Background: an optimization exercise with open tools, aiming at a short achievable clock period and few clock cycles. Do not read the settings as production practice. Function was checked by simulation only, so behaviour that the tests miss may differ from the original. Some runs may be left out. An edit can pass the tests and still lose a function that they never use. Power is estimated from default activity; no workload was simulated.

`flow/flow/run.sh`:
```
#!/bin/bash
# The standard layout (standard.sh: unchanged synthesis, same clock and
# constraints). ORFS's timing repair is asked to leave a larger setup slack, and
# the port buffers are buf_4 cells instead of the default delay buffers.
set -euo pipefail
bash standard.sh SETUP_SLACK_MARGIN=8.5 "BUFFER_PORTS_ARGS=-buffer_cell sky130_fd_sc_hd__buf_4" finish > standard_flow.log 2>&1
```
`flow/config.mk`:
```
export PLATFORM = sky130hd
export DESIGN_NAME = ARM
export DESIGN_NICKNAME = ARM
export VERILOG_FILES = /design/flow/design.v
export SDC_FILE = /design/flow/constraint.sdc
export NUM_CORES = 4
export LEC_CHECK = 0
export ABC_CLOCK_PERIOD_IN_PS = 2000
export CAP_MARGIN = 20
export CORE_MARGIN = 2
export CORE_UTILIZATION = 40
export PLACE_DENSITY = 0.6
export SLEW_MARGIN = 20
export SYNTH_HIERARCHICAL = 1
export SYNTH_MINIMUM_KEEP_SIZE = 0
```
`flow/standard.sh`:
```
#!/bin/bash
# synth_recipe.tcl (not shown) runs the flow's synth.tcl, then flattens the netlist and writes it again
# the make line also repeats each setting of config.mk as NAME=value (left out here)
make -C /OpenROAD-flow-scripts/flow DESIGN_CONFIG=/design/flow/config.mk WORK_HOME=/design/flow/orfs CLKGATE_MAP_FILE= SYNTH_SCRIPT=/design/flow/synth_recipe.tcl "${@:-finish}"
```
`flow/constraint.sdc`:
```
create_clock -name core_clock -period 12.0 [get_ports {clk}]
set_input_delay 2.4000 -clock core_clock [delete_from_list [all_inputs] [get_ports {clk}]]
set_output_delay 2.4000 -clock core_clock [all_outputs]
set_load 0.01 [all_outputs]
```
`flow/design.v`:
```
module ARM(input clk,rst,
           output [31:0] imem_addr,
           input [31:0] imem_rdata,
           output [31:0] dmem_addr,dmem_wdata,
           output dmem_we,
           input [31:0] dmem_rdata);
  function cpass(input [3:0] c, input [3:0] f);
    reg n,z,cf,v;
    begin
      {n,z,cf,v}=f;
      case(c)
        4'd0: cpass=z;
        4'd1: cpass=!z;
        4'd2: cpass=cf;
        4'd3: cpass=!cf;
        4'd4: cpass=n;
        4'd5: cpass=!n;
        4'd6: cpass=v;
        4'd7: cpass=!v;
        4'd8: cpass=cf&!z;
        4'd9: cpass=!cf|z;
        4'd10: cpass=(n==v);
        4'd11: cpass=(n!=v);
        4'd12: cpass=!z&(n==v);
        4'd13: cpass=z|(n!=v);
        4'd14: cpass=1'b1;
        default: cpass=1'b0;
      endcase
    end
  endfunction
  reg [31:0] pc;
  reg        d_valid,d_bpend,d_guess;
  reg [31:0] d_ir,d_pc4;
  reg [15:0] d_noh,d_moh,d_doh;      
  reg        d_byp_n,d_byp_m,d_byp_d;  
  reg        d_mt_n,d_mt_m,d_mt_d;   
  reg        rst_q;                  
  reg        e_valid,e_wb,e_setf,e_ld,e_br,e_guess;
  reg [3:0]  e_cond,e_rd;
  reg        e_inv,e_cinc,e_sub,e_arith,e_mov,e_and,e_orr,e_eor;
  reg [31:0] e_a,e_b;                
  reg        e_fwd_a,e_fwd_b;
  reg [31:0] e_alt;
  reg [31:0] m_addr,m_wdata;
  reg        m_we;
  reg [3:0]  flags;                  
  reg [31:0] w_res;                  
  reg [3:0]  w_rd;
  reg        w_wr;
  reg [31:0] rf [0:14];
  assign imem_addr=pc;
  assign dmem_addr=m_addr;
  assign dmem_wdata=m_wdata;
  assign dmem_we=m_we;
  wire e_pass=cpass(e_cond,flags);
  wire e_wr=e_valid&e_wb&e_pass&(e_rd!=4'd15);
  wire e_sf=e_valid&e_setf&e_pass;
  wire [31:0] A=e_fwd_a ? w_res : e_a;
  wire [31:0] Bx=e_fwd_b ? (w_res^{32{e_inv}}) : e_b;
  wire        cin=e_cinc ? flags[1] : e_sub;
  wire [32:0] sum={1'b0,A}+{1'b0,Bx}+{32'd0,cin};
  wire [31:0] lres=({32{e_mov}}&Bx)|({32{e_and}}&(A&Bx))|
                   ({32{e_orr}}&(A|Bx))|({32{e_eor}}&(A^Bx));
  wire [31:0] res=e_arith ? sum[31:0] : lres;
  wire [31:0] zp=A^Bx;
  wire [31:0] zk={A[30:0]|Bx[30:0],cin};
  wire        z_sum=&(zp^~zk);
  wire nf=res[31];
  wire zf=e_arith ? z_sum : ~|lres;
  wire cf=e_arith ? (sum[32]^e_sub) : flags[1];
  wire vf=e_arith ? ((A[31]==Bx[31])&(A[31]!=sum[31])) : flags[0];
  wire [31:0] e_final=e_ld ? dmem_rdata : res;
  wire e_mispred=e_valid&e_br&(e_pass!=e_guess);
  wire [3:0]  d_cond=d_ir[31:28];
  wire [1:0]  d_mode=d_ir[27:26];
  wire        d_I=d_ir[25];
  wire [3:0]  d_opc=d_ir[24:21];
  wire        d_S=d_ir[20];
  wire [3:0]  d_rn=d_ir[19:16];
  wire [3:0]  d_rd=d_ir[15:12];
  wire [11:0] d_opnd=d_ir[11:0];
  wire [3:0]  d_rm=d_opnd[3:0];
  wire [4:0]  d_sh=d_opnd[11:7];
  wire op_mov=(d_opc==4'b1101),op_mvn=(d_opc==4'b1111),op_add=(d_opc==4'b0100),
       op_adc=(d_opc==4'b0101),op_sub=(d_opc==4'b0010),op_sbc=(d_opc==4'b0110),
       op_and=(d_opc==4'b0000),op_orr=(d_opc==4'b1100),op_eor=(d_opc==4'b0001),
       op_cmp=(d_opc==4'b1010),op_tst=(d_opc==4'b1000);
  wire is_dp=(d_mode==2'b00)&(op_mov|op_mvn|op_add|op_adc|op_sub|op_sbc|op_and|op_orr|op_eor|op_cmp|op_tst);
  wire is_mem=(d_mode==2'b01)&(d_opc==4'b0100);
  wire is_ld=is_mem&d_S;
  wire is_st=is_mem&!d_S;
  wire dp_wb=is_dp&!op_cmp&!op_tst;
  wire dp_setf=is_dp&(d_S|op_cmp|op_tst);
  wire shifted=is_dp&!d_I&!d_opnd[4]&(d_sh!=5'd0);
  wire needs_flags=(d_cond!=4'd14)&(d_cond!=4'd15);
  wire inv_b=op_sub|op_sbc|op_cmp|op_mvn;
  reg  [31:0] rf_n,rf_m,rf_d;
  integer k;
  always @(*) begin
    rf_n=32'd0; rf_m=32'd0; rf_d=32'd0;
    for(k=0;k<15;k=k+1) begin
      rf_n=rf_n|({32{d_noh[k]}}&rf[k]);
      rf_m=rf_m|({32{d_moh[k]}}&rf[k]);
      rf_d=rf_d|({32{d_doh[k]}}&rf[k]);
    end
  end
  wire [31:0] rv_n=rf_n|({32{d_byp_n}}&w_res);
  wire [31:0] rv_m=rf_m|({32{d_byp_m}}&w_res);
  wire [31:0] rv_d=rf_d|({32{d_byp_d}}&w_res);
  wire dep_n=d_mt_n&e_pass;
  wire dep_m=d_mt_m&e_pass;
  wire dep_d=d_mt_d&e_pass;
  wire stall=d_valid&((is_mem&dep_n)|(shifted&dep_m)|(is_st&needs_flags&e_sf));
  wire [4:0]  rot={d_opnd[11:8],1'b0};
  wire [63:0] immx={32'd0,24'd0,d_opnd[7:0]};
  wire [63:0] immr={immx[31:0],immx[31:0]}>>rot;
  wire [63:0] rorx={rv_m,rv_m}>>d_sh;
  reg  [31:0] shv;
  always @(*) begin
    case(d_opnd[6:5])
      2'b00: shv=rv_m<<d_sh;
      2'b01: shv=rv_m>>d_sh;
      2'b10: shv=$signed(rv_m)>>>d_sh;
      default: shv=rorx[31:0];
    endcase
  end
  wire [31:0] op2=d_I ? immr[31:0] : (shifted ? shv : rv_m);
  wire        fwd_b=!d_I&!shifted&dep_m;
  wire [12:0] a_lo={1'b0,rv_n[11:0]}+{1'b0,d_opnd};
  wire [19:0] a_hi=rv_n[31:12];
  wire [19:0] a_hi_p=a_hi+20'd1;
  wire [19:0] a_hi_m=a_hi-20'd1;
  wire [19:0] a_top;
  CSel #(20) a_sel(.s(d_opnd[11]),.c(a_lo[12]),.x(a_hi),.p(a_hi_p),.m(a_hi_m),.y(a_top));
  wire [31:0] addr={a_top,a_lo[11:0]};
  wire [31:0] sdata=dep_d ? e_final : rv_d;
  wire [31:0] d_tgt=d_pc4+{{6{d_ir[23]}},d_ir[23:0],2'b00};
  wire d_br=d_valid&d_bpend;
  wire d_take=cpass(d_cond,flags);
  wire d_redirect=d_br&!e_sf&(d_take!=d_guess);
  wire [31:0] d_newpc=d_take ? d_tgt : d_pc4;
  wire [31:0] pc4=pc+32'd4;
  wire [3:0]  f_cond=imem_rdata[31:28];
  wire        f_isbr=(imem_rdata[27:26]==2'b10);
  wire        d_sf=d_valid&dp_setf;
  wire        f_known=(f_cond==4'd14)|(f_cond==4'd15)|!(d_sf|e_sf);
  wire        f_guess=f_known ? cpass(f_cond,flags) : imem_rdata[23];
  wire        f_short=(imem_rdata[23:7]==17'd0)|(imem_rdata[23:7]==17'h1ffff);
  wire [21:0] h=pc[31:10];
  wire        hq=&pc[9:2];
  wire [21:0] h_p1=h+22'd1;
  wire [21:0] h_p2=h+22'd2;
  wire [21:0] h_m1=h-22'd1;
  wire [21:0] pc4_hi,pc4_hi_p,pc4_hi_m;
  Mux2 #(22) h_sel0(.s(hq),.a(h_p1),.b(h),.y(pc4_hi));
  Mux2 #(22) h_sel1(.s(hq),.a(h_p2),.b(h_p1),.y(pc4_hi_p));
  Mux2 #(22) h_sel2(.s(hq),.a(h),.b(h_m1),.y(pc4_hi_m));
  wire [8:0]  f_lo={1'b0,pc4[9:2]}+{1'b0,imem_rdata[7:0]};
  wire [21:0] f_hi;
  CSel #(22) f_sel(.s(imem_rdata[7]),.c(f_lo[8]),.x(pc4_hi),.p(pc4_hi_p),.m(pc4_hi_m),.y(f_hi));
  wire [31:0] f_tgt={f_hi,f_lo[7:0],pc4[1:0]};
  wire [3:0]  nx_rn=stall ? d_rn : imem_rdata[19:16];
  wire [3:0]  nx_rm=stall ? d_rm : imem_rdata[3:0];
  wire [3:0]  nx_rd=stall ? d_rd : imem_rdata[15:12];
  wire        nx_byp_n=e_wr&(e_rd==nx_rn);
  wire        nx_byp_m=e_wr&(e_rd==nx_rm);
  wire        nx_byp_d=e_wr&(e_rd==nx_rd);
  wire        d_wpot=d_valid&!stall&(dp_wb|is_ld)&(d_rd!=4'd15);
  wire        nx_mt_n=d_wpot&(d_rd==imem_rdata[19:16]);
  wire        nx_mt_m=d_wpot&(d_rd==imem_rdata[3:0]);
  wire        nx_mt_d=d_wpot&(d_rd==imem_rdata[15:12]);
  wire f_take=!e_mispred&!d_redirect&!stall&f_isbr&f_short&f_guess;
  wire [31:0] pc_other=e_mispred ? e_alt : (d_redirect ? d_newpc : (stall ? pc : pc4));
  wire [31:0] pc_next;
  Mux2 #(32) pc_mux(.s(f_take),.a(f_tgt),.b(pc_other),.y(pc_next));
  always @(posedge clk or posedge rst) begin
    if(rst) begin
      pc<=32'd0;
      d_valid<=1'b0;
      e_valid<=1'b0;
      m_we<=1'b0;
      flags<=4'd0;
      w_wr<=1'b0;
    end else begin
      pc<=pc_next;
      if(e_mispred|d_redirect) d_valid<=1'b0;
      else if(!stall) d_valid<=1'b1;
      e_valid<=d_valid&!stall&!e_mispred&(is_dp|is_mem|(d_bpend&e_sf));
      m_we<=d_valid&!stall&!e_mispred&is_st&cpass(d_cond,flags);
      if(e_sf) flags<={nf,zf,cf,vf};
      w_wr<=e_wr;
    end
  end
  always @(posedge clk) begin
    if(!stall) begin
      d_ir<=imem_rdata;
      d_pc4<=pc4;
      d_bpend<=f_isbr&(!f_known|!f_short);
      d_guess<=f_short&f_guess;
    end
    d_noh<=(16'd1<<nx_rn)&{16{!nx_byp_n}};
    d_moh<=(16'd1<<nx_rm)&{16{!nx_byp_m}};
    d_doh<=(16'd1<<nx_rd)&{16{!nx_byp_d}};
    d_byp_n<=nx_byp_n;
    d_byp_m<=nx_byp_m;
    d_byp_d<=nx_byp_d;
    d_mt_n<=nx_mt_n;
    d_mt_m<=nx_mt_m;
    d_mt_d<=nx_mt_d;
    e_cond<=d_cond;
    e_rd<=d_rd;
    e_wb<=dp_wb|is_ld;
    e_setf<=dp_setf;
    e_ld<=is_ld;
    e_br<=d_bpend;
    e_guess<=d_guess;
    e_alt<=d_guess ? d_pc4 : d_tgt;
    e_inv<=inv_b;
    e_cinc<=op_adc|op_sbc;
    e_sub<=op_sub|op_sbc|op_cmp;
    e_arith<=op_add|op_adc|op_sub|op_sbc|op_cmp;
    e_mov<=op_mov|op_mvn;
    e_and<=op_and|op_tst;
    e_orr<=op_orr;
    e_eor<=op_eor;
    e_a<=rv_n;
    e_b<=op2^{32{inv_b}};
    e_fwd_a<=dep_n;
    e_fwd_b<=fwd_b;
    m_addr<=addr;
    m_wdata<=sdata;
    w_res<=e_final;
    w_rd<=e_rd;
  end
  integer i;
  always @(posedge clk or posedge rst) begin
    if(rst) rst_q<=1'b1;
    else rst_q<=1'b0;
  end
  always @(posedge clk) begin
    if(rst_q) begin
      for(i=0;i<15;i=i+1) rf[i]<=i;
    end else if(w_wr) begin
      rf[w_rd]<=w_res;
    end
  end
endmodule
module Mux2 #(parameter W=32) (input s, input [W-1:0] a, b, output [W-1:0] y);
  assign y=s ? a : b;
endmodule
module CSel #(parameter W=20) (input s, c, input [W-1:0] x, p, m, output [W-1:0] y);
  assign y=s ? (c ? x : m) : (c ? p : x);
endmodule
```
run_1/port_trees.png
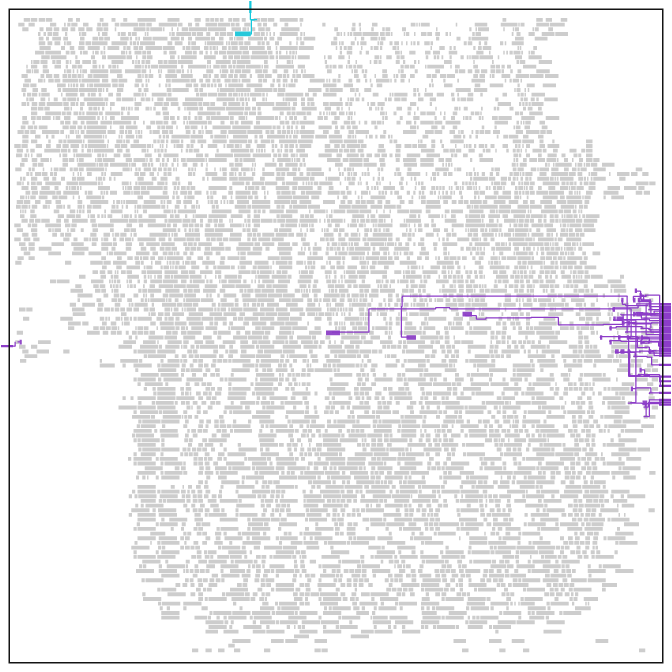
port	color	direction	edge	end cells	buffers	wire
`dmem_we`	cyan	output	north	1	1	19.5 um
`dmem_rdata`	purple	input	31 east, 1 west	32	32	1400 um
quantity of I/O buffers inserted on ports: 162
Top Ports: 163

run_1/ff_map.png
Other sequential cells in the stronger gray, the rest of the logic in the fainter gray.
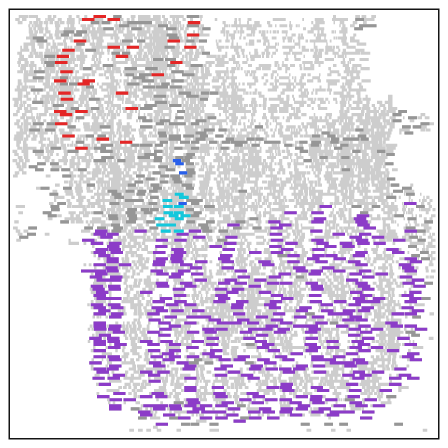
netlist name	color	flops
`w_rd`	blue	4
`d_moh`	cyan	15
`d_pc4`	red	32
`rf`	purple	480
not colored	326
seq pwr: 4.08 mW
Finished Core Util: 51.7%
Reg area: 0.0232 mm^2
Seq area share: 32.1%

run_1/critical_path.png
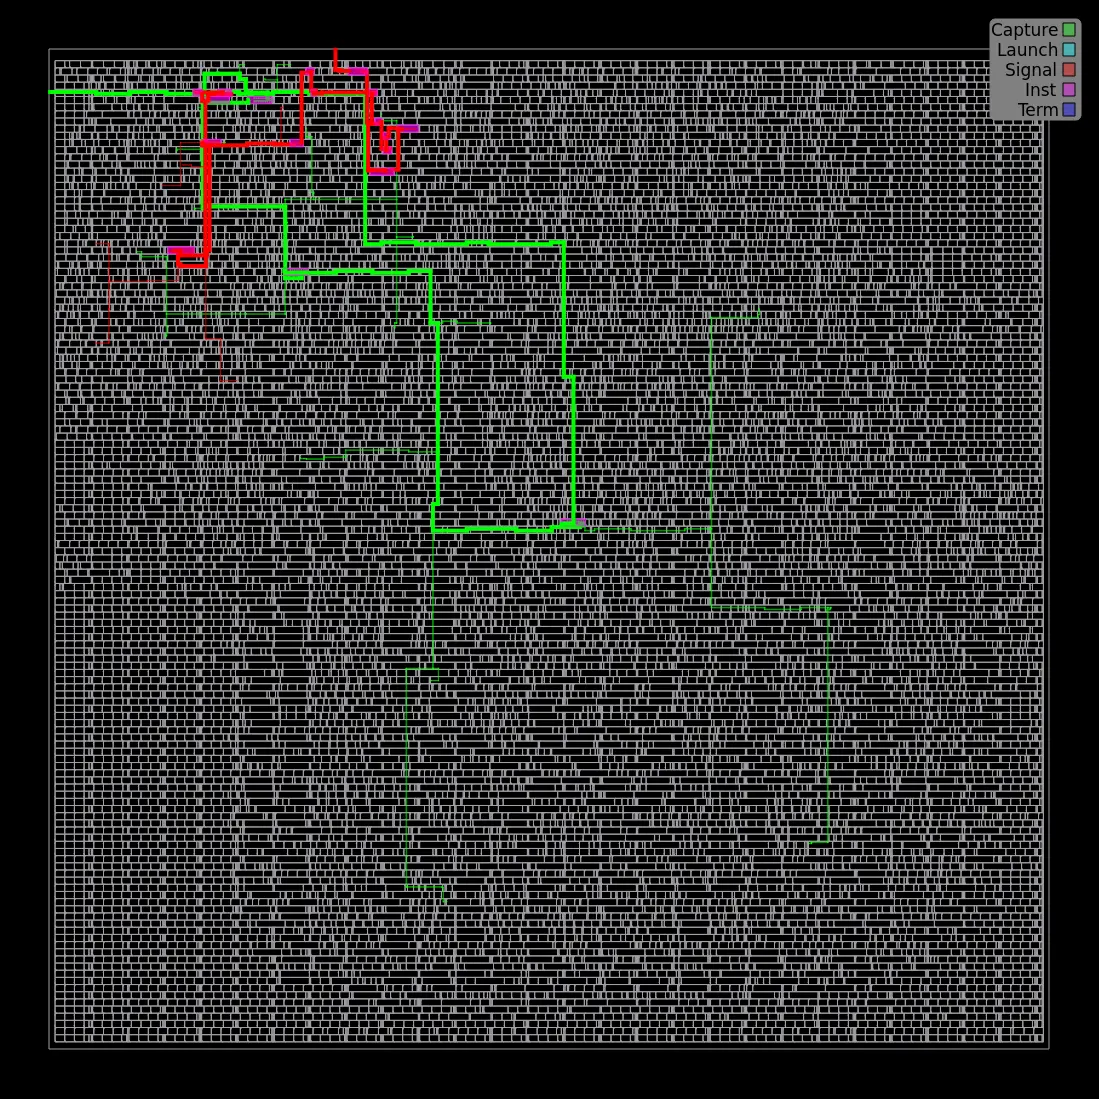
setup TNS: 0 ps
Final WS setup: 7930 ps

==> flow_summary.toml, run 1 <==
[sta]
finalHoldViolCount = 0
period_share_pct = 33.9
slew_viol_final = 0
fmax_ghz = 0.246
clock_skew_ps = 86.4
period_needed_ps = 4070
rsz0062_at_grt = "yes"
slew-limit-headroom_pct = 11.0
timing.hold.ws_ps = 375

[routing]
drt_iter0_drc = 12300
vias = 57800
wire_per_inst_um = 38.3
postRouteAntennaNets = 0
met3_length_mm = 53.2
drt_first_pass_iters = 13
wl_met1_mm = 109
viasPerCell = 7.15
drc = 0
wl_met2_mm = 118
highest_layer = "met5"

[critical_path]
endpoint_kind = "register"
cp_max_fo = 6
worstSetupPathType = "in -> reg"
r2r_setup_slack_ps = 7960
arrival_ps = 4690
cp_data_required_time_ps = 12630
path_depth = 14
slowest_stage = "fa_2"
crit_path_end = "pc[31]$_DFF_PP0_"
ff2ff_path_depth = 12
crit_buf_inv = 3
crit_family = "compound AO/OA/AOI/OAI gates"
start_kind = "input pin"
critPathLaunch = "imem_rdata[0]"
worstPathCellList = "buf_12 -> ha_4 -> fa_2 -> a21o_1 -> a21oi_2 -> o21bai_1 -> a21oi_2 -> nor2b_1 -> o21ai_2 -> nand2b_4 -> buf_12 -> buf_16 -> mux2i_1 -> mux2_4"
rr_endpoint = "m_addr[30]$_DFF_P_"
r2r_start = "d_noh[13]$_DFF_P_"

[grt]
globalRoute.busiestLayer = "met2"
met1_usage_pct = 49.2
met3_usage_pct = 17.5
grt_pass1_wl_mm = 399
track_usage_pct = 38.5
grt-ovfl-total = 0
grt_pass1_vias = 51500
grt_antenna_before_repair = 40

[pwr]
p_per_area_mw_per_mm2 = 165
total_power_mw = 11.9
maxPowerGroup = "combinational logic"
p_seq_share_pct = 34.3
clkPwrFrac_pct = 26.4
combPwrFrac_pct = 39.4
p_int_mw = 7.40
vdd_drop_max_mv = 0.129
p_sw_share_pct = 37.8
power_clock_mw = 3.14
pg_comb_mw = 4.69

[die]
num_rows = 137
dieWidth_um = 380
dieHeight_um = 380
coreArea_mm2 = 0.140
initial_core_util_pct = 40.4
tap_cells = 1876

[layout]
nets = 6283
final_cell_count_no_fill = 8084
insertedDiodeCount = 31
mostFrequentLayoutCells = "546 x edfxtp_1, 483 x buf_4, 467 x and2_1"
buffers = 777
final_common_cell = "edfxtp_1"
multi_input_area_mm2 = 0.0340
largest_register = "rf"
inv_count = 170
drive_gt1_share_pct = 29.7
stdcell_area_mm2 = 0.0723
clock_cell_area_share_pct = 4.55
largest_register_ffs = 480
area_growth_pct = 28.0
area_dominant_class = "multi-input gates"
multi_input_area_share_pct = 47.1
num-multi-input-gates = 4187
fillers = 12300

[yosys]
syn_area_mm2 = 0.0565
yosys-top-cells-count = "546 x edfxtp_1, 472 x and2_1, 376 x nand2_1"
synth_top_family_by_area = "compound AO/OA/AOI/OAI gates"
synth_xor_area_share_pct = 5.16
async_flop_share_pct = 4.78
synth.most_common_cell = "edfxtp_1"
synth-edff-count = 546
yosysSeqAreaShare_pct = 40.4
synth_top_cell_by_area = "edfxtp_1"
synth_seq_cells = 857
ys_top_cells_by_area = "edfxtp_1 29%, dfxtp_1 9.6%, and2_1 5.2%, a221oi_1 4.5%, mux2i_1 4.5%"
netlist_instances = 5738
synth_flop_cell = "edfxtp_1"
synthAdderAreaFrac_pct = 2.86
synth-compound-area-share_pct = 20.5
postSynthAreaPerCell_um2 = 9.84
yosys.area_share.simple_pct = 15.9

[clocking]
cts_max_path_buffers = 3
htree_levels = 3
cts.sinks = 857
clkLatencyLatePin_ps = 780
clockRootBuffer = "clkbuf_16"
cts_made_buffers = 98
cts.clk_slew.worst_paths_ps = 60
cts_tree = "done"
holdBufCountCts = 0
cts_resized = 763

[min_path]
hold_start = "d_pc4[0]$_DFFE_PN_"
hold_path_end = "e_alt[0]$_DFF_P_"
holdPathStages = 0

[placed_design]
gp_congestion = 1.02
dp_cells = 7383
hpwl_mm = 165
dpl_cell_area_mm2 = 0.0589

[status]
status = "finished clean"
Testbench counts for the RTL of run 1, summed over its fixed seeds: cycles 24,737.
==> run 2: a larger rewrite; changed files in full <==
==> flow/design.v <==
module EStage(input [31:0] A, B,                 
              input cin, arith, sub, mov, and_, orr, eor, ld, c_old, v_old,
              input [31:0] rdata,
              input dep_a, dep_b, inv_b, dep_d,
              input [31:0] rv_n, op2, rv_d,
              output [31:0] res_out, a_next, b_next, sdata,
              output nf, zf, cf, vf);
  wire [32:0] sum={1'b0,A}+{1'b0,B}+{32'd0,cin};
  wire [31:0] lres=({32{mov}}&B)|({32{and_}}&(A&B))|({32{orr}}&(A|B))|({32{eor}}&(A^B));
  wire [31:0] res=arith ? sum[31:0] : lres;
  wire [31:0] zp=A^B;
  wire [31:0] zk={A[30:0]|B[30:0],cin};
  wire        z_sum=&(zp^~zk);
  assign nf=res[31];
  assign zf=arith ? z_sum : ~|lres;
  assign cf=arith ? (sum[32]^sub) : c_old;
  assign vf=arith ? ((A[31]==B[31])&(A[31]!=sum[31])) : v_old;
  assign res_out=ld ? rdata : res;
  assign a_next=dep_a ? res_out : rv_n;
  assign b_next=(dep_b ? res_out : op2)^{32{inv_b}};
  assign sdata=dep_d ? res_out : rv_d;
endmodule
module ARM(input clk,rst,
           output [31:0] imem_addr,
           input [31:0] imem_rdata,
           output [31:0] dmem_addr,dmem_wdata,
           output dmem_we,
           input [31:0] dmem_rdata);
  function cpass(input [3:0] c, input [3:0] f);
    reg n,z,cf,v;
    begin
      {n,z,cf,v}=f;
      case(c)
        4'd0: cpass=z;
        4'd1: cpass=!z;
        4'd2: cpass=cf;
        4'd3: cpass=!cf;
        4'd4: cpass=n;
        4'd5: cpass=!n;
        4'd6: cpass=v;
        4'd7: cpass=!v;
        4'd8: cpass=cf&!z;
        4'd9: cpass=!cf|z;
        4'd10: cpass=(n==v);
        4'd11: cpass=(n!=v);
        4'd12: cpass=!z&(n==v);
        4'd13: cpass=z|(n!=v);
        4'd14: cpass=1'b1;
        default: cpass=1'b0;
      endcase
    end
  endfunction
  reg [31:0] pc;
  reg        d_valid,d_bpend,d_guess;
  reg [31:0] d_ir,d_pc4;
  reg [15:0] d_noh,d_moh,d_doh;      
  reg        d_byp_n,d_byp_m,d_byp_d;  
  reg        d_mt_n,d_mt_m,d_mt_d;   
  reg        rst_q;                  
  reg        e_valid,e_wb,e_setf,e_ld,e_br,e_guess;
  reg [3:0]  e_cond,e_rd;
  reg        e_inv,e_cin,e_sub,e_arith,e_mov,e_and,e_orr,e_eor;
  reg [31:0] e_a,e_b;                
  reg [31:0] e_alt;
  reg [31:0] m_addr,m_wdata;
  reg        m_we;
  reg [3:0]  flags;                  
  reg [31:0] w_res;                  
  reg [3:0]  w_rd;
  reg        w_wr;
  reg [31:0] rf [0:14];
  assign imem_addr=pc;
  assign dmem_addr=m_addr;
  assign dmem_wdata=m_wdata;
  assign dmem_we=m_we;
  wire e_pass=cpass(e_cond,flags);
  wire e_wr=e_valid&e_wb&e_pass&(e_rd!=4'd15);
  wire e_sf=e_valid&e_setf&e_pass;
  wire [31:0] e_final,a_next,b_next,sdata;
  wire        nf,zf,cf,vf;
  EStage e_stage(.A(e_a),.B(e_b),.cin(e_cin),.arith(e_arith),.sub(e_sub),.mov(e_mov),
                 .and_(e_and),.orr(e_orr),.eor(e_eor),.ld(e_ld),.c_old(flags[1]),.v_old(flags[0]),
                 .rdata(dmem_rdata),.dep_a(dep_n),.dep_b(fwd_b),.inv_b(inv_b),.dep_d(dep_d),
                 .rv_n(rv_n),.op2(op2),.rv_d(rv_d),.res_out(e_final),.a_next(a_next),
                 .b_next(b_next),.sdata(sdata),.nf(nf),.zf(zf),.cf(cf),.vf(vf));
  wire e_mispred=e_valid&e_br&(e_pass!=e_guess);
  wire [3:0]  d_cond=d_ir[31:28];
  wire [1:0]  d_mode=d_ir[27:26];
  wire        d_I=d_ir[25];
  wire [3:0]  d_opc=d_ir[24:21];
  wire        d_S=d_ir[20];
  wire [3:0]  d_rn=d_ir[19:16];
  wire [3:0]  d_rd=d_ir[15:12];
  wire [11:0] d_opnd=d_ir[11:0];
  wire [3:0]  d_rm=d_opnd[3:0];
  wire [4:0]  d_sh=d_opnd[11:7];
  wire op_mov=(d_opc==4'b1101),op_mvn=(d_opc==4'b1111),op_add=(d_opc==4'b0100),
       op_adc=(d_opc==4'b0101),op_sub=(d_opc==4'b0010),op_sbc=(d_opc==4'b0110),
       op_and=(d_opc==4'b0000),op_orr=(d_opc==4'b1100),op_eor=(d_opc==4'b0001),
       op_cmp=(d_opc==4'b1010),op_tst=(d_opc==4'b1000);
  wire is_dp=(d_mode==2'b00)&(op_mov|op_mvn|op_add|op_adc|op_sub|op_sbc|op_and|op_orr|op_eor|op_cmp|op_tst);
  wire is_mem=(d_mode==2'b01)&(d_opc==4'b0100);
  wire is_ld=is_mem&d_S;
  wire is_st=is_mem&!d_S;
  wire dp_wb=is_dp&!op_cmp&!op_tst;
  wire dp_setf=is_dp&(d_S|op_cmp|op_tst);
  wire shifted=is_dp&!d_I&!d_opnd[4]&(d_sh!=5'd0);
  wire needs_flags=(d_cond!=4'd14)&(d_cond!=4'd15);
  wire inv_b=op_sub|op_sbc|op_cmp|op_mvn;
  reg  [31:0] rf_n,rf_m,rf_d;
  integer k;
  always @(*) begin
    rf_n=32'd0; rf_m=32'd0; rf_d=32'd0;
    for(k=0;k<15;k=k+1) begin
      rf_n=rf_n|({32{d_noh[k]}}&rf[k]);
      rf_m=rf_m|({32{d_moh[k]}}&rf[k]);
      rf_d=rf_d|({32{d_doh[k]}}&rf[k]);
    end
  end
  wire [31:0] rv_n=rf_n|({32{d_byp_n}}&w_res);
  wire [31:0] rv_m=rf_m|({32{d_byp_m}}&w_res);
  wire [31:0] rv_d=rf_d|({32{d_byp_d}}&w_res);
  wire dep_n=d_mt_n&e_pass;
  wire dep_m=d_mt_m&e_pass;
  wire dep_d=d_mt_d&e_pass;
  wire stall=d_valid&((is_mem&dep_n)|(shifted&dep_m)|(is_st&needs_flags&e_sf));
  wire [4:0]  rot={d_opnd[11:8],1'b0};
  wire [63:0] immx={32'd0,24'd0,d_opnd[7:0]};
  wire [63:0] immr={immx[31:0],immx[31:0]}>>rot;
  wire [63:0] rorx={rv_m,rv_m}>>d_sh;
  reg  [31:0] shv;
  always @(*) begin
    case(d_opnd[6:5])
      2'b00: shv=rv_m<<d_sh;
      2'b01: shv=rv_m>>d_sh;
      2'b10: shv=$signed(rv_m)>>>d_sh;
      default: shv=rorx[31:0];
    endcase
  end
  wire [31:0] op2=d_I ? immr[31:0] : (shifted ? shv : rv_m);
  wire        fwd_b=!d_I&!shifted&dep_m;
  wire [12:0] a_lo;
  AddC #(12) a_add(.a(rv_n[11:0]),.b(d_opnd),.ci(1'b0),.s(a_lo[11:0]),.co(a_lo[12]));
  wire [19:0] a_hi=rv_n[31:12];
  wire [19:0] a_hi_p,a_hi_m;
  wire        a_unused0,a_unused1;
  AddC #(20) a_inc(.a(a_hi),.b(20'd0),.ci(1'b1),.s(a_hi_p),.co(a_unused0));
  AddC #(20) a_dec(.a(a_hi),.b(20'hfffff),.ci(1'b0),.s(a_hi_m),.co(a_unused1));
  wire [19:0] a_top;
  CSel #(20) a_sel(.s(d_opnd[11]),.c(a_lo[12]),.x(a_hi),.p(a_hi_p),.m(a_hi_m),.y(a_top));
  wire [31:0] addr={a_top,a_lo[11:0]};
  wire [31:0] d_tgt;
  wire        d_unused;
  AddC #(32) d_add(.a(d_pc4),.b({{6{d_ir[23]}},d_ir[23:0],2'b00}),.ci(1'b0),.s(d_tgt),.co(d_unused));
  wire d_br=d_valid&d_bpend;
  wire d_take=cpass(d_cond,flags);
  wire d_redirect=d_br&!e_sf&(d_take!=d_guess);
  wire [31:0] d_newpc=d_take ? d_tgt : d_pc4;
  wire [31:0] pc4;
  wire        pc4_unused;
  AddC #(30) pc_inc(.a(pc[31:2]),.b(30'd0),.ci(1'b1),.s(pc4[31:2]),.co(pc4_unused));
  assign pc4[1:0]=pc[1:0];
  wire [3:0]  f_cond=imem_rdata[31:28];
  wire        f_isbr=(imem_rdata[27:26]==2'b10);
  wire        d_sf=d_valid&dp_setf;
  wire        f_known=(f_cond==4'd14)|(f_cond==4'd15)|!(d_sf|e_sf);
  wire [15:0] f_pass;
  genvar gc;
  generate for(gc=0;gc<16;gc=gc+1) begin : g_pass
    assign f_pass[gc]=cpass(gc,flags);
  end endgenerate
  wire        f_ok=!e_mispred&!d_redirect&!stall;
  wire        f_guess,f_take;
  FTake f_dec(.ok(f_ok),.known(!(d_sf|e_sf)),.pass(f_pass),.cond(f_cond),.mode(imem_rdata[27:26]),
              .back(imem_rdata[23]),.guess(f_guess),.take(f_take));
  wire        f_short=(imem_rdata[23:7]==17'd0)|(imem_rdata[23:7]==17'h1ffff);
  wire [21:0] h=pc[31:10];
  wire        hq=&pc[9:2];
  wire [21:0] h_p1,h_p2,h_m1;
  wire        h_unused0,h_unused1,h_unused2;
  AddC #(22) h_inc1(.a(h),.b(22'd0),.ci(1'b1),.s(h_p1),.co(h_unused0));
  AddC #(22) h_inc2(.a(h),.b(22'd1),.ci(1'b1),.s(h_p2),.co(h_unused1));
  AddC #(22) h_dec1(.a(h),.b(22'h3fffff),.ci(1'b0),.s(h_m1),.co(h_unused2));
  wire [21:0] pc4_hi_p,pc4_hi_m;
  Mux2 #(22) h_sel1(.s(hq),.a(h_p2),.b(h_p1),.y(pc4_hi_p));
  Mux2 #(22) h_sel2(.s(hq),.a(h),.b(h_m1),.y(pc4_hi_m));
  wire [3:0]  nx_rn=stall ? d_rn : imem_rdata[19:16];
  wire [3:0]  nx_rm=stall ? d_rm : imem_rdata[3:0];
  wire [3:0]  nx_rd=stall ? d_rd : imem_rdata[15:12];
  wire        nx_byp_n=e_wr&(e_rd==nx_rn);
  wire        nx_byp_m=e_wr&(e_rd==nx_rm);
  wire        nx_byp_d=e_wr&(e_rd==nx_rd);
  wire        d_wpot=d_valid&!stall&(dp_wb|is_ld)&(d_rd!=4'd15);
  wire        nx_mt_n=d_wpot&(d_rd==imem_rdata[19:16]);
  wire        nx_mt_m=d_wpot&(d_rd==imem_rdata[3:0]);
  wire        nx_mt_d=d_wpot&(d_rd==imem_rdata[15:12]);
  wire [31:0] pc_other=e_mispred ? e_alt : (d_redirect ? d_newpc : (stall ? pc : pc4));
  wire [31:0] pc_next;
  FNext f_next(.take(f_take),.short(f_short),.off(imem_rdata[7:0]),.pc4(pc4),.hi_p(pc4_hi_p),
               .hi_m(pc4_hi_m),.other(pc_other),.next(pc_next));
  always @(posedge clk or posedge rst) begin
    if(rst) begin
      d_valid<=1'b0;
      e_valid<=1'b0;
      flags<=4'd0;
      w_wr<=1'b0;
    end else begin
      if(e_mispred|d_redirect) d_valid<=1'b0;
      else if(!stall) d_valid<=1'b1;
      e_valid<=d_valid&!stall&!e_mispred&(is_dp|is_mem|(d_bpend&e_sf));
      if(e_sf) flags<={nf,zf,cf,vf};
      w_wr<=e_wr;
    end
  end
  always @(posedge clk) begin
    if(rst) begin
      pc<=32'd0;
      m_we<=1'b0;
    end else begin
      pc<=pc_next;
      m_we<=d_valid&!stall&!e_mispred&is_st&cpass(d_cond,flags);
    end
  end
  always @(posedge clk) begin
    if(!stall) begin
      d_ir<=imem_rdata;
      d_pc4<=pc4;
      d_bpend<=f_isbr&(!f_known|!f_short);
      d_guess<=f_short&f_guess;
    end
    d_noh<=(16'd1<<nx_rn)&{16{!nx_byp_n}};
    d_moh<=(16'd1<<nx_rm)&{16{!nx_byp_m}};
    d_doh<=(16'd1<<nx_rd)&{16{!nx_byp_d}};
    d_byp_n<=nx_byp_n;
    d_byp_m<=nx_byp_m;
    d_byp_d<=nx_byp_d;
    d_mt_n<=nx_mt_n;
    d_mt_m<=nx_mt_m;
    d_mt_d<=nx_mt_d;
    e_cond<=d_cond;
    e_rd<=d_rd;
    e_wb<=dp_wb|is_ld;
    e_setf<=dp_setf;
    e_ld<=is_ld;
    e_br<=d_bpend;
    e_guess<=d_guess;
    e_alt<=d_guess ? d_pc4 : d_tgt;
    e_inv<=inv_b;
    e_cin<=(op_adc|op_sbc) ? (e_sf ? cf : flags[1]) : (op_sub|op_cmp);
    e_sub<=op_sub|op_sbc|op_cmp;
    e_arith<=op_add|op_adc|op_sub|op_sbc|op_cmp;
    e_mov<=op_mov|op_mvn;
    e_and<=op_and|op_tst;
    e_orr<=op_orr;
    e_eor<=op_eor;
    e_a<=a_next;
    e_b<=b_next;
    m_addr<=addr;
    m_wdata<=sdata;
    w_res<=e_final;
    w_rd<=e_rd;
  end
  integer i;
  always @(posedge clk or posedge rst) begin
    if(rst) rst_q<=1'b1;
    else rst_q<=1'b0;
  end
  always @(posedge clk) begin
    if(rst_q) begin
      for(i=0;i<15;i=i+1) rf[i]<=i;
    end else if(w_wr) begin
      rf[w_rd]<=w_res;
    end
  end
endmodule
module AddC #(parameter W=32) (input [W-1:0] a, b, input ci, output [W-1:0] s, output co);
  assign {co,s}={1'b0,a}+{1'b0,b}+{{W{1'b0}},ci};
endmodule
module Mux2 #(parameter W=32) (input s, input [W-1:0] a, b, output [W-1:0] y);
  assign y=s ? a : b;
endmodule
module CSel #(parameter W=20) (input s, c, input [W-1:0] x, p, m, output [W-1:0] y);
  assign y=s ? (c ? x : m) : (c ? p : x);
endmodule
module FTake(input ok, known, input [15:0] pass, input [3:0] cond, input [1:0] mode,
             input back, output guess, take);
  assign guess=(cond==4'd14)|((cond!=4'd15)&(known ? pass[cond] : back));
  assign take=ok&(mode==2'b10)&guess;
endmodule
module FNext(input take, short, input [7:0] off, input [31:0] pc4,
             input [21:0] hi_p, hi_m, input [31:0] other, output [31:0] next);
  wire [8:0]  lo={1'b0,pc4[9:2]}+{1'b0,off};
  wire [21:0] hi_c1=off[7] ? pc4[31:10] : hi_p;
  wire [21:0] hi_c0=off[7] ? hi_m : pc4[31:10];
  wire        ts=take&short;
  wire [31:0] base=take ? pc4 : other;
  wire        s1=ts&lo[8];
  wire        s0=ts&!lo[8];
  wire        sb=!ts;
  assign next[31:10]=({22{s1}}&hi_c1)|({22{s0}}&hi_c0)|({22{sb}}&base[31:10]);
  assign next[9:2]=ts ? lo[7:0] : base[9:2];
  assign next[1:0]=base[1:0];
endmodule
run_2/layers.png
Scale bar: 100 um.
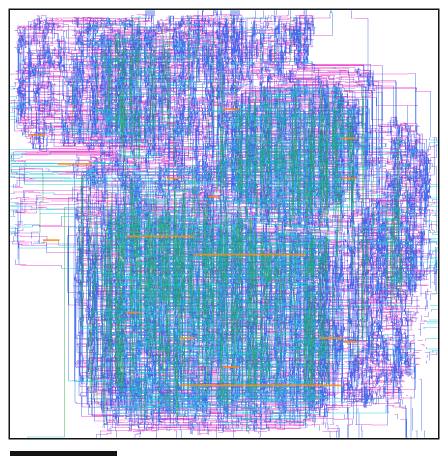
layer	color	wire length
M3	cyan	52.7 mm
M4	green	26.5 mm
M1	magenta	118 mm
M2	blue	128 mm
M5	orange	501 um
Vias: 65300
Total GRT Usage: 38.1%

run_2/port_trees.png
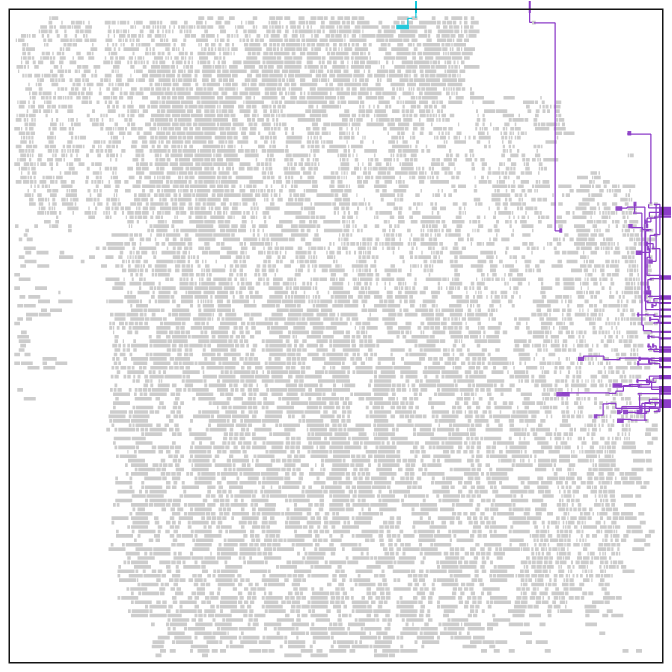
port	color	direction	edge	end cells	buffers	wire
`dmem_we`	cyan	output	north	1	1	11.8 um
`dmem_rdata`	purple	input	31 east, 1 north	32	32	1240 um

==> run 2 against run 1 <==
Still clean. First-iteration DRC count fell by 11%. Combinational power rose by 53%. Sequential power is 2% lower. Routed wire length increased by 5.4%. Hold slack gained 47 ps. Global-route usage down 0.44 points. Clock-buffer cell count is 10 lower.
==> flow_summary.toml, run 2 <==
[critical_path]
slowest_delay_ps = 610
cp_max_fo = 7
crit_buf_inv = 1
r2r_setup_slack_ps = 8140
crit_family = "compound AO/OA/AOI/OAI gates"
critPathLaunch = "d_moh[14]$_DFF_P_"
r2r_start = "d_moh[14]$_DFF_P_"
arrival_ps = 4480
rr_endpoint = "e_b[26]$_DFF_P_"
cp_data_required_time_ps = 12620
start_kind = "register"
path_depth = 13
slowest_stage = "mux4_2"
worstPathCellList = "clkbuf_16 -> a22oi_1 -> nand2_1 -> or4_4 -> mux4_2 -> or2_4 -> a32oi_4 -> nor2_2 -> a2111oi_4 -> a21oi_4 -> nor2b_2 -> a31oi_1 -> xnor2_1"
worstSetupPathType = "reg -> reg"
ff2ff_path_depth = 13
endpoint_kind = "register"
crit_path_end = "e_b[26]$_DFF_P_"

[sta]
tightestPinTransition_ps = 1110
slew-limit-headroom_pct = 26.1
setup_slack_ps = 8140
timing.hold.ws_ps = 423
slew_viol_final = 0
fmax_ghz = 0.259
final.setup.tns_ps = 0
period_share_pct = 32.1
clock_skew_ps = 66.3
finalHoldViolCount = 0
rsz0062_at_grt = "yes"
setup_viol = 0
period_needed_ps = 3860

[pwr]
maxPowerGroup = "combinational logic"
pg_comb_mw = 7.16
p_per_area_mw_per_mm2 = 179
p_int_mw = 8.27
vdd_drop_max_mv = 0.158
total_power_mw = 14.3
power_clock_mw = 3.15
p_seq_share_pct = 27.9
p_sw_share_pct = 42.2
p_leak_nw = 30.8
powerSeq_mw = 3.98
power_switching_mw = 6.03
clkPwrFrac_pct = 22.0
combPwrFrac_pct = 50.1

[grt]
grt-ovfl-total = 0
globalRoute.busiestLayer = "met2"
grt_antenna_before_repair = 30
met3_usage_pct = 17.4
grt_pass1_vias = 59700
grt_max_degree = 68
grtUsageMet2_pct = 52.9
grt_pass1_wl_mm = 444
met1_usage_pct = 47.9

[die]
initial_core_util_pct = 40.3
ios = 163
dieWidth_um = 401
tap_cells = 2058
num_rows = 145
dieArea_mm2 = 0.161
coreArea_mm2 = 0.156
dieHeight_um = 401

[layout]
mostFrequentLayoutCells = "546 x edfxtp_1, 483 x buf_4, 477 x and2_1"
multi_input_area_share_pct = 51.7
insertedDiodeCount = 24
fillers = 13800
area_growth_pct = 27.2
nets = 7461
buffer_area_share_pct = 11.3
buffers = 806
seq_share_pct = 28.6
seq_cells = 854
largest_register = "rf"
drive_gt1_share_pct = 28.4
largest_register_ffs = 480
fin_util_pct = 51.3
clock_buffers = 125
stdcell_area_mm2 = 0.0801
ff_latch_area_mm2 = 0.0229
num-multi-input-gates = 5194
inv_count = 178
multi_input_area_mm2 = 0.0414
final_common_cell = "edfxtp_1"
final_cell_count_no_fill = 9299
area_dominant_class = "multi-input gates"
clock_cell_area_share_pct = 4.13

[min_path]
hold_path_class = "reg -> reg"
hold_start = "d_bpend$_DFFE_PP_"
hold_path_end = "e_br$_DFF_P_"
holdPathStages = 0

[placed_design]
dp_cells = 8580
dpl_cell_area_mm2 = 0.0663
pre_cts_ws_ps = 6580
port_buffers = 162
gp_congestion = 1.06
hpwl_mm = 186

[routing]
highest_layer = "met5"
wl_met1_mm = 118
postRouteAntennaNets = 0
drt_first_pass_iters = 14
drt_iter0_drc = 10900
wl_met2_mm = 128
drc = 0
totalWireLength_mm = 327
met3_length_mm = 52.7
viasPerCell = 7.02
wire_per_inst_um = 35.1

[yosys]
syn_area_mm2 = 0.0630
ys_warn_count = 7
postSynthAreaPerCell_um2 = 9.57
netlist_instances = 6578

[clocking]
cts_resized = 772
cts_made_buffers = 98
cts_max_path_buffers = 3
cts_setup_buffers = 258
cts.clk_slew.worst_paths_ps = 60
clkLatencyLatePin_ps = 790
holdBufCountCts = 0
cts_tree = "done"
clockRootBuffer = "clkbuf_16"
htree_levels = 3
cts.sinks = 854

[status]
status = "finished clean"

[flow_run]
drv_cap = 0
Testbench counts for the RTL of run 2, summed over its fixed seeds: cycles 24,737.
## Run 3: what changed since run 2
--- a/flow/design.v
+++ b/flow/design.v
@@ -4,6 +4,7 @@
               input dep_a, dep_b, inv_b, dep_d,
               input [31:0] rv_n, op2, rv_d,
+              input sets, input [3:0] flags, input [3:0] next_cond,
               output [31:0] res_out, a_next, b_next, sdata,
-              output nf, zf, cf, vf);
+              output nf, zf, cf, vf, next_pass);
   wire [32:0] sum={1'b0,A}+{1'b0,B}+{32'd0,cin};
   wire [31:0] lres=({32{mov}}&B)|({32{and_}}&(A&B))|({32{orr}}&(A|B))|({32{eor}}&(A^B));
@@ -17,8 +18,49 @@
   assign vf=arith ? ((A[31]==B[31])&(A[31]!=sum[31])) : v_old;
   assign res_out=ld ? rdata : res;
+  wire ps00,ps01,ps10,ps11,pl;
+  wire v0=(A[31]==B[31])&A[31];
+  wire v1=(A[31]==B[31])&!A[31];
+  Cond c00(.c(next_cond),.f({1'b0,z_sum,sub,v0}),.y(ps00));
+  Cond c01(.c(next_cond),.f({1'b0,z_sum,!sub,v0}),.y(ps01));
+  Cond c10(.c(next_cond),.f({1'b1,z_sum,sub,v1}),.y(ps10));
+  Cond c11(.c(next_cond),.f({1'b1,z_sum,!sub,v1}),.y(ps11));
+  Cond cl(.c(next_cond),.f(sets ? {lres[31],~|lres,c_old,v_old} : flags),.y(pl));
+  wire [1:0] top={sum[31],sum[32]};
+  wire ps=(top==2'd0) ? ps00 : (top==2'd1) ? ps01 : (top==2'd2) ? ps10 : ps11;
+  assign next_pass=(sets&arith) ? ps : pl;
   assign a_next=dep_a ? res_out : rv_n;
   assign b_next=(dep_b ? res_out : op2)^{32{inv_b}};
   assign sdata=dep_d ? res_out : rv_d;
 endmodule
+module ZPre(input [31:0] A, B, input cin, arith, mov, and_, orr, eor, output z);
+  wire [31:0] p=A^B;
+  wire [31:0] k={A[30:0]|B[30:0],cin};
+  wire        z_sum=&(p^~k);
+  wire [31:0] l=({32{mov}}&B)|({32{and_}}&(A&B))|({32{orr}}&(A|B))|({32{eor}}&p);
+  assign z=arith ? z_sum : ~|l;
+endmodule
+module Cond(input [3:0] c, input [3:0] f, output reg y);
+  wire n=f[3],z=f[2],cf=f[1],v=f[0];
+  always @(*) begin
+    case(c)
+      4'd0: y=z;
+      4'd1: y=!z;
+      4'd2: y=cf;
+      4'd3: y=!cf;
+      4'd4: y=n;
+      4'd5: y=!n;
+      4'd6: y=v;
+      4'd7: y=!v;
+      4'd8: y=cf&!z;
+      4'd9: y=!cf|z;
+      4'd10: y=(n==v);
+      4'd11: y=(n!=v);
+      4'd12: y=!z&(n==v);
+      4'd13: y=z|(n!=v);
+      4'd14: y=1'b1;
+      default: y=1'b0;
+    endcase
+  end
+endmodule
 module ARM(input clk,rst,
            output [31:0] imem_addr,
@@ -63,4 +105,5 @@
   reg [31:0] e_a,e_b;                
   reg [31:0] e_alt;
+  reg        e_zpre,e_zok;           
   reg [31:0] m_addr,m_wdata;
   reg        m_we;
@@ -74,14 +117,15 @@
   assign dmem_wdata=m_wdata;
   assign dmem_we=m_we;
-  wire e_pass=cpass(e_cond,flags);
+  reg  e_pass;                       
   wire e_wr=e_valid&e_wb&e_pass&(e_rd!=4'd15);
   wire e_sf=e_valid&e_setf&e_pass;
   wire [31:0] e_final,a_next,b_next,sdata;
-  wire        nf,zf,cf,vf;
+  wire        nf,zf,cf,vf,pass_next;
   EStage e_stage(.A(e_a),.B(e_b),.cin(e_cin),.arith(e_arith),.sub(e_sub),.mov(e_mov),
                  .and_(e_and),.orr(e_orr),.eor(e_eor),.ld(e_ld),.c_old(flags[1]),.v_old(flags[0]),
                  .rdata(dmem_rdata),.dep_a(dep_n),.dep_b(fwd_b),.inv_b(inv_b),.dep_d(dep_d),
-                 .rv_n(rv_n),.op2(op2),.rv_d(rv_d),.res_out(e_final),.a_next(a_next),
-                 .b_next(b_next),.sdata(sdata),.nf(nf),.zf(zf),.cf(cf),.vf(vf));
+                 .rv_n(rv_n),.op2(op2),.rv_d(rv_d),.sets(e_sf),.flags(flags),.next_cond(d_cond),
+                 .res_out(e_final),.a_next(a_next),.b_next(b_next),.sdata(sdata),
+                 .nf(nf),.zf(zf),.cf(cf),.vf(vf),.next_pass(pass_next));
   wire e_mispred=e_valid&e_br&(e_pass!=e_guess);
   wire [3:0]  d_cond=d_ir[31:28];
@@ -155,6 +199,14 @@
   wire d_br=d_valid&d_bpend;
   wire d_take=cpass(d_cond,flags);
-  wire d_redirect=d_br&!e_sf&(d_take!=d_guess);
-  wire [31:0] d_newpc=d_take ? d_tgt : d_pc4;
+  wire d_zcond=(d_cond[3:1]==3'd0);
+  wire d_known=!e_sf|(d_zcond&e_zok);
+  wire d_take_k=e_sf ? (e_zpre^d_cond[0]) : d_take;
+  wire d_redirect=d_br&d_known&(d_take_k!=d_guess);
+  wire [31:0] d_newpc=d_take_k ? d_tgt : d_pc4;
+  wire [31:0] z_b=(d_I ? immr[31:0] : rv_m)^{32{inv_b}};
+  wire        z_pre;
+  ZPre z_dec(.A(rv_n),.B(z_b),.cin(op_sub|op_cmp),.arith(op_add|op_sub|op_cmp),.mov(op_mov|op_mvn),
+             .and_(op_and|op_tst),.orr(op_orr),.eor(op_eor),.z(z_pre));
+  wire        z_ok=!shifted&!(!op_mov&!op_mvn&dep_n)&!fwd_b&!op_adc&!op_sbc;
   wire [31:0] pc4;
   wire        pc4_unused;
@@ -208,5 +260,5 @@
       if(e_mispred|d_redirect) d_valid<=1'b0;
       else if(!stall) d_valid<=1'b1;
-      e_valid<=d_valid&!stall&!e_mispred&(is_dp|is_mem|(d_bpend&e_sf));
+      e_valid<=d_valid&!stall&!e_mispred&(is_dp|is_mem|(d_bpend&!d_known));
       if(e_sf) flags<={nf,zf,cf,vf};
       w_wr<=e_wr;
@@ -239,4 +291,5 @@
     d_mt_d<=nx_mt_d;
     e_cond<=d_cond;
+    e_pass<=pass_next;
     e_rd<=d_rd;
     e_wb<=dp_wb|is_ld;
@@ -256,4 +309,6 @@
     e_a<=a_next;
     e_b<=b_next;
+    e_zpre<=z_pre;
+    e_zok<=z_ok;
     m_addr<=addr;
     m_wdata<=sdata;
run_3/layers.png
Scale bar: 100 um.
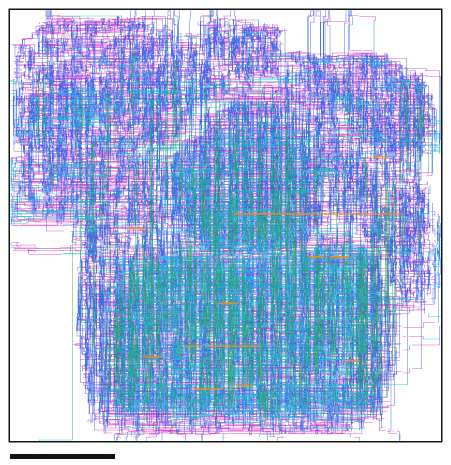
layer	color	wire length
M3	cyan	55.9 mm
M1	magenta	127 mm
M2	blue	138 mm
M5	orange	360 um
M4	green	30.5 mm
drt wl/cell: 35.5 um
Vias: 69400
Total GRT Usage: 39.4%
final WL: 351 mm

run_3/clock_nets.png
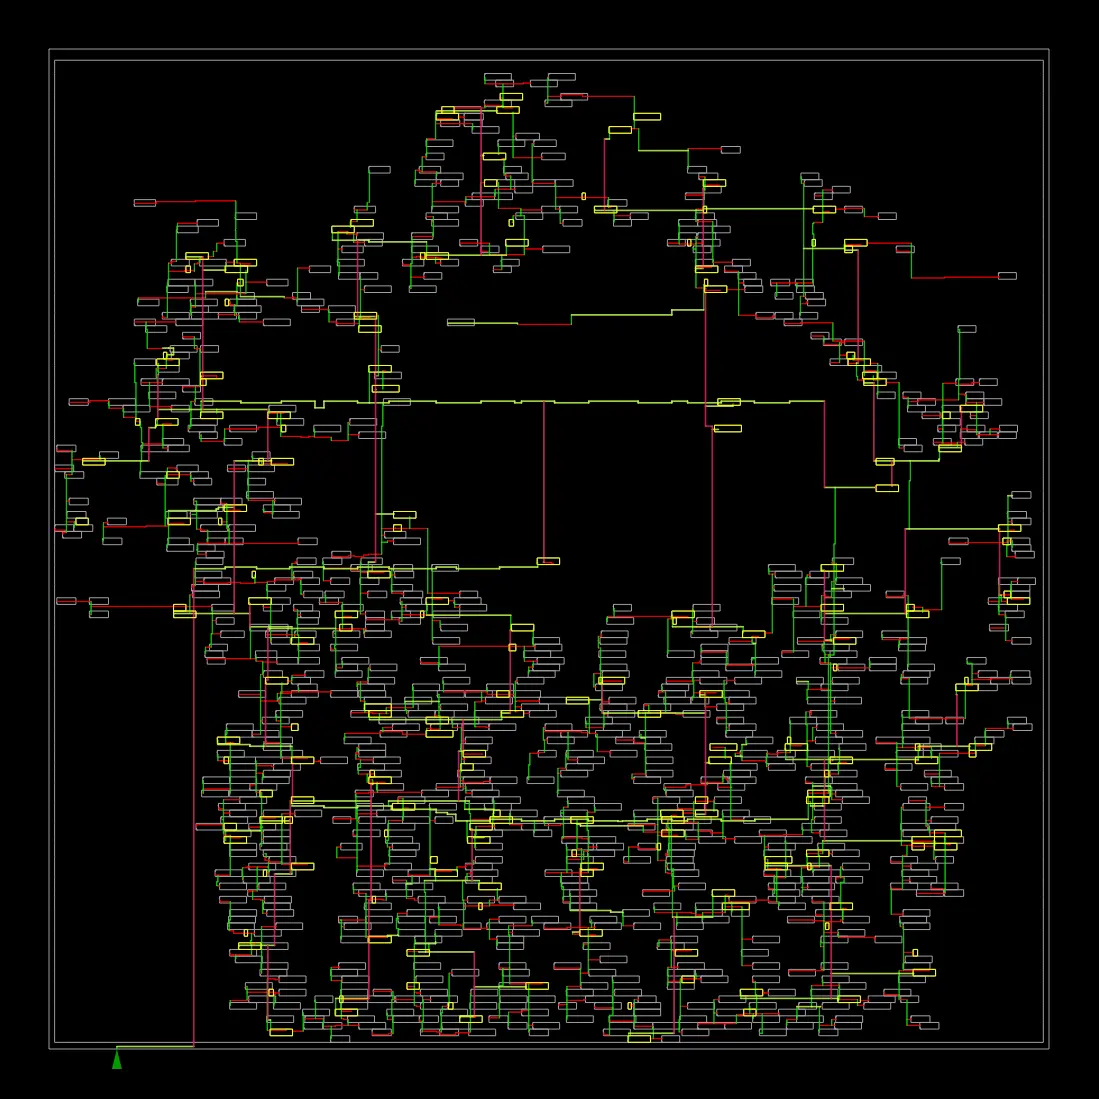
# clk buffers: 142
clock network power: 3.30 mW

==> run 3 against run 2 <==
Setup slack worse by 28 ps. Critical path depth rose by 1. Clock skew is essentially flat. Hold slack better by 21 ps. First-iteration DRC count increased by 26%. Routed wire length increased by 7.6%. Synthesized area increased by 4.7%. Clock-buffer cell count increased by 17. Cell area rose by 5.1%. Power up 1.1%. Synthesized cell count is 7.0% higher.
==> flow_summary.toml, run 3 <==
[layout]
area_dominant_class = "multi-input gates"
area_growth_pct = 27.7
buffer_area_share_pct = 11.0
buffers = 829
seq_cells = 853
ff_latch_area_mm2 = 0.0229
fin_util_pct = 51.6
final_cell_count_no_fill = 9900
mostFrequentLayoutCells = "546 x edfxtp_1, 515 x nand2_1, 496 x buf_4"
multi_input_area_mm2 = 0.0447
inv_count = 238
largest_register_ffs = 480
seq_share_pct = 27.2
stdcell_area_mm2 = 0.0842
num-multi-input-gates = 5588
multi_input_area_share_pct = 53.1
clock_cell_area_share_pct = 4.17
insertedDiodeCount = 28
largest_register = "rf"
fillers = 14600

[grt]
globalRoute.busiestLayer = "met2"
grtUsageMet2_pct = 54.5
grt_pass1_wl_mm = 480
grt_max_degree = 69
grt_pass1_vias = 64100
grt_antenna_before_repair = 30
grt-ovfl-total = 0
met1_usage_pct = 50.2

[sta]
finalHoldViolCount = 0
tightestPinTransition_ps = 1300
period_share_pct = 32.4
setup_viol = 0
timing.hold.ws_ps = 444
slew-limit-headroom_pct = 13.1
rsz0062_at_grt = "yes"
clock_skew_ps = 66.6
setup_slack_ps = 8110
slew_viol_final = 0

[die]
num_rows = 148
dieArea_mm2 = 0.168
dieHeight_um = 410
dieWidth_um = 410
tap_cells = 2175
initial_core_util_pct = 40.4

[pwr]
powerSeq_mw = 3.99
p_leak_nw = 32.9
clkPwrFrac_pct = 22.9
pg_comb_mw = 7.16
power_switching_mw = 6.04
vdd_drop_max_mv = 0.151
p_int_mw = 8.41
combPwrFrac_pct = 49.5
maxPowerGroup = "combinational logic"
p_sw_share_pct = 41.8
p_seq_share_pct = 27.6

[critical_path]
path_depth = 14
r2r_setup_slack_ps = 8110
crit_buf_inv = 2
start_kind = "register"
crit_family = "compound AO/OA/AOI/OAI gates"
cp_max_fo = 9
endpoint_kind = "register"
slowest_delay_ps = 440
r2r_start = "d_moh[4]$_DFF_P_"
worstSetupPathType = "reg -> reg"
crit_path_end = "e_b[24]$_DFF_P_"
rr_endpoint = "e_b[24]$_DFF_P_"
arrival_ps = 4500
slowest_stage = "a221o_2"
worstPathCellList = "buf_12 -> a22oi_1 -> nand4_1 -> nor3_4 -> buf_4 -> mux2i_1 -> mux2i_2 -> a21oi_1 -> a221o_2 -> o311a_1 -> a311o_1 -> nor2_1 -> a21oi_1 -> xor2_1"

[yosys]
netlist_instances = 7039
postSynthAreaPerCell_um2 = 9.36
syn_area_mm2 = 0.0659
ys_warn_count = 8

[flow_run]
drv_cap = 0

[clocking]
htree_levels = 3
clkLatencyLatePin_ps = 780
cts_max_path_buffers = 3
clockRootBuffer = "clkbuf_16"
cts.clk_slew.worst_paths_ps = 70
cts_setup_buffers = 309
cts_tree = "done"
cts.sinks = 853
cts_made_buffers = 101
cts_resized = 897

[min_path]
holdPathStages = 0
hold_path_class = "reg -> reg"
hold_path_end = "e_br$_DFF_P_"

[placed_design]
port_buffers = 162
gp_congestion = 1.05
pre_cts_ws_ps = 6300
dp_cells = 9169
dpl_cell_area_mm2 = 0.0696

[routing]
highest_layer = "met5"
viasPerCell = 7.01
postRouteAntennaNets = 0
wl_met1_mm = 127
drt_iter0_drc = 13700
wl_met2_mm = 138
drc = 0

[status]
status = "finished clean"
Testbench counts for the RTL of run 3, summed over its fixed seeds: cycles 24,230.
## Run 4: what changed since run 3
--- a/flow/design.v
+++ b/flow/design.v
@@ -95,5 +95,10 @@
   reg [31:0] pc;
   reg        d_valid,d_bpend,d_guess;
-  reg [31:0] d_ir,d_pc4;
+  reg [31:0] d_ir,d_pc,d_pc4;
+  reg        d_ismem,d_shifted;      
+  reg        d_zstatic,d_auses,d_rmop,d_setf;  
+  reg        d_fal,d_fz;             
+  reg        d_fold;                 
+  reg [3:0]  d_fcond;                
   reg [15:0] d_noh,d_moh,d_doh;      
   reg        d_byp_n,d_byp_m,d_byp_d;  
@@ -105,4 +110,11 @@
   reg [31:0] e_a,e_b;                
   reg [31:0] e_alt;
+  reg        e_fold;
+  reg [3:0]  e_fcond;
+  reg [3:0]  btb_v;
+  reg [31:0] btb_tag [0:3];          
+  reg [31:0] btb_tgt [0:3];
+  reg [3:0]  btb_cond [0:3];
+  reg [1:0]  btb_ptr;
   reg        e_zpre,e_zok;           
   reg [31:0] m_addr,m_wdata;
@@ -128,5 +140,6 @@
                  .res_out(e_final),.a_next(a_next),.b_next(b_next),.sdata(sdata),
                  .nf(nf),.zf(zf),.cf(cf),.vf(vf),.next_pass(pass_next));
-  wire e_mispred=e_valid&e_br&(e_pass!=e_guess);
+  wire e_ftaken=(e_fcond==4'd14)|(e_sf ? (e_zpre^e_fcond[0]) : cpass(e_fcond,flags));
+  wire e_mispred=e_valid&((e_br&(e_pass!=e_guess))|(e_fold&!e_ftaken));
   wire [3:0]  d_cond=d_ir[31:28];
   wire [1:0]  d_mode=d_ir[27:26];
@@ -168,5 +181,5 @@
   wire dep_m=d_mt_m&e_pass;
   wire dep_d=d_mt_d&e_pass;
-  wire stall=d_valid&((is_mem&dep_n)|(shifted&dep_m)|(is_st&needs_flags&e_sf));
+  wire stall=d_valid&e_pass&((d_ismem&d_mt_n)|(d_shifted&d_mt_m));
   wire [4:0]  rot={d_opnd[11:8],1'b0};
   wire [63:0] immx={32'd0,24'd0,d_opnd[7:0]};
@@ -202,11 +215,25 @@
   wire d_known=!e_sf|(d_zcond&e_zok);
   wire d_take_k=e_sf ? (e_zpre^d_cond[0]) : d_take;
-  wire d_redirect=d_br&d_known&(d_take_k!=d_guess);
-  wire [31:0] d_newpc=d_take_k ? d_tgt : d_pc4;
+  wire d_redirect_b=d_br&d_known&(d_take_k!=d_guess);
+  wire d_fk=d_fal|!d_setf|(d_fz&z_ok);
+  wire d_unfold=d_valid&d_fold&!d_fk&!stall;
+  wire d_redirect=d_redirect_b|d_unfold;
+  wire [31:0] d_newpc=(d_take_k&!d_unfold) ? d_tgt : d_pc4;
+  wire [31:0] d_pc8;
+  wire        d_pc8_unused;
+  AddC #(30) d_inc(.a(d_pc4[31:2]),.b(30'd0),.ci(1'b1),.s(d_pc8[31:2]),.co(d_pc8_unused));
+  assign d_pc8[1:0]=d_pc4[1:0];
+  wire d_isbr=(d_mode==2'b10);
+  wire d_btaken=d_bpend ? (d_known&d_take_k) : d_guess;
+  wire [31:0] d_pcm4;
+  wire        d_pcm4_unused;
+  AddC #(30) d_dec(.a(d_pc[31:2]),.b(30'h3fffffff),.ci(1'b0),.s(d_pcm4[31:2]),.co(d_pcm4_unused));
+  assign d_pcm4[1:0]=d_pc[1:0];
+  wire btb_ins=d_valid&d_isbr&!e_mispred&d_btaken&((d_cond[3:1]==3'd0)|(d_cond==4'd14));
   wire [31:0] z_b=(d_I ? immr[31:0] : rv_m)^{32{inv_b}};
   wire        z_pre;
   ZPre z_dec(.A(rv_n),.B(z_b),.cin(op_sub|op_cmp),.arith(op_add|op_sub|op_cmp),.mov(op_mov|op_mvn),
              .and_(op_and|op_tst),.orr(op_orr),.eor(op_eor),.z(z_pre));
-  wire        z_ok=!shifted&!(!op_mov&!op_mvn&dep_n)&!fwd_b&!op_adc&!op_sbc;
+  wire        z_ok=d_zstatic&!(d_auses&d_mt_n&e_pass)&!(d_rmop&d_mt_m&e_pass);
   wire [31:0] pc4;
   wire        pc4_unused;
@@ -223,4 +250,20 @@
   end endgenerate
   wire        f_ok=!e_mispred&!d_redirect&!stall;
+  wire [3:0]  f_hitv;
+  assign f_hitv[0]=btb_v[0]&(btb_tag[0]==pc);
+  assign f_hitv[1]=btb_v[1]&(btb_tag[1]==pc);
+  assign f_hitv[2]=btb_v[2]&(btb_tag[2]==pc);
+  assign f_hitv[3]=btb_v[3]&(btb_tag[3]==pc);
+  wire        f_hit=|f_hitv;
+  wire [31:0] f_btgt=({32{f_hitv[0]}}&btb_tgt[0])|({32{f_hitv[1]}}&btb_tgt[1])|
+                     ({32{f_hitv[2]}}&btb_tgt[2])|({32{f_hitv[3]}}&btb_tgt[3]);
+  wire [3:0]  f_bcond=({4{f_hitv[0]}}&btb_cond[0])|({4{f_hitv[1]}}&btb_cond[1])|
+                      ({4{f_hitv[2]}}&btb_cond[2])|({4{f_hitv[3]}}&btb_cond[3]);
+  wire        f_fold=f_ok&f_hit&!f_isbr;
+  wire [3:0]  f_opc=imem_rdata[24:21];
+  wire        f_dp=(imem_rdata[27:26]==2'b00)&((f_opc==4'b1101)|(f_opc==4'b1111)|(f_opc==4'b0100)|
+                   (f_opc==4'b0101)|(f_opc==4'b0010)|(f_opc==4'b0110)|(f_opc==4'b0000)|
+                   (f_opc==4'b1100)|(f_opc==4'b0001)|(f_opc==4'b1010)|(f_opc==4'b1000));
+  wire        f_shifted=f_dp&!imem_rdata[25]&!imem_rdata[4]&(imem_rdata[11:7]!=5'd0);
   wire        f_guess,f_take;
   FTake f_dec(.ok(f_ok),.known(!(d_sf|e_sf)),.pass(f_pass),.cond(f_cond),.mode(imem_rdata[27:26]),
@@ -249,6 +292,6 @@
   wire [31:0] pc_other=e_mispred ? e_alt : (d_redirect ? d_newpc : (stall ? pc : pc4));
   wire [31:0] pc_next;
-  FNext f_next(.take(f_take),.short(f_short),.off(imem_rdata[7:0]),.pc4(pc4),.hi_p(pc4_hi_p),
-               .hi_m(pc4_hi_m),.other(pc_other),.next(pc_next));
+  FNext f_next(.take(f_take),.short(f_short),.fold(f_fold),.off(imem_rdata[7:0]),.pc4(pc4),
+               .hi_p(pc4_hi_p),.hi_m(pc4_hi_m),.other(pc_other),.ftgt(f_btgt),.next(pc_next));
   always @(posedge clk or posedge rst) begin
     if(rst) begin
@@ -260,5 +303,5 @@
       if(e_mispred|d_redirect) d_valid<=1'b0;
       else if(!stall) d_valid<=1'b1;
-      e_valid<=d_valid&!stall&!e_mispred&(is_dp|is_mem|(d_bpend&!d_known));
+      e_valid<=d_valid&!stall&!e_mispred&(is_dp|is_mem|(d_bpend&!d_known)|(d_fold&d_fk));
       if(e_sf) flags<={nf,zf,cf,vf};
       w_wr<=e_wr;
@@ -271,5 +314,5 @@
     end else begin
       pc<=pc_next;
-      m_we<=d_valid&!stall&!e_mispred&is_st&cpass(d_cond,flags);
+      m_we<=d_valid&!stall&!e_mispred&is_st&pass_next;
     end
   end
@@ -277,5 +320,16 @@
     if(!stall) begin
       d_ir<=imem_rdata;
+      d_pc<=pc;
       d_pc4<=pc4;
+      d_fold<=f_hit&!f_isbr;
+      d_ismem<=(imem_rdata[27:26]==2'b01)&(imem_rdata[24:21]==4'b0100);
+      d_shifted<=f_shifted;
+      d_zstatic<=!f_shifted&(f_opc!=4'b0101)&(f_opc!=4'b0110);
+      d_auses<=(f_opc!=4'b1101)&(f_opc!=4'b1111);
+      d_rmop<=!imem_rdata[25]&!f_shifted;
+      d_setf<=f_dp&(imem_rdata[20]|(f_opc==4'b1010)|(f_opc==4'b1000));
+      d_fal<=(f_bcond==4'd14);
+      d_fz<=(f_bcond[3:1]==3'd0);
+      d_fcond<=f_bcond;
       d_bpend<=f_isbr&(!f_known|!f_short);
       d_guess<=f_short&f_guess;
@@ -298,5 +352,7 @@
     e_br<=d_bpend;
     e_guess<=d_guess;
-    e_alt<=d_guess ? d_pc4 : d_tgt;
+    e_alt<=d_fold ? d_pc8 : (d_guess ? d_pc4 : d_tgt);
+    e_fold<=d_fold&d_fk;
+    e_fcond<=d_fcond;
     e_inv<=inv_b;
     e_cin<=(op_adc|op_sbc) ? (e_sf ? cf : flags[1]) : (op_sub|op_cmp);
@@ -317,4 +373,32 @@
   end
   integer i;
+  reg        ins_q;
+  reg [31:0] ins_tag,ins_tgt;
+  reg [3:0]  ins_cond;
+  wire       ins_dup=(btb_v[0]&(btb_tag[0]==ins_tag))|(btb_v[1]&(btb_tag[1]==ins_tag))|
+                     (btb_v[2]&(btb_tag[2]==ins_tag))|(btb_v[3]&(btb_tag[3]==ins_tag));
+  always @(posedge clk or posedge rst) begin
+    if(rst) begin
+      ins_q<=1'b0;
+      btb_v<=4'd0;
+      btb_ptr<=2'd0;
+    end else begin
+      ins_q<=btb_ins;
+      if(ins_q&!ins_dup) begin
+        btb_v[btb_ptr]<=1'b1;
+        btb_ptr<=btb_ptr+2'd1;
+      end
+    end
+  end
+  always @(posedge clk) begin
+    ins_tag<=d_pcm4;
+    ins_tgt<=d_tgt;
+    ins_cond<=d_cond;
+    if(ins_q&!ins_dup) begin
+      btb_tag[btb_ptr]<=ins_tag;
+      btb_tgt[btb_ptr]<=ins_tgt;
+      btb_cond[btb_ptr]<=ins_cond;
+    end
+  end
   always @(posedge clk or posedge rst) begin
     if(rst) rst_q<=1'b1;
@@ -343,6 +427,6 @@
   assign take=ok&(mode==2'b10)&guess;
 endmodule
-module FNext(input take, short, input [7:0] off, input [31:0] pc4,
-             input [21:0] hi_p, hi_m, input [31:0] other, output [31:0] next);
+module FNext(input take, short, fold, input [7:0] off, input [31:0] pc4,
+             input [21:0] hi_p, hi_m, input [31:0] other, ftgt, output [31:0] next);
   wire [8:0]  lo={1'b0,pc4[9:2]}+{1'b0,off};
   wire [21:0] hi_c1=off[7] ? pc4[31:10] : hi_p;
@@ -352,7 +436,7 @@
   wire        s1=ts&lo[8];
   wire        s0=ts&!lo[8];
-  wire        sb=!ts;
-  assign next[31:10]=({22{s1}}&hi_c1)|({22{s0}}&hi_c0)|({22{sb}}&base[31:10]);
-  assign next[9:2]=ts ? lo[7:0] : base[9:2];
-  assign next[1:0]=base[1:0];
+  wire        sb=!ts&!fold;
+  assign next[31:10]=({22{s1}}&hi_c1)|({22{s0}}&hi_c0)|({22{fold}}&ftgt[31:10])|({22{sb}}&base[31:10]);
+  assign next[9:2]=({8{ts}}&lo[7:0])|({8{fold}}&ftgt[9:2])|({8{sb}}&base[9:2]);
+  assign next[1:0]=fold ? ftgt[1:0] : base[1:0];
 endmodule
run_4/critical_path.png
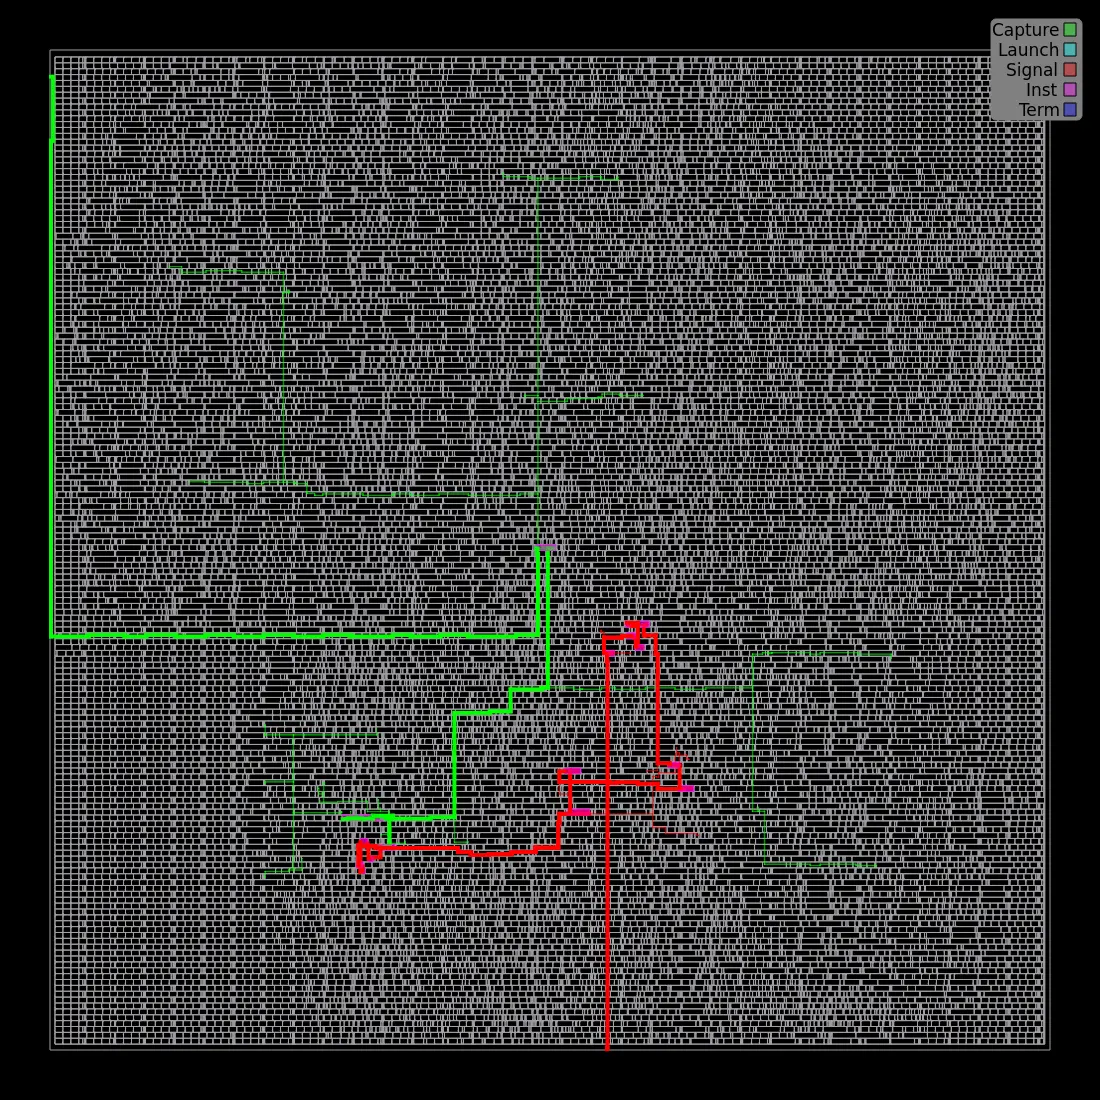
Final WS setup: 7990 ps
crit path time final: 4010 ps
Post-Layout Cell Count: 12000
Finished Core Util: 49.9%

run_4/route_heat.png
Scale bar: 100 um. 23 x 23 tiles, from dark blue (low) to red (high), scaled to the fullest tile. Values are wire area over tile area, all layers added.
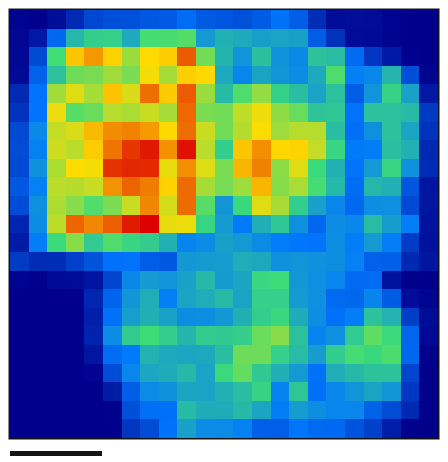
fullest tile	0.97
emptiest ninth of the die	south-west
nearly empty tiles	12%
mean over tiles	0.35
tiles over half the peak	25%
final WL: 407 mm
Vias: 80500
Total GRT Usage: 35.4%
drt wl/cell: 34.0 um

==> run 4 against run 3 <==
Hold slack lost 120 ps. Sequential power grew 52%. Non-clock buffer count grew 42. Critical path type is now in -> reg. Clock power up 43%. Via count increased by 16%. Sequential share of layout area grew 5.3 points. Synthesized area up 28%. First-iteration DRC count shrank 0.53%. Global-route usage shrank 4.0 points.
==> flow_summary.toml, run 4 <==
[clocking]
cts.clk_slew.worst_paths_ps = 60
cts_resized = 822
cts_tree = "done"
htree_levels = 4
clkLatencyLatePin_ps = 830
cts_made_buffers = 145
cts_max_path_buffers = 3
cts.sinks = 1248
clockRootBuffer = "clkbuf_16"
cts_setup_buffers = 287

[critical_path]
crit_buf_inv = 4
start_kind = "input pin"
arrival_ps = 4660
crit_path_end = "pc[28]$_SDFF_PP0_"
slowest_delay_ps = 540
worstSetupPathType = "in -> reg"
r2r_setup_slack_ps = 8060
path_depth = 13
cp_max_fo = 6
endpoint_kind = "register"
rr_endpoint = "pc[20]$_SDFF_PP0_"

[grt]
grt_max_degree = 76
globalRoute.busiestLayer = "met2"
grt-ovfl-total = 0
grtUsageMet2_pct = 49.7
met1_usage_pct = 46.8

[sta]
setup_viol = 0
clock_skew_ps = 39.0
slew-limit-headroom_pct = 18.1
tightestPinTransition_ps = 1230
timing.hold.ws_ps = 324
rsz0062_at_grt = "yes"
period_share_pct = 33.4
finalHoldViolCount = 0

[layout]
multi_input_area_share_pct = 49.1
largest_register = "rf"
seq_share_pct = 32.6
buffer_area_share_pct = 9.07
multi_input_area_mm2 = 0.0513
area_dominant_class = "multi-input gates"
num-multi-input-gates = 6507
mostFrequentLayoutCells = "861 x edfxtp_1, 550 x buf_4, 508 x and2_1"
area_growth_pct = 24.0
fillers = 18900
insertedDiodeCount = 40
stdcell_area_mm2 = 0.104
ff_latch_area_mm2 = 0.0340

[flow_run]
drv_cap = 0

[pwr]
power_clock_mw = 4.72
vdd_drop_max_mv = 0.166
powerSeq_mw = 6.08
p_seq_share_pct = 30.1
pg_comb_mw = 9.41
p_sw_share_pct = 41.0
maxPowerGroup = "combinational logic"
combPwrFrac_pct = 46.6
power_switching_mw = 8.28
clkPwrFrac_pct = 23.3

[yosys]
ys_warn_count = 8
netlist_instances = 8375

[die]
tap_cells = 2805
initial_core_util_pct = 40.2
dieHeight_um = 463
dieWidth_um = 463

[min_path]
holdPathStages = 0
hold_path_end = "e_fcond[0]$_DFF_P_"
hold_path_class = "reg -> reg"

[status]
status = "finished clean"

[routing]
drt_iter0_drc = 13600
wl_met1_mm = 158
drc = 0
wl_met2_mm = 162
viasPerCell = 6.71
postRouteAntennaNets = 0

[placed_design]
dpl_cell_area_mm2 = 0.0887
dp_cells = 11200
Testbench counts for the RTL of run 4, summed over its fixed seeds: cycles 22,873.
## Run 5: what changed since run 4
--- a/flow/design.v
+++ b/flow/design.v
@@ -4,7 +4,7 @@
               input dep_a, dep_b, inv_b, dep_d,
               input [31:0] rv_n, op2, rv_d,
-              input sets, input [3:0] flags, input [3:0] next_cond,
+              input sets, input [3:0] flags, input [3:0] next_cond, input st_ok,
               output [31:0] res_out, a_next, b_next, sdata,
-              output nf, zf, cf, vf, next_pass);
+              output nf, zf, cf, vf, next_pass, we_next);
   wire [32:0] sum={1'b0,A}+{1'b0,B}+{32'd0,cin};
   wire [31:0] lres=({32{mov}}&B)|({32{and_}}&(A&B))|({32{orr}}&(A|B))|({32{eor}}&(A^B));
@@ -29,4 +29,5 @@
   wire ps=(top==2'd0) ? ps00 : (top==2'd1) ? ps01 : (top==2'd2) ? ps10 : ps11;
   assign next_pass=(sets&arith) ? ps : pl;
+  assign we_next=st_ok&next_pass;          
   assign a_next=dep_a ? res_out : rv_n;
   assign b_next=(dep_b ? res_out : op2)^{32{inv_b}};
@@ -99,4 +100,6 @@
   reg        d_zstatic,d_auses,d_rmop,d_setf;  
   reg        d_fal,d_fz;             
+  reg [31:0] d_immr;                 
+  reg        d_long;                 
   reg        d_fold;                 
   reg [3:0]  d_fcond;                
@@ -133,5 +136,6 @@
   wire e_sf=e_valid&e_setf&e_pass;
   wire [31:0] e_final,a_next,b_next,sdata;
-  wire        nf,zf,cf,vf,pass_next;
+  wire        nf,zf,cf,vf,pass_next,we_next;
+  wire        st_ok;
   EStage e_stage(.A(e_a),.B(e_b),.cin(e_cin),.arith(e_arith),.sub(e_sub),.mov(e_mov),
                  .and_(e_and),.orr(e_orr),.eor(e_eor),.ld(e_ld),.c_old(flags[1]),.v_old(flags[0]),
@@ -139,5 +143,6 @@
                  .rv_n(rv_n),.op2(op2),.rv_d(rv_d),.sets(e_sf),.flags(flags),.next_cond(d_cond),
                  .res_out(e_final),.a_next(a_next),.b_next(b_next),.sdata(sdata),
-                 .nf(nf),.zf(zf),.cf(cf),.vf(vf),.next_pass(pass_next));
+                 .st_ok(st_ok),
+                 .nf(nf),.zf(zf),.cf(cf),.vf(vf),.next_pass(pass_next),.we_next(we_next));
   wire e_ftaken=(e_fcond==4'd14)|(e_sf ? (e_zpre^e_fcond[0]) : cpass(e_fcond,flags));
   wire e_mispred=e_valid&((e_br&(e_pass!=e_guess))|(e_fold&!e_ftaken));
@@ -182,7 +187,5 @@
   wire dep_d=d_mt_d&e_pass;
   wire stall=d_valid&e_pass&((d_ismem&d_mt_n)|(d_shifted&d_mt_m));
-  wire [4:0]  rot={d_opnd[11:8],1'b0};
-  wire [63:0] immx={32'd0,24'd0,d_opnd[7:0]};
-  wire [63:0] immr={immx[31:0],immx[31:0]}>>rot;
+  assign st_ok=d_valid&!stall&!e_mispred&is_st&!rst;
   wire [63:0] rorx={rv_m,rv_m}>>d_sh;
   reg  [31:0] shv;
@@ -195,5 +198,5 @@
     endcase
   end
-  wire [31:0] op2=d_I ? immr[31:0] : (shifted ? shv : rv_m);
+  wire [31:0] op2=d_I ? d_immr : (shifted ? shv : rv_m);
   wire        fwd_b=!d_I&!shifted&dep_m;
   wire [12:0] a_lo;
@@ -215,9 +218,10 @@
   wire d_known=!e_sf|(d_zcond&e_zok);
   wire d_take_k=e_sf ? (e_zpre^d_cond[0]) : d_take;
-  wire d_redirect_b=d_br&d_known&(d_take_k!=d_guess);
+  wire d_want=d_known ? d_take_k : d_guess;
+  wire d_redirect_b=d_br&((d_want!=d_guess)|(d_long&d_want));
   wire d_fk=d_fal|!d_setf|(d_fz&z_ok);
   wire d_unfold=d_valid&d_fold&!d_fk&!stall;
   wire d_redirect=d_redirect_b|d_unfold;
-  wire [31:0] d_newpc=(d_take_k&!d_unfold) ? d_tgt : d_pc4;
+  wire [31:0] d_newpc=(d_want&!d_unfold) ? d_tgt : d_pc4;
   wire [31:0] d_pc8;
   wire        d_pc8_unused;
@@ -231,5 +235,5 @@
   assign d_pcm4[1:0]=d_pc[1:0];
   wire btb_ins=d_valid&d_isbr&!e_mispred&d_btaken&((d_cond[3:1]==3'd0)|(d_cond==4'd14));
-  wire [31:0] z_b=(d_I ? immr[31:0] : rv_m)^{32{inv_b}};
+  wire [31:0] z_b=(d_I ? d_immr : rv_m)^{32{inv_b}};
   wire        z_pre;
   ZPre z_dec(.A(rv_n),.B(z_b),.cin(op_sub|op_cmp),.arith(op_add|op_sub|op_cmp),.mov(op_mov|op_mvn),
@@ -249,5 +253,5 @@
     assign f_pass[gc]=cpass(gc,flags);
   end endgenerate
-  wire        f_ok=!e_mispred&!d_redirect&!stall;
+  wire        f_ok=!e_mispred&!d_redirect&!stall&!rst;
   wire [3:0]  f_hitv;
   assign f_hitv[0]=btb_v[0]&(btb_tag[0]==pc);
@@ -269,4 +273,7 @@
   FTake f_dec(.ok(f_ok),.known(!(d_sf|e_sf)),.pass(f_pass),.cond(f_cond),.mode(imem_rdata[27:26]),
               .back(imem_rdata[23]),.guess(f_guess),.take(f_take));
+  wire [4:0]  f_rot={imem_rdata[11:8],1'b0};
+  wire [63:0] f_immx={32'd0,24'd0,imem_rdata[7:0]};
+  wire [63:0] f_immr={f_immx[31:0],f_immx[31:0]}>>f_rot;
   wire        f_short=(imem_rdata[23:7]==17'd0)|(imem_rdata[23:7]==17'h1ffff);
   wire [21:0] h=pc[31:10];
@@ -290,7 +297,7 @@
   wire        nx_mt_m=d_wpot&(d_rd==imem_rdata[3:0]);
   wire        nx_mt_d=d_wpot&(d_rd==imem_rdata[15:12]);
-  wire [31:0] pc_other=e_mispred ? e_alt : (d_redirect ? d_newpc : (stall ? pc : pc4));
+  wire [31:0] pc_other=rst ? 32'd0 : (e_mispred ? e_alt : (d_redirect ? d_newpc : (stall ? pc : pc4)));
   wire [31:0] pc_next;
-  FNext f_next(.take(f_take),.short(f_short),.fold(f_fold),.off(imem_rdata[7:0]),.pc4(pc4),
+  FNext f_next(.take(f_take),.fold(f_fold),.off(imem_rdata[7:0]),.pc4(pc4),
                .hi_p(pc4_hi_p),.hi_m(pc4_hi_m),.other(pc_other),.ftgt(f_btgt),.next(pc_next));
   always @(posedge clk or posedge rst) begin
@@ -309,11 +316,6 @@
   end
   always @(posedge clk) begin
-    if(rst) begin
-      pc<=32'd0;
-      m_we<=1'b0;
-    end else begin
-      pc<=pc_next;
-      m_we<=d_valid&!stall&!e_mispred&is_st&pass_next;
-    end
+    pc<=pc_next;                     
+    m_we<=we_next;                   
   end
   always @(posedge clk) begin
@@ -333,5 +335,7 @@
       d_fcond<=f_bcond;
       d_bpend<=f_isbr&(!f_known|!f_short);
-      d_guess<=f_short&f_guess;
+      d_guess<=f_guess;
+      d_long<=f_isbr&!f_short;
+      d_immr<=f_immr[31:0];
     end
     d_noh<=(16'd1<<nx_rn)&{16{!nx_byp_n}};
@@ -427,10 +431,10 @@
   assign take=ok&(mode==2'b10)&guess;
 endmodule
-module FNext(input take, short, fold, input [7:0] off, input [31:0] pc4,
+module FNext(input take, fold, input [7:0] off, input [31:0] pc4,
              input [21:0] hi_p, hi_m, input [31:0] other, ftgt, output [31:0] next);
   wire [8:0]  lo={1'b0,pc4[9:2]}+{1'b0,off};
   wire [21:0] hi_c1=off[7] ? pc4[31:10] : hi_p;
   wire [21:0] hi_c0=off[7] ? hi_m : pc4[31:10];
-  wire        ts=take&short;
+  wire        ts=take;
   wire [31:0] base=take ? pc4 : other;
   wire        s1=ts&lo[8];
run_5/clock_nets.png
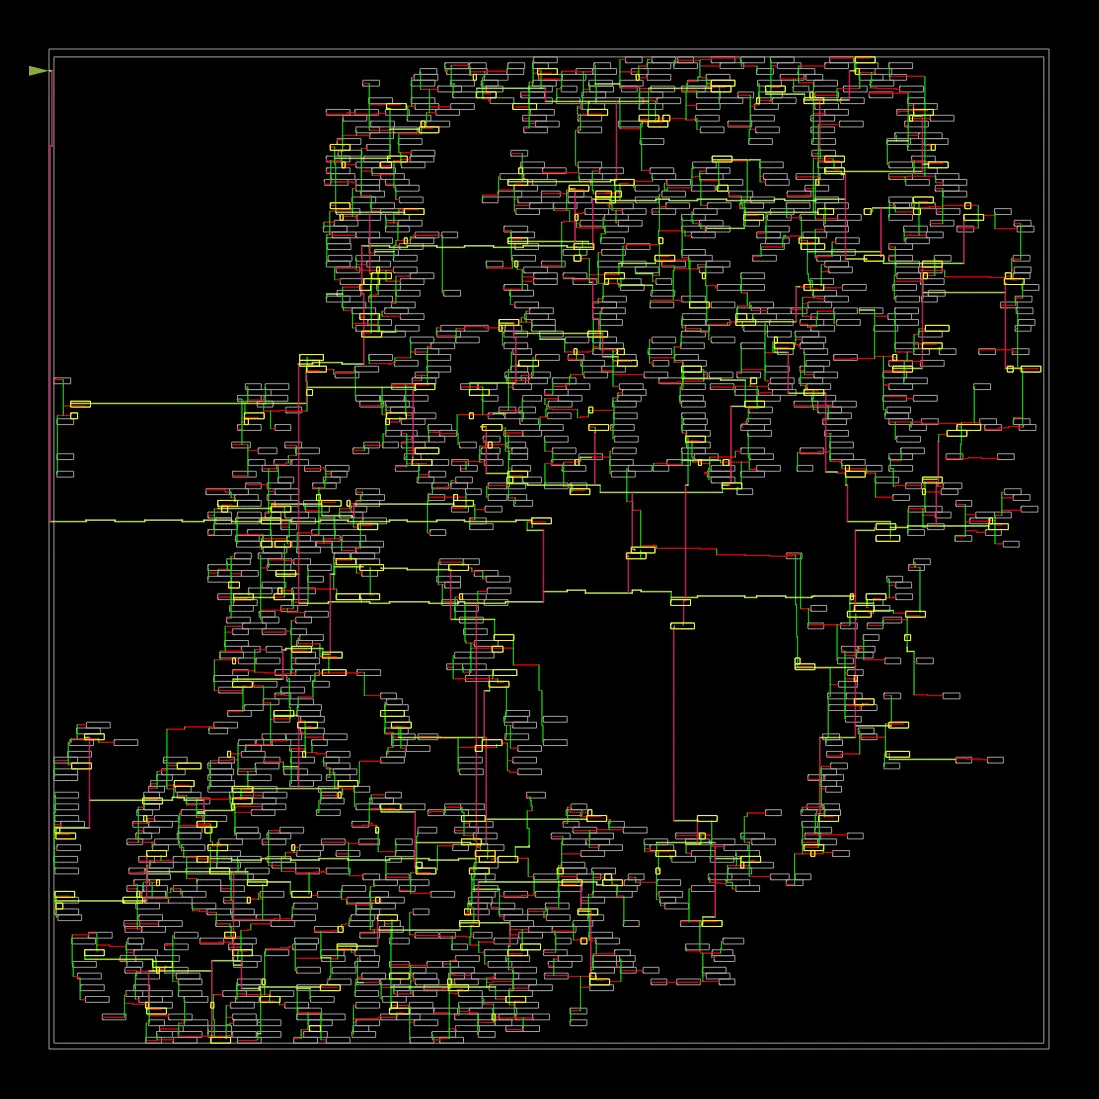
CTS Buf Count: 148
clock network power: 4.79 mW
num sequential: 1281

run_5/ff_map.png
Other sequential cells in the stronger gray, the rest of the logic in the fainter gray.
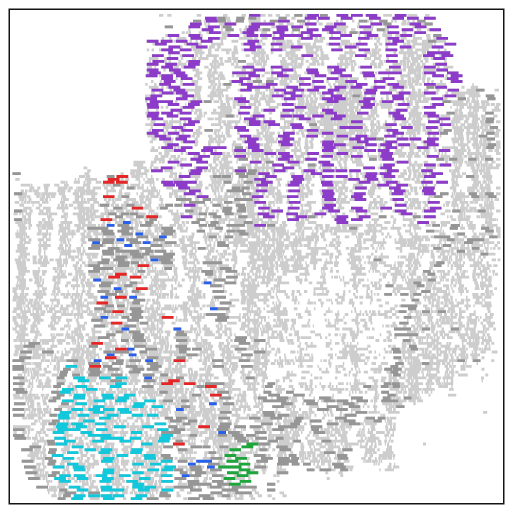
netlist name	color	flops
`rf`	purple	480
`d_pc4`	red	30
`btb_cond`	green	16
`ins_tgt`	blue	32
`btb_tag`	cyan	128
not colored	595
Finished Core Util: 50.0%
Reg area: 0.0350 mm^2
Seq area share: 33.0%
seq pwr: 6.23 mW

==> run 5 against run 4 <==
Still clean. Clock skew is 23 ps higher. First-iteration DRC count increased by 6.5%. Non-clock buffer count rose by 33. Routed wire length rose by 3.2%.
==> flow_summary.toml, run 5 <==
[sta]
fmax_ghz = 0.259
period_needed_ps = 3860
finalHoldViolCount = 0
tightestPinTransition_ps = 1170
rsz0062_at_grt = "yes"
slew-limit-headroom_pct = 21.4
period_share_pct = 32.1
final.setup.tns_ps = 0
timing.hold.ws_ps = 344
setup_viol = 0
setup_slack_ps = 8140
clock_skew_ps = 62.5

[placed_design]
dpl_cell_area_mm2 = 0.0900
port_buffers = 162
dp_cells = 11300
gp_congestion = 1.03
hpwl_mm = 249

[critical_path]
slowest_delay_ps = 1010
r2r_start = "d_ir[25]$_DFFE_PN_"
ff2ff_path_depth = 11
worstSetupPathType = "reg -> reg"
critPathLaunch = "d_ir[25]$_DFFE_PN_"
start_kind = "register"
path_depth = 11
cp_data_required_time_ps = 12760
endpoint_kind = "register"
crit_buf_inv = 3
r2r_setup_slack_ps = 8140
cp_max_fo = 63
arrival_ps = 4610
crit_path_end = "e_zpre$_DFF_P_"
path_common_cell = "nand4_1"
rr_endpoint = "e_zpre$_DFF_P_"
crit_family = "compound AO/OA/AOI/OAI gates"
slowest_stage = "o21ai_0"

[status]
status = "finished clean"

[grt]
grt_pass1_vias = 76600
globalRoute.busiestLayer = "met2"
met1_usage_pct = 44.1
met3_usage_pct = 12.4
grt-ovfl-total = 0
track_usage_pct = 36.1
grt_pass1_wl_mm = 566
grt_antenna_before_repair = 45
grt_max_degree = 65
grtUsageMet2_pct = 52.9

[clocking]
clkLatencyLatePin_ps = 870
cts_setup_buffers = 326
cts_max_path_buffers = 3
cts_resized = 814
clockRootBuffer = "clkbuf_16"
cts.sinks = 1281
holdBufCountCts = 0
cts_tree = "done"
cts.clk_slew.worst_paths_ps = 60
htree_levels = 4

[layout]
clock_buffers = 193
buffers = 904
multi_input_area_share_pct = 48.7
inv_count = 260
drive_gt1_share_pct = 24.0
largest_register_ffs = 480
area_growth_pct = 24.1
final_common_cell = "edfxtp_1"
fillers = 18900
final_cell_count_no_fill = 12100
largest_register = "rf"
insertedDiodeCount = 40
stdcell_area_mm2 = 0.106
multi_input_area_mm2 = 0.0516
reg.largest.list = "rf: 480 flops, btb_tag: 128 flops, btb_tgt: 128 flops"
clock_cell_area_share_pct = 4.77
buffer_area_share_pct = 9.10
nets = 9611
mostFrequentLayoutCells = "894 x edfxtp_1, 571 x buf_4, 564 x nand2_1"
num-multi-input-gates = 6554
area_dominant_class = "multi-input gates"

[yosys]
ys_warn_count = 8
syn_area_mm2 = 0.0854
postSynthAreaPerCell_um2 = 10.1
netlist_instances = 8478

[routing]
wl_met2_mm = 173
drt_first_pass_iters = 13
postRouteAntennaNets = 0
highest_layer = "met5"
totalWireLength_mm = 420
met3_length_mm = 56.4
drc = 0
viasPerCell = 6.74
vias = 81800
wl_met1_mm = 152
wire_per_inst_um = 34.6
drt_iter0_drc = 14500

[pwr]
clkPwrFrac_pct = 24.1
pg_comb_mw = 8.85
power_switching_mw = 8.05
maxPowerGroup = "combinational logic"
p_seq_share_pct = 31.3
vdd_drop_max_mv = 0.162
p_leak_nw = 40.9
p_int_mw = 11.8
combPwrFrac_pct = 44.5
p_sw_share_pct = 40.5

[min_path]
hold_path_end = "e_fcond[2]$_DFF_P_"
hold_start = "d_fcond[2]$_DFFE_PN_"
hold_path_class = "reg -> reg"
holdPathStages = 0

[flow_run]
drv_cap = 0

[die]
ios = 163
dieArea_mm2 = 0.217
coreArea_mm2 = 0.212
initial_core_util_pct = 40.3
tap_cells = 2821
dieWidth_um = 466
num_rows = 169
dieHeight_um = 466
Testbench counts for the RTL of run 5, summed over its fixed seeds: cycles 22,873.
## Run 6: what changed since run 5
--- a/flow/design.v
+++ b/flow/design.v
@@ -95,4 +95,5 @@
   endfunction
   reg [31:0] pc;
+  reg [31:0] pc_o;                   
   reg        d_valid,d_bpend,d_guess;
   reg [31:0] d_ir,d_pc,d_pc4;
@@ -128,5 +129,5 @@
   reg        w_wr;
   reg [31:0] rf [0:14];
-  assign imem_addr=pc;
+  assign imem_addr=pc_o;
   assign dmem_addr=m_addr;
   assign dmem_wdata=m_wdata;
@@ -273,4 +274,7 @@
   FTake f_dec(.ok(f_ok),.known(!(d_sf|e_sf)),.pass(f_pass),.cond(f_cond),.mode(imem_rdata[27:26]),
               .back(imem_rdata[23]),.guess(f_guess),.take(f_take));
+  wire        f_guess_o,f_take_o;
+  FTake f_dec_o(.ok(f_ok),.known(!(d_sf|e_sf)),.pass(f_pass),.cond(f_cond),.mode(imem_rdata[27:26]),
+                .back(imem_rdata[23]),.guess(f_guess_o),.take(f_take_o));
   wire [4:0]  f_rot={imem_rdata[11:8],1'b0};
   wire [63:0] f_immx={32'd0,24'd0,imem_rdata[7:0]};
@@ -301,4 +305,7 @@
   FNext f_next(.take(f_take),.fold(f_fold),.off(imem_rdata[7:0]),.pc4(pc4),
                .hi_p(pc4_hi_p),.hi_m(pc4_hi_m),.other(pc_other),.ftgt(f_btgt),.next(pc_next));
+  wire [31:0] pc_next_o;
+  FNext f_next_o(.take(f_take_o),.fold(f_fold),.off(imem_rdata[7:0]),.pc4(pc4),
+                 .hi_p(pc4_hi_p),.hi_m(pc4_hi_m),.other(pc_other),.ftgt(f_btgt),.next(pc_next_o));
   always @(posedge clk or posedge rst) begin
     if(rst) begin
@@ -317,4 +324,5 @@
   always @(posedge clk) begin
     pc<=pc_next;                     
+    pc_o<=pc_next_o;
     m_we<=we_next;                   
   end
run_6/port_trees.png
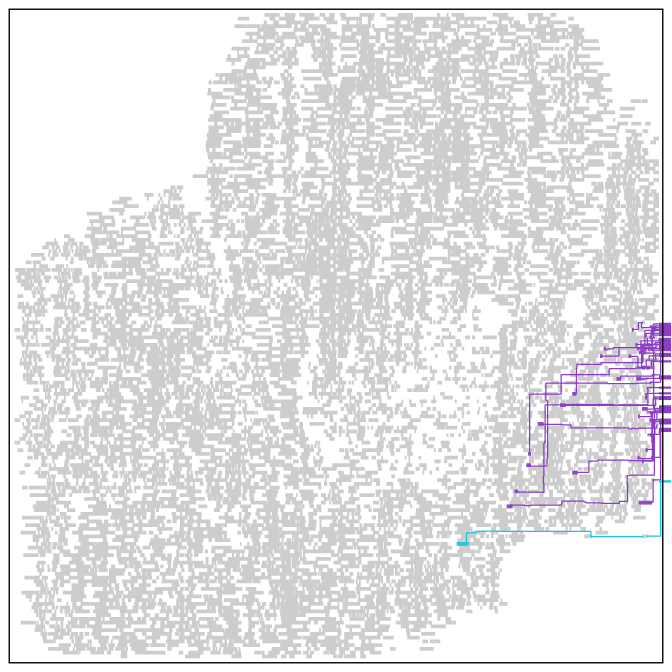
port	color	direction	edge	end cells	buffers	wire
`dmem_rdata`	purple	input	east	33	32	1870 um
`dmem_we`	cyan	output	east	1	1	191 um

run_6/route_heat.png
Scale bar: 100 um. 24 x 24 tiles, from dark blue (low) to red (high), scaled to the fullest tile. Values are wire area over tile area, all layers added.
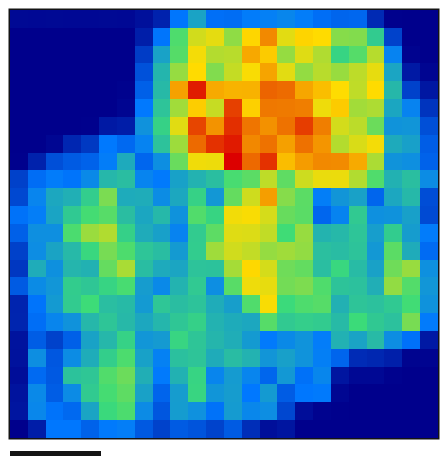
tiles over half the peak	29%
nearly empty tiles	15%
densest ninth of the die	north
emptiest ninth of the die	north-west
fullest tile	0.95
final WL: 432 mm
Total GRT Usage: 36.3%
Vias: 84000
drt wl/cell: 34.8 um

==> run 6 against run 5 <==
Still clean on timing, DRC and antenna. Global-route usage rose by 0.19 points. Clock-buffer cell count fell by 2. Synthesized cell count rose by 2.9%. Sequential power rose by 5.1%. Clock skew barely moved. Cell count rose by 2.2%. Critical path depth fell by 10. Largest power group unchanged.
==> flow_summary.toml, run 6 <==
[critical_path]
crit_family = "flip-flops"
rr_endpoint = "m_addr[26]$_DFF_P_"
critPathLaunch = "pc_o[12]$_DFF_P_"
arrival_ps = 1390
r2r_start = "d_noh[6]$_DFF_P_"
r2r_setup_slack_ps = 8290
crit_buf_inv = 1
slowest_stage = "dfxtp_4"
worstPathCellList = "buf_6"
cp_data_required_time_ps = 9600
crit_path_end = "imem_addr[12]"
start_kind = "register"
endpoint_kind = "primary output"
path_depth = 1
ff2ff_path_depth = 15
cp_max_fo = 1
slowest_delay_ps = 410
worstSetupPathType = "reg -> out"

[pwr]
p_int_mw = 12.5
pg_comb_mw = 9.61
powerSeq_mw = 6.55
clkPwrFrac_pct = 23.5
power_clock_mw = 4.97
p_per_area_mw_per_mm2 = 192
power_switching_mw = 8.60
p_seq_share_pct = 31.0
p_sw_share_pct = 40.7
p_leak_nw = 42.6
combPwrFrac_pct = 45.5
maxPowerGroup = "combinational logic"
total_power_mw = 21.1
vdd_drop_max_mv = 0.136

[min_path]
hold_path_end = "e_fcond[2]$_DFF_P_"
holdPathStages = 0
hold_start = "d_fcond[2]$_DFFE_PN_"
hold_path_class = "reg -> reg"

[placed_design]
dp_cells = 11500
pre_cts_ws_ps = 6450
port_buffers = 162
hpwl_mm = 260
dpl_cell_area_mm2 = 0.0926
gp_congestion = 1.01

[clocking]
cts_tree = "done"
clockRootBuffer = "clkbuf_16"
holdBufCountCts = 0
cts_max_path_buffers = 3
cts.sinks = 1313
htree_levels = 4
cts_resized = 899
cts_setup_buffers = 301
cts_made_buffers = 152
clkLatencyLatePin_ps = 870
cts.clk_slew.worst_paths_ps = 70

[routing]
met3_length_mm = 55.6
drc = 0
drt_first_pass_iters = 11
postRouteAntennaNets = 0
viasPerCell = 6.77
highest_layer = "met5"
wl_met2_mm = 180
wl_met1_mm = 156
drt_iter0_drc = 14100

[layout]
num-multi-input-gates = 6751
clock_cell_area_share_pct = 4.80
seq_share_pct = 32.4
buffer_area_share_pct = 9.00
fin_util_pct = 50.4
multi_input_area_mm2 = 0.0547
largest_register_ffs = 480
final_common_cell = "edfxtp_1"
area_dominant_class = "multi-input gates"
largest_register = "rf"
buffers = 902
multi_input_area_share_pct = 49.6
ff_latch_area_mm2 = 0.0357
reg.largest.list = "rf: 480 flops, btb_tag: 128 flops, btb_tgt: 128 flops"
clock_buffers = 191
insertedDiodeCount = 27
nets = 9851
stdcell_area_mm2 = 0.110
inv_count = 260
final_cell_count_no_fill = 12400
seq_cells = 1313
mostFrequentLayoutCells = "894 x edfxtp_1, 564 x nand2_1, 555 x buf_4"
fillers = 19500
drive_gt1_share_pct = 25.9
area_growth_pct = 25.5

[grt]
grt-ovfl-total = 0
globalRoute.busiestLayer = "met2"
met1_usage_pct = 44.4
grt_pass1_wl_mm = 585
grt_max_degree = 91
met3_usage_pct = 12.4
grt_pass1_vias = 77800
grtUsageMet2_pct = 53.3
grt_antenna_before_repair = 34

[die]
coreArea_mm2 = 0.219
tap_cells = 2871
dieHeight_um = 473
dieArea_mm2 = 0.223
num_rows = 172
dieWidth_um = 473
initial_core_util_pct = 40.1
ios = 163

[yosys]
postSynthAreaPerCell_um2 = 10.1
syn_area_mm2 = 0.0879
netlist_instances = 8725
ys_warn_count = 8

[sta]
slew-limit-headroom_pct = 18.6
period_share_pct = 31.6
slew_viol_final = 0
clock_skew_ps = 62.7
setup_viol = 0
finalHoldViolCount = 0
period_needed_ps = 3790
setup_slack_ps = 8210
fmax_ghz = 0.264
final.setup.tns_ps = 0
rsz0062_at_grt = "yes"
timing.hold.ws_ps = 349
tightestPinTransition_ps = 1220

[status]
status = "finished clean"

[flow_run]
drv_cap = 0
Testbench counts for the RTL of run 6, summed over its fixed seeds: cycles 22,873.
## Run 7: what changed since run 6
--- a/flow/design.v
+++ b/flow/design.v
@@ -105,4 +105,8 @@
   reg        d_fold;                 
   reg [3:0]  d_fcond;                
+  reg        d_fpred;                
+  reg [1:0]  d_fidx;                 
+  reg [31:0] d_ftgt;                 
+  reg        d_hintok;               
   reg [15:0] d_noh,d_moh,d_doh;      
   reg        d_byp_n,d_byp_m,d_byp_d;  
@@ -116,4 +120,7 @@
   reg        e_fold;
   reg [3:0]  e_fcond;
+  reg        e_fpred,e_hintok;
+  reg [1:0]  e_fidx;
+  reg [3:0]  btb_hint;               
   reg [3:0]  btb_v;
   reg [31:0] btb_tag [0:3];          
@@ -138,4 +145,5 @@
   wire [31:0] e_final,a_next,b_next,sdata;
   wire        nf,zf,cf,vf,pass_next,we_next;
+  wire        eq_next=(e_a=={~e_b[30:0],1'b0});
   wire        st_ok;
   EStage e_stage(.A(e_a),.B(e_b),.cin(e_cin),.arith(e_arith),.sub(e_sub),.mov(e_mov),
@@ -147,5 +155,5 @@
                  .nf(nf),.zf(zf),.cf(cf),.vf(vf),.next_pass(pass_next),.we_next(we_next));
   wire e_ftaken=(e_fcond==4'd14)|(e_sf ? (e_zpre^e_fcond[0]) : cpass(e_fcond,flags));
-  wire e_mispred=e_valid&((e_br&(e_pass!=e_guess))|(e_fold&!e_ftaken));
+  wire e_mispred=e_valid&((e_br&(e_pass!=e_guess))|(e_fold&(e_ftaken!=e_fpred)));
   wire [3:0]  d_cond=d_ir[31:28];
   wire [1:0]  d_mode=d_ir[27:26];
@@ -265,4 +273,11 @@
   wire [3:0]  f_bcond=({4{f_hitv[0]}}&btb_cond[0])|({4{f_hitv[1]}}&btb_cond[1])|
                       ({4{f_hitv[2]}}&btb_cond[2])|({4{f_hitv[3]}}&btb_cond[3]);
+  wire        f_bhint=|(f_hitv&btb_hint);
+  wire [1:0]  f_fidx={f_hitv[3]|f_hitv[2],f_hitv[3]|f_hitv[1]};
+  wire [31:0] f_pc8;
+  wire        f_pc8_unused;
+  AddC #(30) f_inc8(.a(pc[31:2]),.b(30'd1),.ci(1'b1),.s(f_pc8[31:2]),.co(f_pc8_unused));
+  assign f_pc8[1:0]=pc[1:0];
+  wire [31:0] f_fnext=f_bhint ? f_pc8 : f_btgt;   
   wire        f_fold=f_ok&f_hit&!f_isbr;
   wire [3:0]  f_opc=imem_rdata[24:21];
@@ -304,8 +319,8 @@
   wire [31:0] pc_next;
   FNext f_next(.take(f_take),.fold(f_fold),.off(imem_rdata[7:0]),.pc4(pc4),
-               .hi_p(pc4_hi_p),.hi_m(pc4_hi_m),.other(pc_other),.ftgt(f_btgt),.next(pc_next));
+               .hi_p(pc4_hi_p),.hi_m(pc4_hi_m),.other(pc_other),.ftgt(f_fnext),.next(pc_next));
   wire [31:0] pc_next_o;
   FNext f_next_o(.take(f_take_o),.fold(f_fold),.off(imem_rdata[7:0]),.pc4(pc4),
-                 .hi_p(pc4_hi_p),.hi_m(pc4_hi_m),.other(pc_other),.ftgt(f_btgt),.next(pc_next_o));
+                 .hi_p(pc4_hi_p),.hi_m(pc4_hi_m),.other(pc_other),.ftgt(f_fnext),.next(pc_next_o));
   always @(posedge clk or posedge rst) begin
     if(rst) begin
@@ -342,4 +357,9 @@
       d_fz<=(f_bcond[3:1]==3'd0);
       d_fcond<=f_bcond;
+      d_fpred<=!f_bhint;
+      d_fidx<=f_fidx;
+      d_ftgt<=f_btgt;
+      d_hintok<=(f_cond==4'd14)&(imem_rdata[27:25]==3'b001)&(f_opc==4'b0010)&imem_rdata[20]&
+                (imem_rdata[19:16]==imem_rdata[15:12]);
       d_bpend<=f_isbr&(!f_known|!f_short);
       d_guess<=f_guess;
@@ -364,5 +384,8 @@
     e_br<=d_bpend;
     e_guess<=d_guess;
-    e_alt<=d_fold ? d_pc8 : (d_guess ? d_pc4 : d_tgt);
+    e_alt<=d_fold ? (d_fpred ? d_pc8 : d_ftgt) : (d_guess ? d_pc4 : d_tgt);
+    e_fpred<=d_fpred;
+    e_fidx<=d_fidx;
+    e_hintok<=d_hintok;
     e_fold<=d_fold&d_fk;
     e_fcond<=d_fcond;
@@ -388,4 +411,7 @@
   reg [31:0] ins_tag,ins_tgt;
   reg [3:0]  ins_cond;
+  reg        ins_hint;
+  reg        hw_q,hw_val;            
+  reg [1:0]  hw_idx;
   wire       ins_dup=(btb_v[0]&(btb_tag[0]==ins_tag))|(btb_v[1]&(btb_tag[1]==ins_tag))|
                      (btb_v[2]&(btb_tag[2]==ins_tag))|(btb_v[3]&(btb_tag[3]==ins_tag));
@@ -393,8 +419,10 @@
     if(rst) begin
       ins_q<=1'b0;
+      hw_q<=1'b0;
       btb_v<=4'd0;
       btb_ptr<=2'd0;
     end else begin
       ins_q<=btb_ins;
+      hw_q<=e_valid&e_fold;
       if(ins_q&!ins_dup) begin
         btb_v[btb_ptr]<=1'b1;
@@ -407,8 +435,13 @@
     ins_tgt<=d_tgt;
     ins_cond<=d_cond;
+    ins_hint<=e_valid&e_hintok&(d_cond[3:1]==3'd0)&(eq_next==d_cond[0]);
+    hw_idx<=e_fidx;
+    hw_val<=e_hintok&(e_fcond[3:1]==3'd0)&(eq_next==e_fcond[0]);
+    if(hw_q) btb_hint[hw_idx]<=hw_val;
     if(ins_q&!ins_dup) begin
       btb_tag[btb_ptr]<=ins_tag;
       btb_tgt[btb_ptr]<=ins_tgt;
       btb_cond[btb_ptr]<=ins_cond;
+      btb_hint[btb_ptr]<=ins_hint;
     end
   end
run_7/port_trees.png
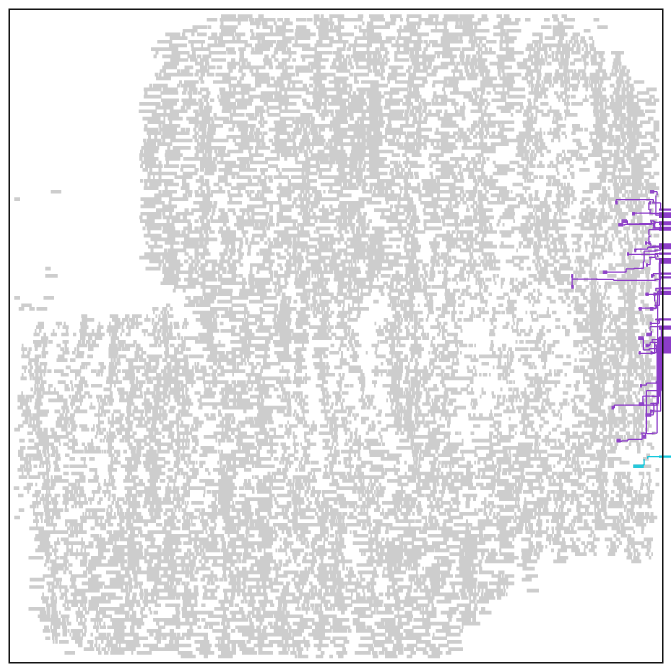
port	color	direction	edge	end cells	buffers	wire
`dmem_we`	cyan	output	east	1	1	17.2 um
`dmem_rdata`	purple	input	east	33	32	1240 um

run_7/critical_path.png
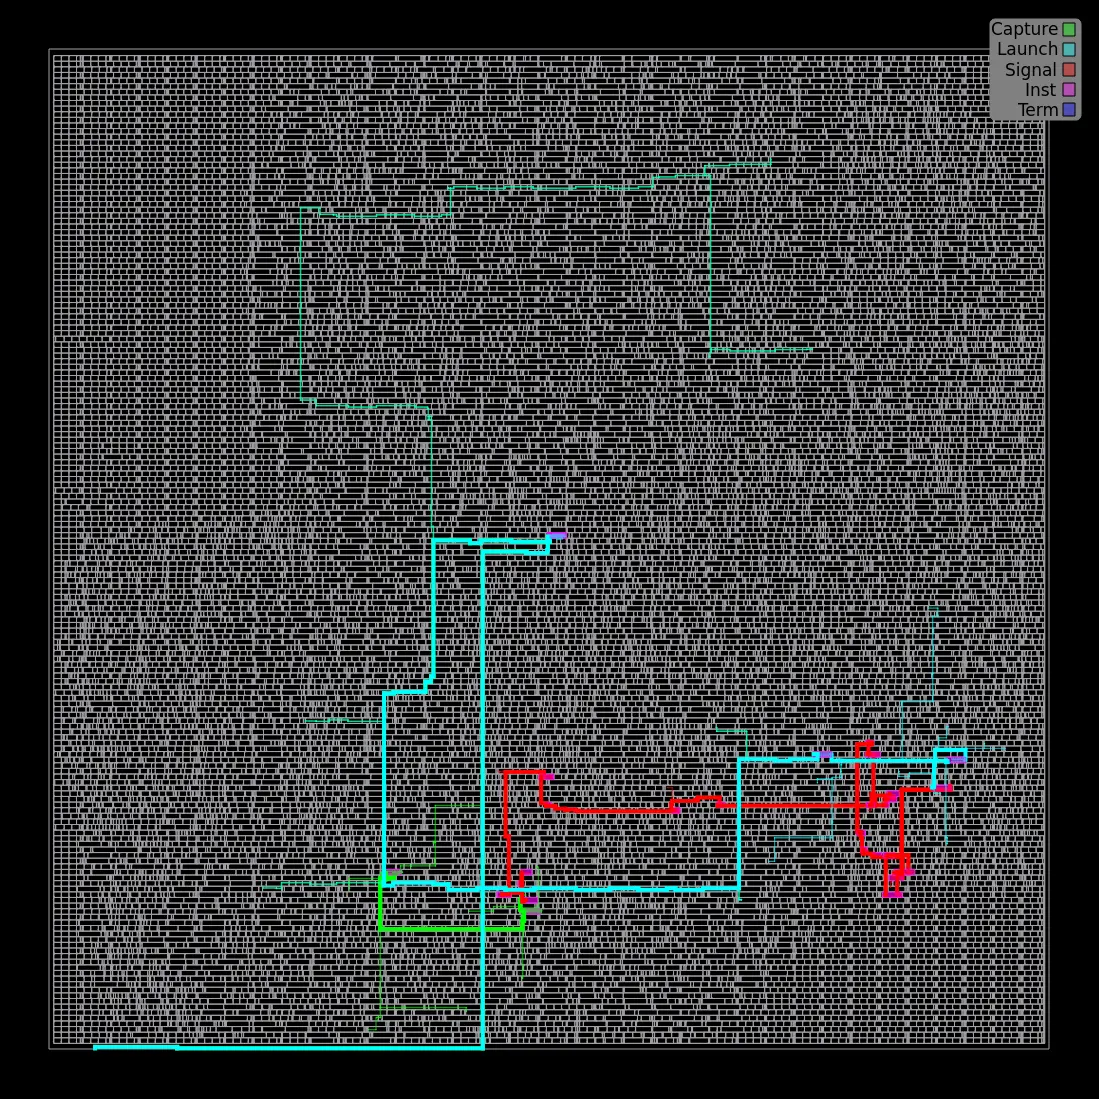
Finished Core Util: 50.0%
Post-Layout Cell Count: 13100

==> run 7 against run 6 <==
Still clean on timing, DRC and antenna. Synthesized cell count grew 6.4%. Power grew 7.7%. Die area up 5.1%. Hold slack worse by 21 ps. Cell count is 5.9% higher. Critical path depth increased by 19. Clock-buffer cell count rose by 7. Flip-flop and latch count increased by 49. Fmax fell by 3.4%. Register-to-register slack lost 210 ps. Sequential share of layout area fell by 0.11 points. Cell area increased by 4.2%. Largest cell class unchanged. Highest routed layer unchanged.
==> flow_summary.toml, run 7 <==
[sta]
setup_slack_ps = 8080
fmax_ghz = 0.255
tightestPinTransition_ps = 1250
setup_viol = 0
period_share_pct = 32.7
finalHoldViolCount = 0
clock_skew_ps = 60.9
timing.hold.ws_ps = 328
final.setup.tns_ps = 0
slew-limit-headroom_pct = 16.4
rsz0062_at_grt = "yes"

[critical_path]
crit_family = "compound AO/OA/AOI/OAI gates"
slowest_delay_ps = 470
crit_path_end = "pc_o[7]$_DFF_P_"
critPathLaunch = "flags[3]$_DFFE_PP0P_"
arrival_ps = 4720
r2r_start = "flags[3]$_DFFE_PP0P_"
rr_endpoint = "pc_o[7]$_DFF_P_"
cp_max_fo = 3
start_kind = "register"
worstSetupPathType = "reg -> reg"
cp_data_required_time_ps = 12800
crit_buf_inv = 5
path_depth = 20
slowest_stage = "dfrtp_2"
endpoint_kind = "register"
worstPathCellList = "xor2_4 -> mux2_4 -> a311oi_4 -> nor3b_4 -> a211oi_2 -> xnor2_1 -> a32o_2 -> nor2_4 -> buf_12 -> and3_4 -> nand2_2 -> or3_4 -> a21oi_4 -> buf_6 -> buf_6 -> clkinvlp_4 -> buf_12 -> nor3b_4 -> a221oi_2 -> o21ai_1"
r2r_setup_slack_ps = 8080

[status]
status = "finished clean"

[clocking]
cts.clk_slew.worst_paths_ps = 60
cts_made_buffers = 156
cts_resized = 1044
htree_levels = 4
cts_tree = "done"
clkLatencyLatePin_ps = 890
clockRootBuffer = "clkbuf_16"
cts.sinks = 1362
cts_max_path_buffers = 3
cts_setup_buffers = 321
holdBufCountCts = 0

[die]
initial_core_util_pct = 40.2
dieWidth_um = 485
dieArea_mm2 = 0.235
ios = 163
tap_cells = 3026
dieHeight_um = 485
num_rows = 176

[yosys]
syn_area_mm2 = 0.0924
netlist_instances = 9280
ys_warn_count = 8
postSynthAreaPerCell_um2 = 9.96

[grt]
grtUsageMet2_pct = 52.8
globalRoute.busiestLayer = "met2"
track_usage_pct = 37.1
met3_usage_pct = 14.2
grt-ovfl-total = 0
grt_pass1_wl_mm = 630
grt_max_degree = 84
met1_usage_pct = 46.9
grt_antenna_before_repair = 51
grt_pass1_vias = 83000

[pwr]
powerSeq_mw = 6.80
p_int_mw = 13.3
maxPowerGroup = "combinational logic"
pg_comb_mw = 10.5
p_seq_share_pct = 29.9
combPwrFrac_pct = 46.3
total_power_mw = 22.7
p_sw_share_pct = 41.7
clkPwrFrac_pct = 23.8
p_per_area_mw_per_mm2 = 198
p_leak_nw = 44.4
power_switching_mw = 9.48
vdd_drop_max_mv = 0.150

[routing]
drc = 0
drt_iter0_drc = 14700
viasPerCell = 6.77
wl_met2_mm = 185
drt_first_pass_iters = 15
wire_per_inst_um = 34.7
vias = 89000
postRouteAntennaNets = 0
highest_layer = "met5"
wl_met1_mm = 170
met3_length_mm = 62.8

[min_path]
holdPathStages = 0
hold_path_end = "hw_idx[0]$_DFF_P_"
hold_path_class = "reg -> reg"

[placed_design]
pre_cts_ws_ps = 6770
dpl_cell_area_mm2 = 0.0976
gp_congestion = 1.05
dp_cells = 12300
port_buffers = 162
hpwl_mm = 285

[layout]
largest_register_ffs = 480
seq_share_pct = 32.3
drive_gt1_share_pct = 25.1
buffers = 887
final_common_cell = "edfxtp_1"
inv_count = 283
ff_latch_area_mm2 = 0.0371
fillers = 20700
area_growth_pct = 24.4
reg.largest.list = "rf: 480 flops, btb_tag: 128 flops, btb_tgt: 128 flops"
seq_cells = 1362
clock_cell_area_share_pct = 5.04
num-multi-input-gates = 7251
clock_buffers = 198
area_dominant_class = "multi-input gates"
insertedDiodeCount = 38
multi_input_area_mm2 = 0.0575
largest_register = "rf"
nets = 10400
mostFrequentLayoutCells = "930 x edfxtp_1, 629 x nand2_1, 557 x buf_4"
stdcell_area_mm2 = 0.115
buffer_area_share_pct = 8.31

[flow_run]
drv_cap = 0
Testbench counts for the RTL of run 7, summed over its fixed seeds: cycles 22,227.
## Run 8: what changed since run 7
--- a/flow/design.v
+++ b/flow/design.v
@@ -140,4 +140,9 @@
   assign dmem_wdata=m_wdata;
   assign dmem_we=m_we;
+  wire [15:0] f_pass;
+  genvar gc;
+  generate for(gc=0;gc<16;gc=gc+1) begin : g_pass
+    assign f_pass[gc]=cpass(gc,flags);
+  end endgenerate
   reg  e_pass;                       
   wire e_wr=e_valid&e_wb&e_pass&(e_rd!=4'd15);
@@ -154,5 +159,5 @@
                  .st_ok(st_ok),
                  .nf(nf),.zf(zf),.cf(cf),.vf(vf),.next_pass(pass_next),.we_next(we_next));
-  wire e_ftaken=(e_fcond==4'd14)|(e_sf ? (e_zpre^e_fcond[0]) : cpass(e_fcond,flags));
+  wire e_ftaken=(e_fcond==4'd14)|(e_sf ? (e_zpre^e_fcond[0]) : f_pass[e_fcond]);
   wire e_mispred=e_valid&((e_br&(e_pass!=e_guess))|(e_fold&(e_ftaken!=e_fpred)));
   wire [3:0]  d_cond=d_ir[31:28];
@@ -223,5 +228,5 @@
   AddC #(32) d_add(.a(d_pc4),.b({{6{d_ir[23]}},d_ir[23:0],2'b00}),.ci(1'b0),.s(d_tgt),.co(d_unused));
   wire d_br=d_valid&d_bpend;
-  wire d_take=cpass(d_cond,flags);
+  wire d_take=f_pass[d_cond];
   wire d_zcond=(d_cond[3:1]==3'd0);
   wire d_known=!e_sf|(d_zcond&e_zok);
@@ -257,9 +262,4 @@
   wire        d_sf=d_valid&dp_setf;
   wire        f_known=(f_cond==4'd14)|(f_cond==4'd15)|!(d_sf|e_sf);
-  wire [15:0] f_pass;
-  genvar gc;
-  generate for(gc=0;gc<16;gc=gc+1) begin : g_pass
-    assign f_pass[gc]=cpass(gc,flags);
-  end endgenerate
   wire        f_ok=!e_mispred&!d_redirect&!stall&!rst;
   wire [3:0]  f_hitv;
run_8/port_trees.png
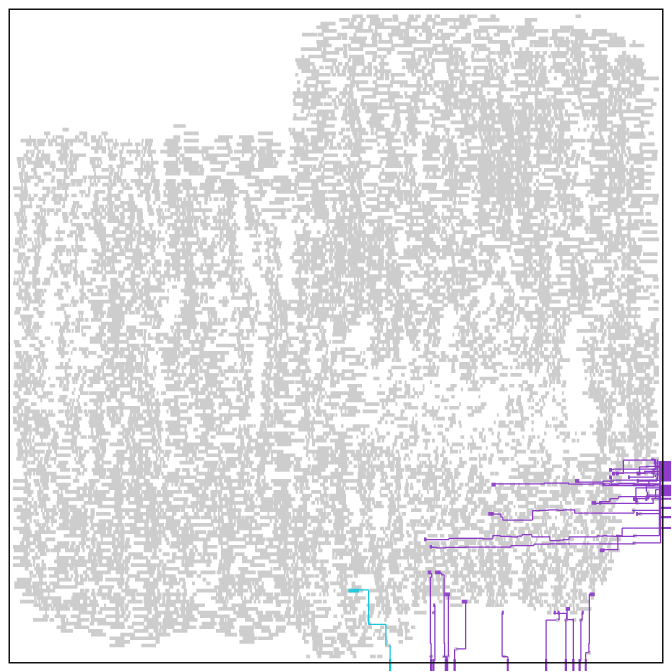
port	color	direction	edge	end cells	buffers	wire
`dmem_rdata`	purple	input	21 east, 11 south	33	32	1970 um
`dmem_we`	cyan	output	south	1	1	74.0 um

run_8/route_heat.png
Scale bar: 100 um. 24 x 24 tiles, from dark blue (low) to red (high), scaled to the fullest tile. Values are wire area over tile area, all layers added.
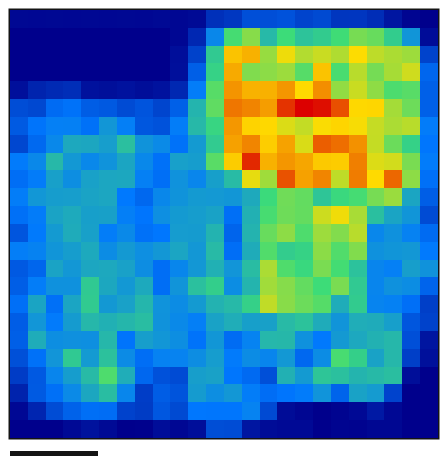
nearly empty tiles	12%
mean over tiles	0.35
tiles over half the peak	23%
fullest tile	1.0
Vias: 88400
drt wl/cell: 34.6 um

==> run 8 against run 7 <==
Power decreased by 0.94%. Core utilization increased by 0.41 points. Die area about the same. Sequential power about the same. Non-clock buffer count increased by 82.
==> flow_summary.toml, run 8 <==
[placed_design]
port_buffers = 162
dp_cells = 12300
dpl_cell_area_mm2 = 0.0978
hpwl_mm = 272

[die]
num_rows = 176
dieArea_mm2 = 0.235
dieWidth_um = 485

[sta]
final.setup.tns_ps = 0
setup_viol = 0
fmax_ghz = 0.254
period_share_pct = 32.8
clock_skew_ps = 100
slew-limit-headroom_pct = 18.2
timing.hold.ws_ps = 325
finalHoldViolCount = 0

[critical_path]
path_depth = 17
arrival_ps = 4690
slowest_delay_ps = 360
crit_buf_inv = 4
start_kind = "register"
cp_data_required_time_ps = 12750
endpoint_kind = "register"
worstSetupPathType = "reg -> reg"
r2r_start = "d_noh[9]$_DFF_P_"
rr_endpoint = "m_addr[28]$_DFF_P_"
crit_family = "compound AO/OA/AOI/OAI gates"
crit_path_end = "m_addr[28]$_DFF_P_"
worstPathCellList = "buf_8 -> a221oi_2 -> nand4_1 -> buf_12 -> buf_4 -> fa_2 -> fa_2 -> a21o_2 -> nand4_1 -> a21boi_2 -> o2111ai_2 -> buf_4 -> nand4_1 -> a21boi_1 -> xnor2_1 -> mux2i_1 -> mux2i_1"
r2r_setup_slack_ps = 8060
critPathLaunch = "d_noh[9]$_DFF_P_"
slowest_stage = "fa_2"

[layout]
stdcell_area_mm2 = 0.116
fin_util_pct = 50.4
ff_latch_area_mm2 = 0.0371
seq_cells = 1362
area_growth_pct = 25.4
reg.largest.list = "rf: 480 flops, btb_tag: 128 flops, btb_tgt: 128 flops"
area_dominant_class = "multi-input gates"
inv_count = 307
final_cell_count_no_fill = 13200
insertedDiodeCount = 37
largest_register = "rf"
clock_cell_area_share_pct = 4.82
seq_share_pct = 32.0
mostFrequentLayoutCells = "930 x edfxtp_1, 618 x buf_4, 577 x nand2_1"
nets = 10500
num-multi-input-gates = 7223
multi_input_area_mm2 = 0.0579
final_common_cell = "edfxtp_1"
buffer_area_share_pct = 8.82
fillers = 20600
clock_buffers = 228
drive_gt1_share_pct = 25.7

[clocking]
htree_levels = 4
cts_tree = "done"
cts.clk_slew.worst_paths_ps = 60
cts.sinks = 1362
cts_max_path_buffers = 3
holdBufCountCts = 0

[pwr]
p_leak_nw = 45.1
vdd_drop_max_mv = 0.159
maxPowerGroup = "combinational logic"
combPwrFrac_pct = 47.0
powerSeq_mw = 6.77
p_seq_share_pct = 30.0
p_int_mw = 13.2
pg_comb_mw = 10.6
power_switching_mw = 9.32
p_sw_share_pct = 41.4

[status]
status = "finished clean"

[yosys]
ys_warn_count = 8
netlist_instances = 9255
syn_area_mm2 = 0.0924
postSynthAreaPerCell_um2 = 9.99

[grt]
grt_pass1_vias = 82900
met1_usage_pct = 44.3
grt_pass1_wl_mm = 614
globalRoute.busiestLayer = "met2"
met3_usage_pct = 10.7
grt_max_degree = 116
grt-ovfl-total = 0
track_usage_pct = 36.0

[min_path]
hold_path_end = "hw_idx[0]$_DFF_P_"
hold_path_class = "reg -> reg"
holdPathStages = 0

[flow_run]
drv_cap = 0

[routing]
wl_met1_mm = 165
viasPerCell = 6.68
Testbench counts for the RTL of run 8, summed over its fixed seeds: cycles 22,227.

==> layout pictures side by side <==
Routed metal per tile.
(a)
Scale bar: 100 um. 23 x 23 tiles, from dark blue (low) to red (high), scaled to the fullest tile. Values are wire area over tile area, all layers added.
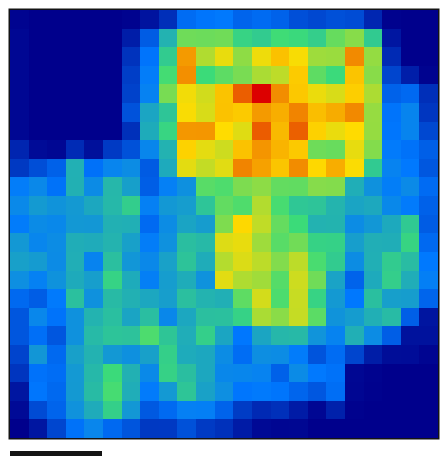
(b)
Scale bar: 100 um. 20 x 20 tiles, from dark blue (low) to red (high), scaled to the fullest tile. Values are wire area over tile area, all layers added.
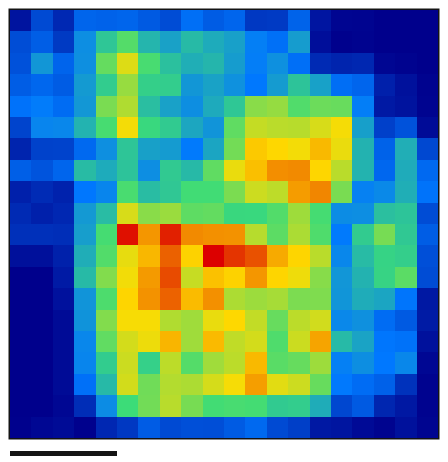
(c)
Scale bar: 100 um. 24 x 24 tiles, from dark blue (low) to red (high), scaled to the fullest tile. Values are wire area over tile area, all layers added.
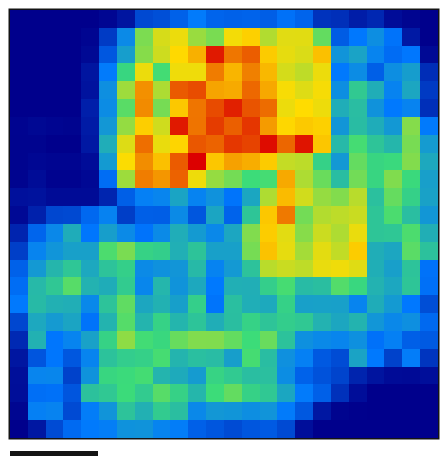
(d)
Scale bar: 100 um. 38 x 38 tiles, from dark blue (low) to red (high), scaled to the fullest tile. Values are wire area over tile area, all layers added.
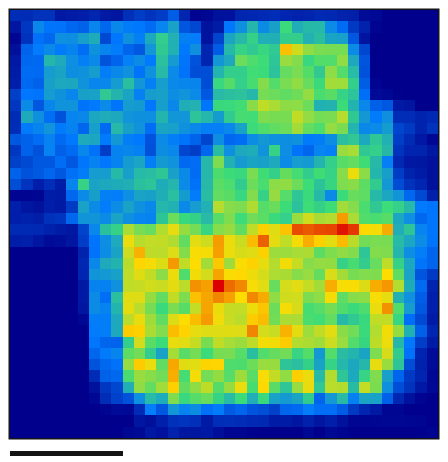
(e)
Scale bar: 100 um. 20 x 20 tiles, from dark blue (low) to red (high), scaled to the fullest tile. Values are wire area over tile area, all layers added.
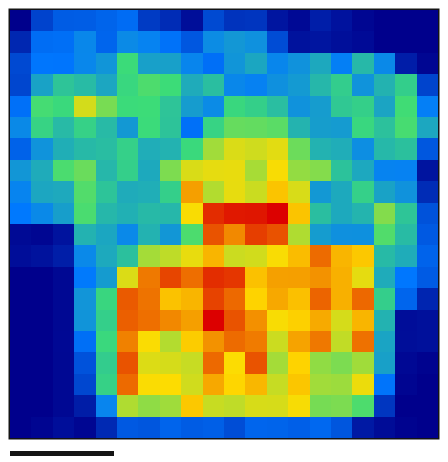
(c) -> run 7
(b) -> run 2
(e) -> run 3
(a) -> run 5
(d) -> run 1


## Gallery

Clock routing.
panel A
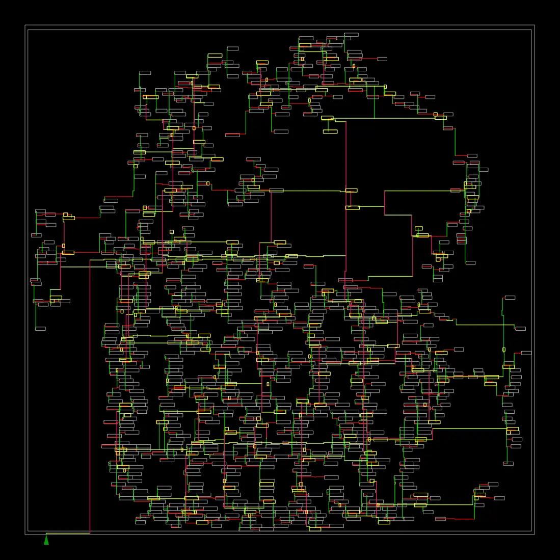
panel B
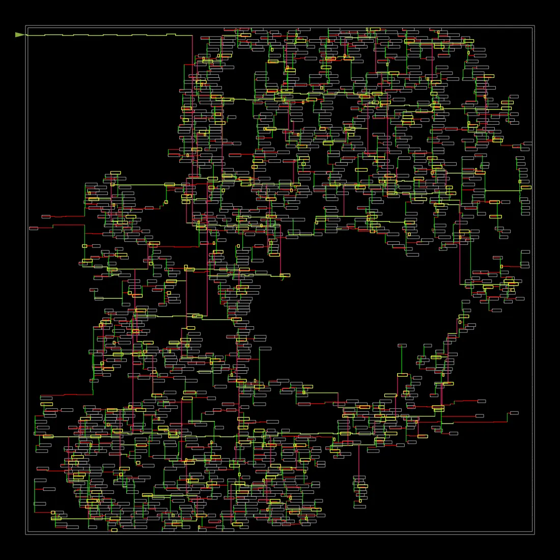
panel C
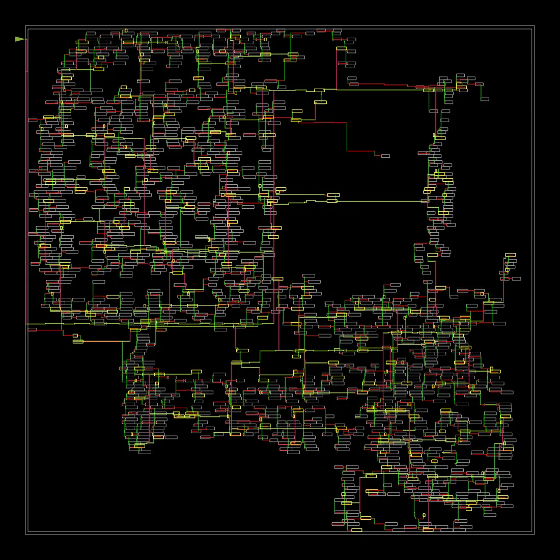
panel D
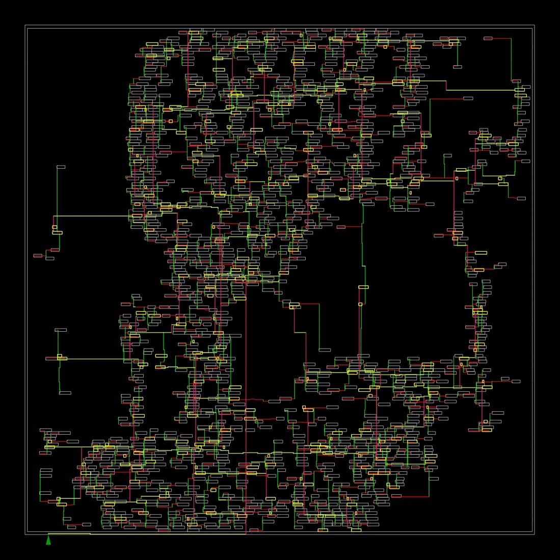
panel E
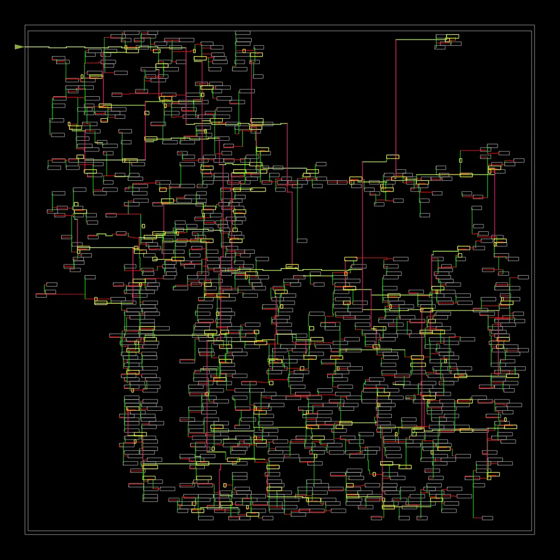
panel A: run 2
panel D: run 7
panel E: run 1
panel B: run 6
panel C: run 4

==> what the ideal ports hide <==
The flow's constraints put no driver on any port. The routed layouts listed below were extracted and timed again, unchanged, in two steps.
Step 1: set_driving_cell puts a clkbuf_16 on clk and a buf_2 on each other input, an assumption about the parent block.
Step 2 times the ports against the registers' clock, not the clock port: input delays grow and output delays shrink by t, the midpoint of the rising clock arrivals with the driver on.
a / b / c = ideal / step 1 / step 2; a / b = the first two.
run	t (ns)	setup slack, ns	worst setup path at the end
run 1	0.826	7.930 / 7.957 / 7.144	input to register
run 2	0.837	8.142 / 8.142 / 7.331	input to register
run 3	0.826	8.114 / 8.113 / 7.288	input to register
run 4	0.898	7.992 / 7.914 / 7.016	input to register
run 5	0.929	8.144 / 8.076 / 7.547	input to register
run 6	0.937	8.209 / 8.108 / 7.474	input to register
run 7	0.959	8.077 / 8.077 / 7.307	input to register
run 8	0.923	8.063 / 8.063 / 7.408	input to register
After both steps every run listed still meets setup and hold. For run 4, which loses most, drivers alone change the setup slack by -0.078 ns; drivers and shift together by -0.976 ns.
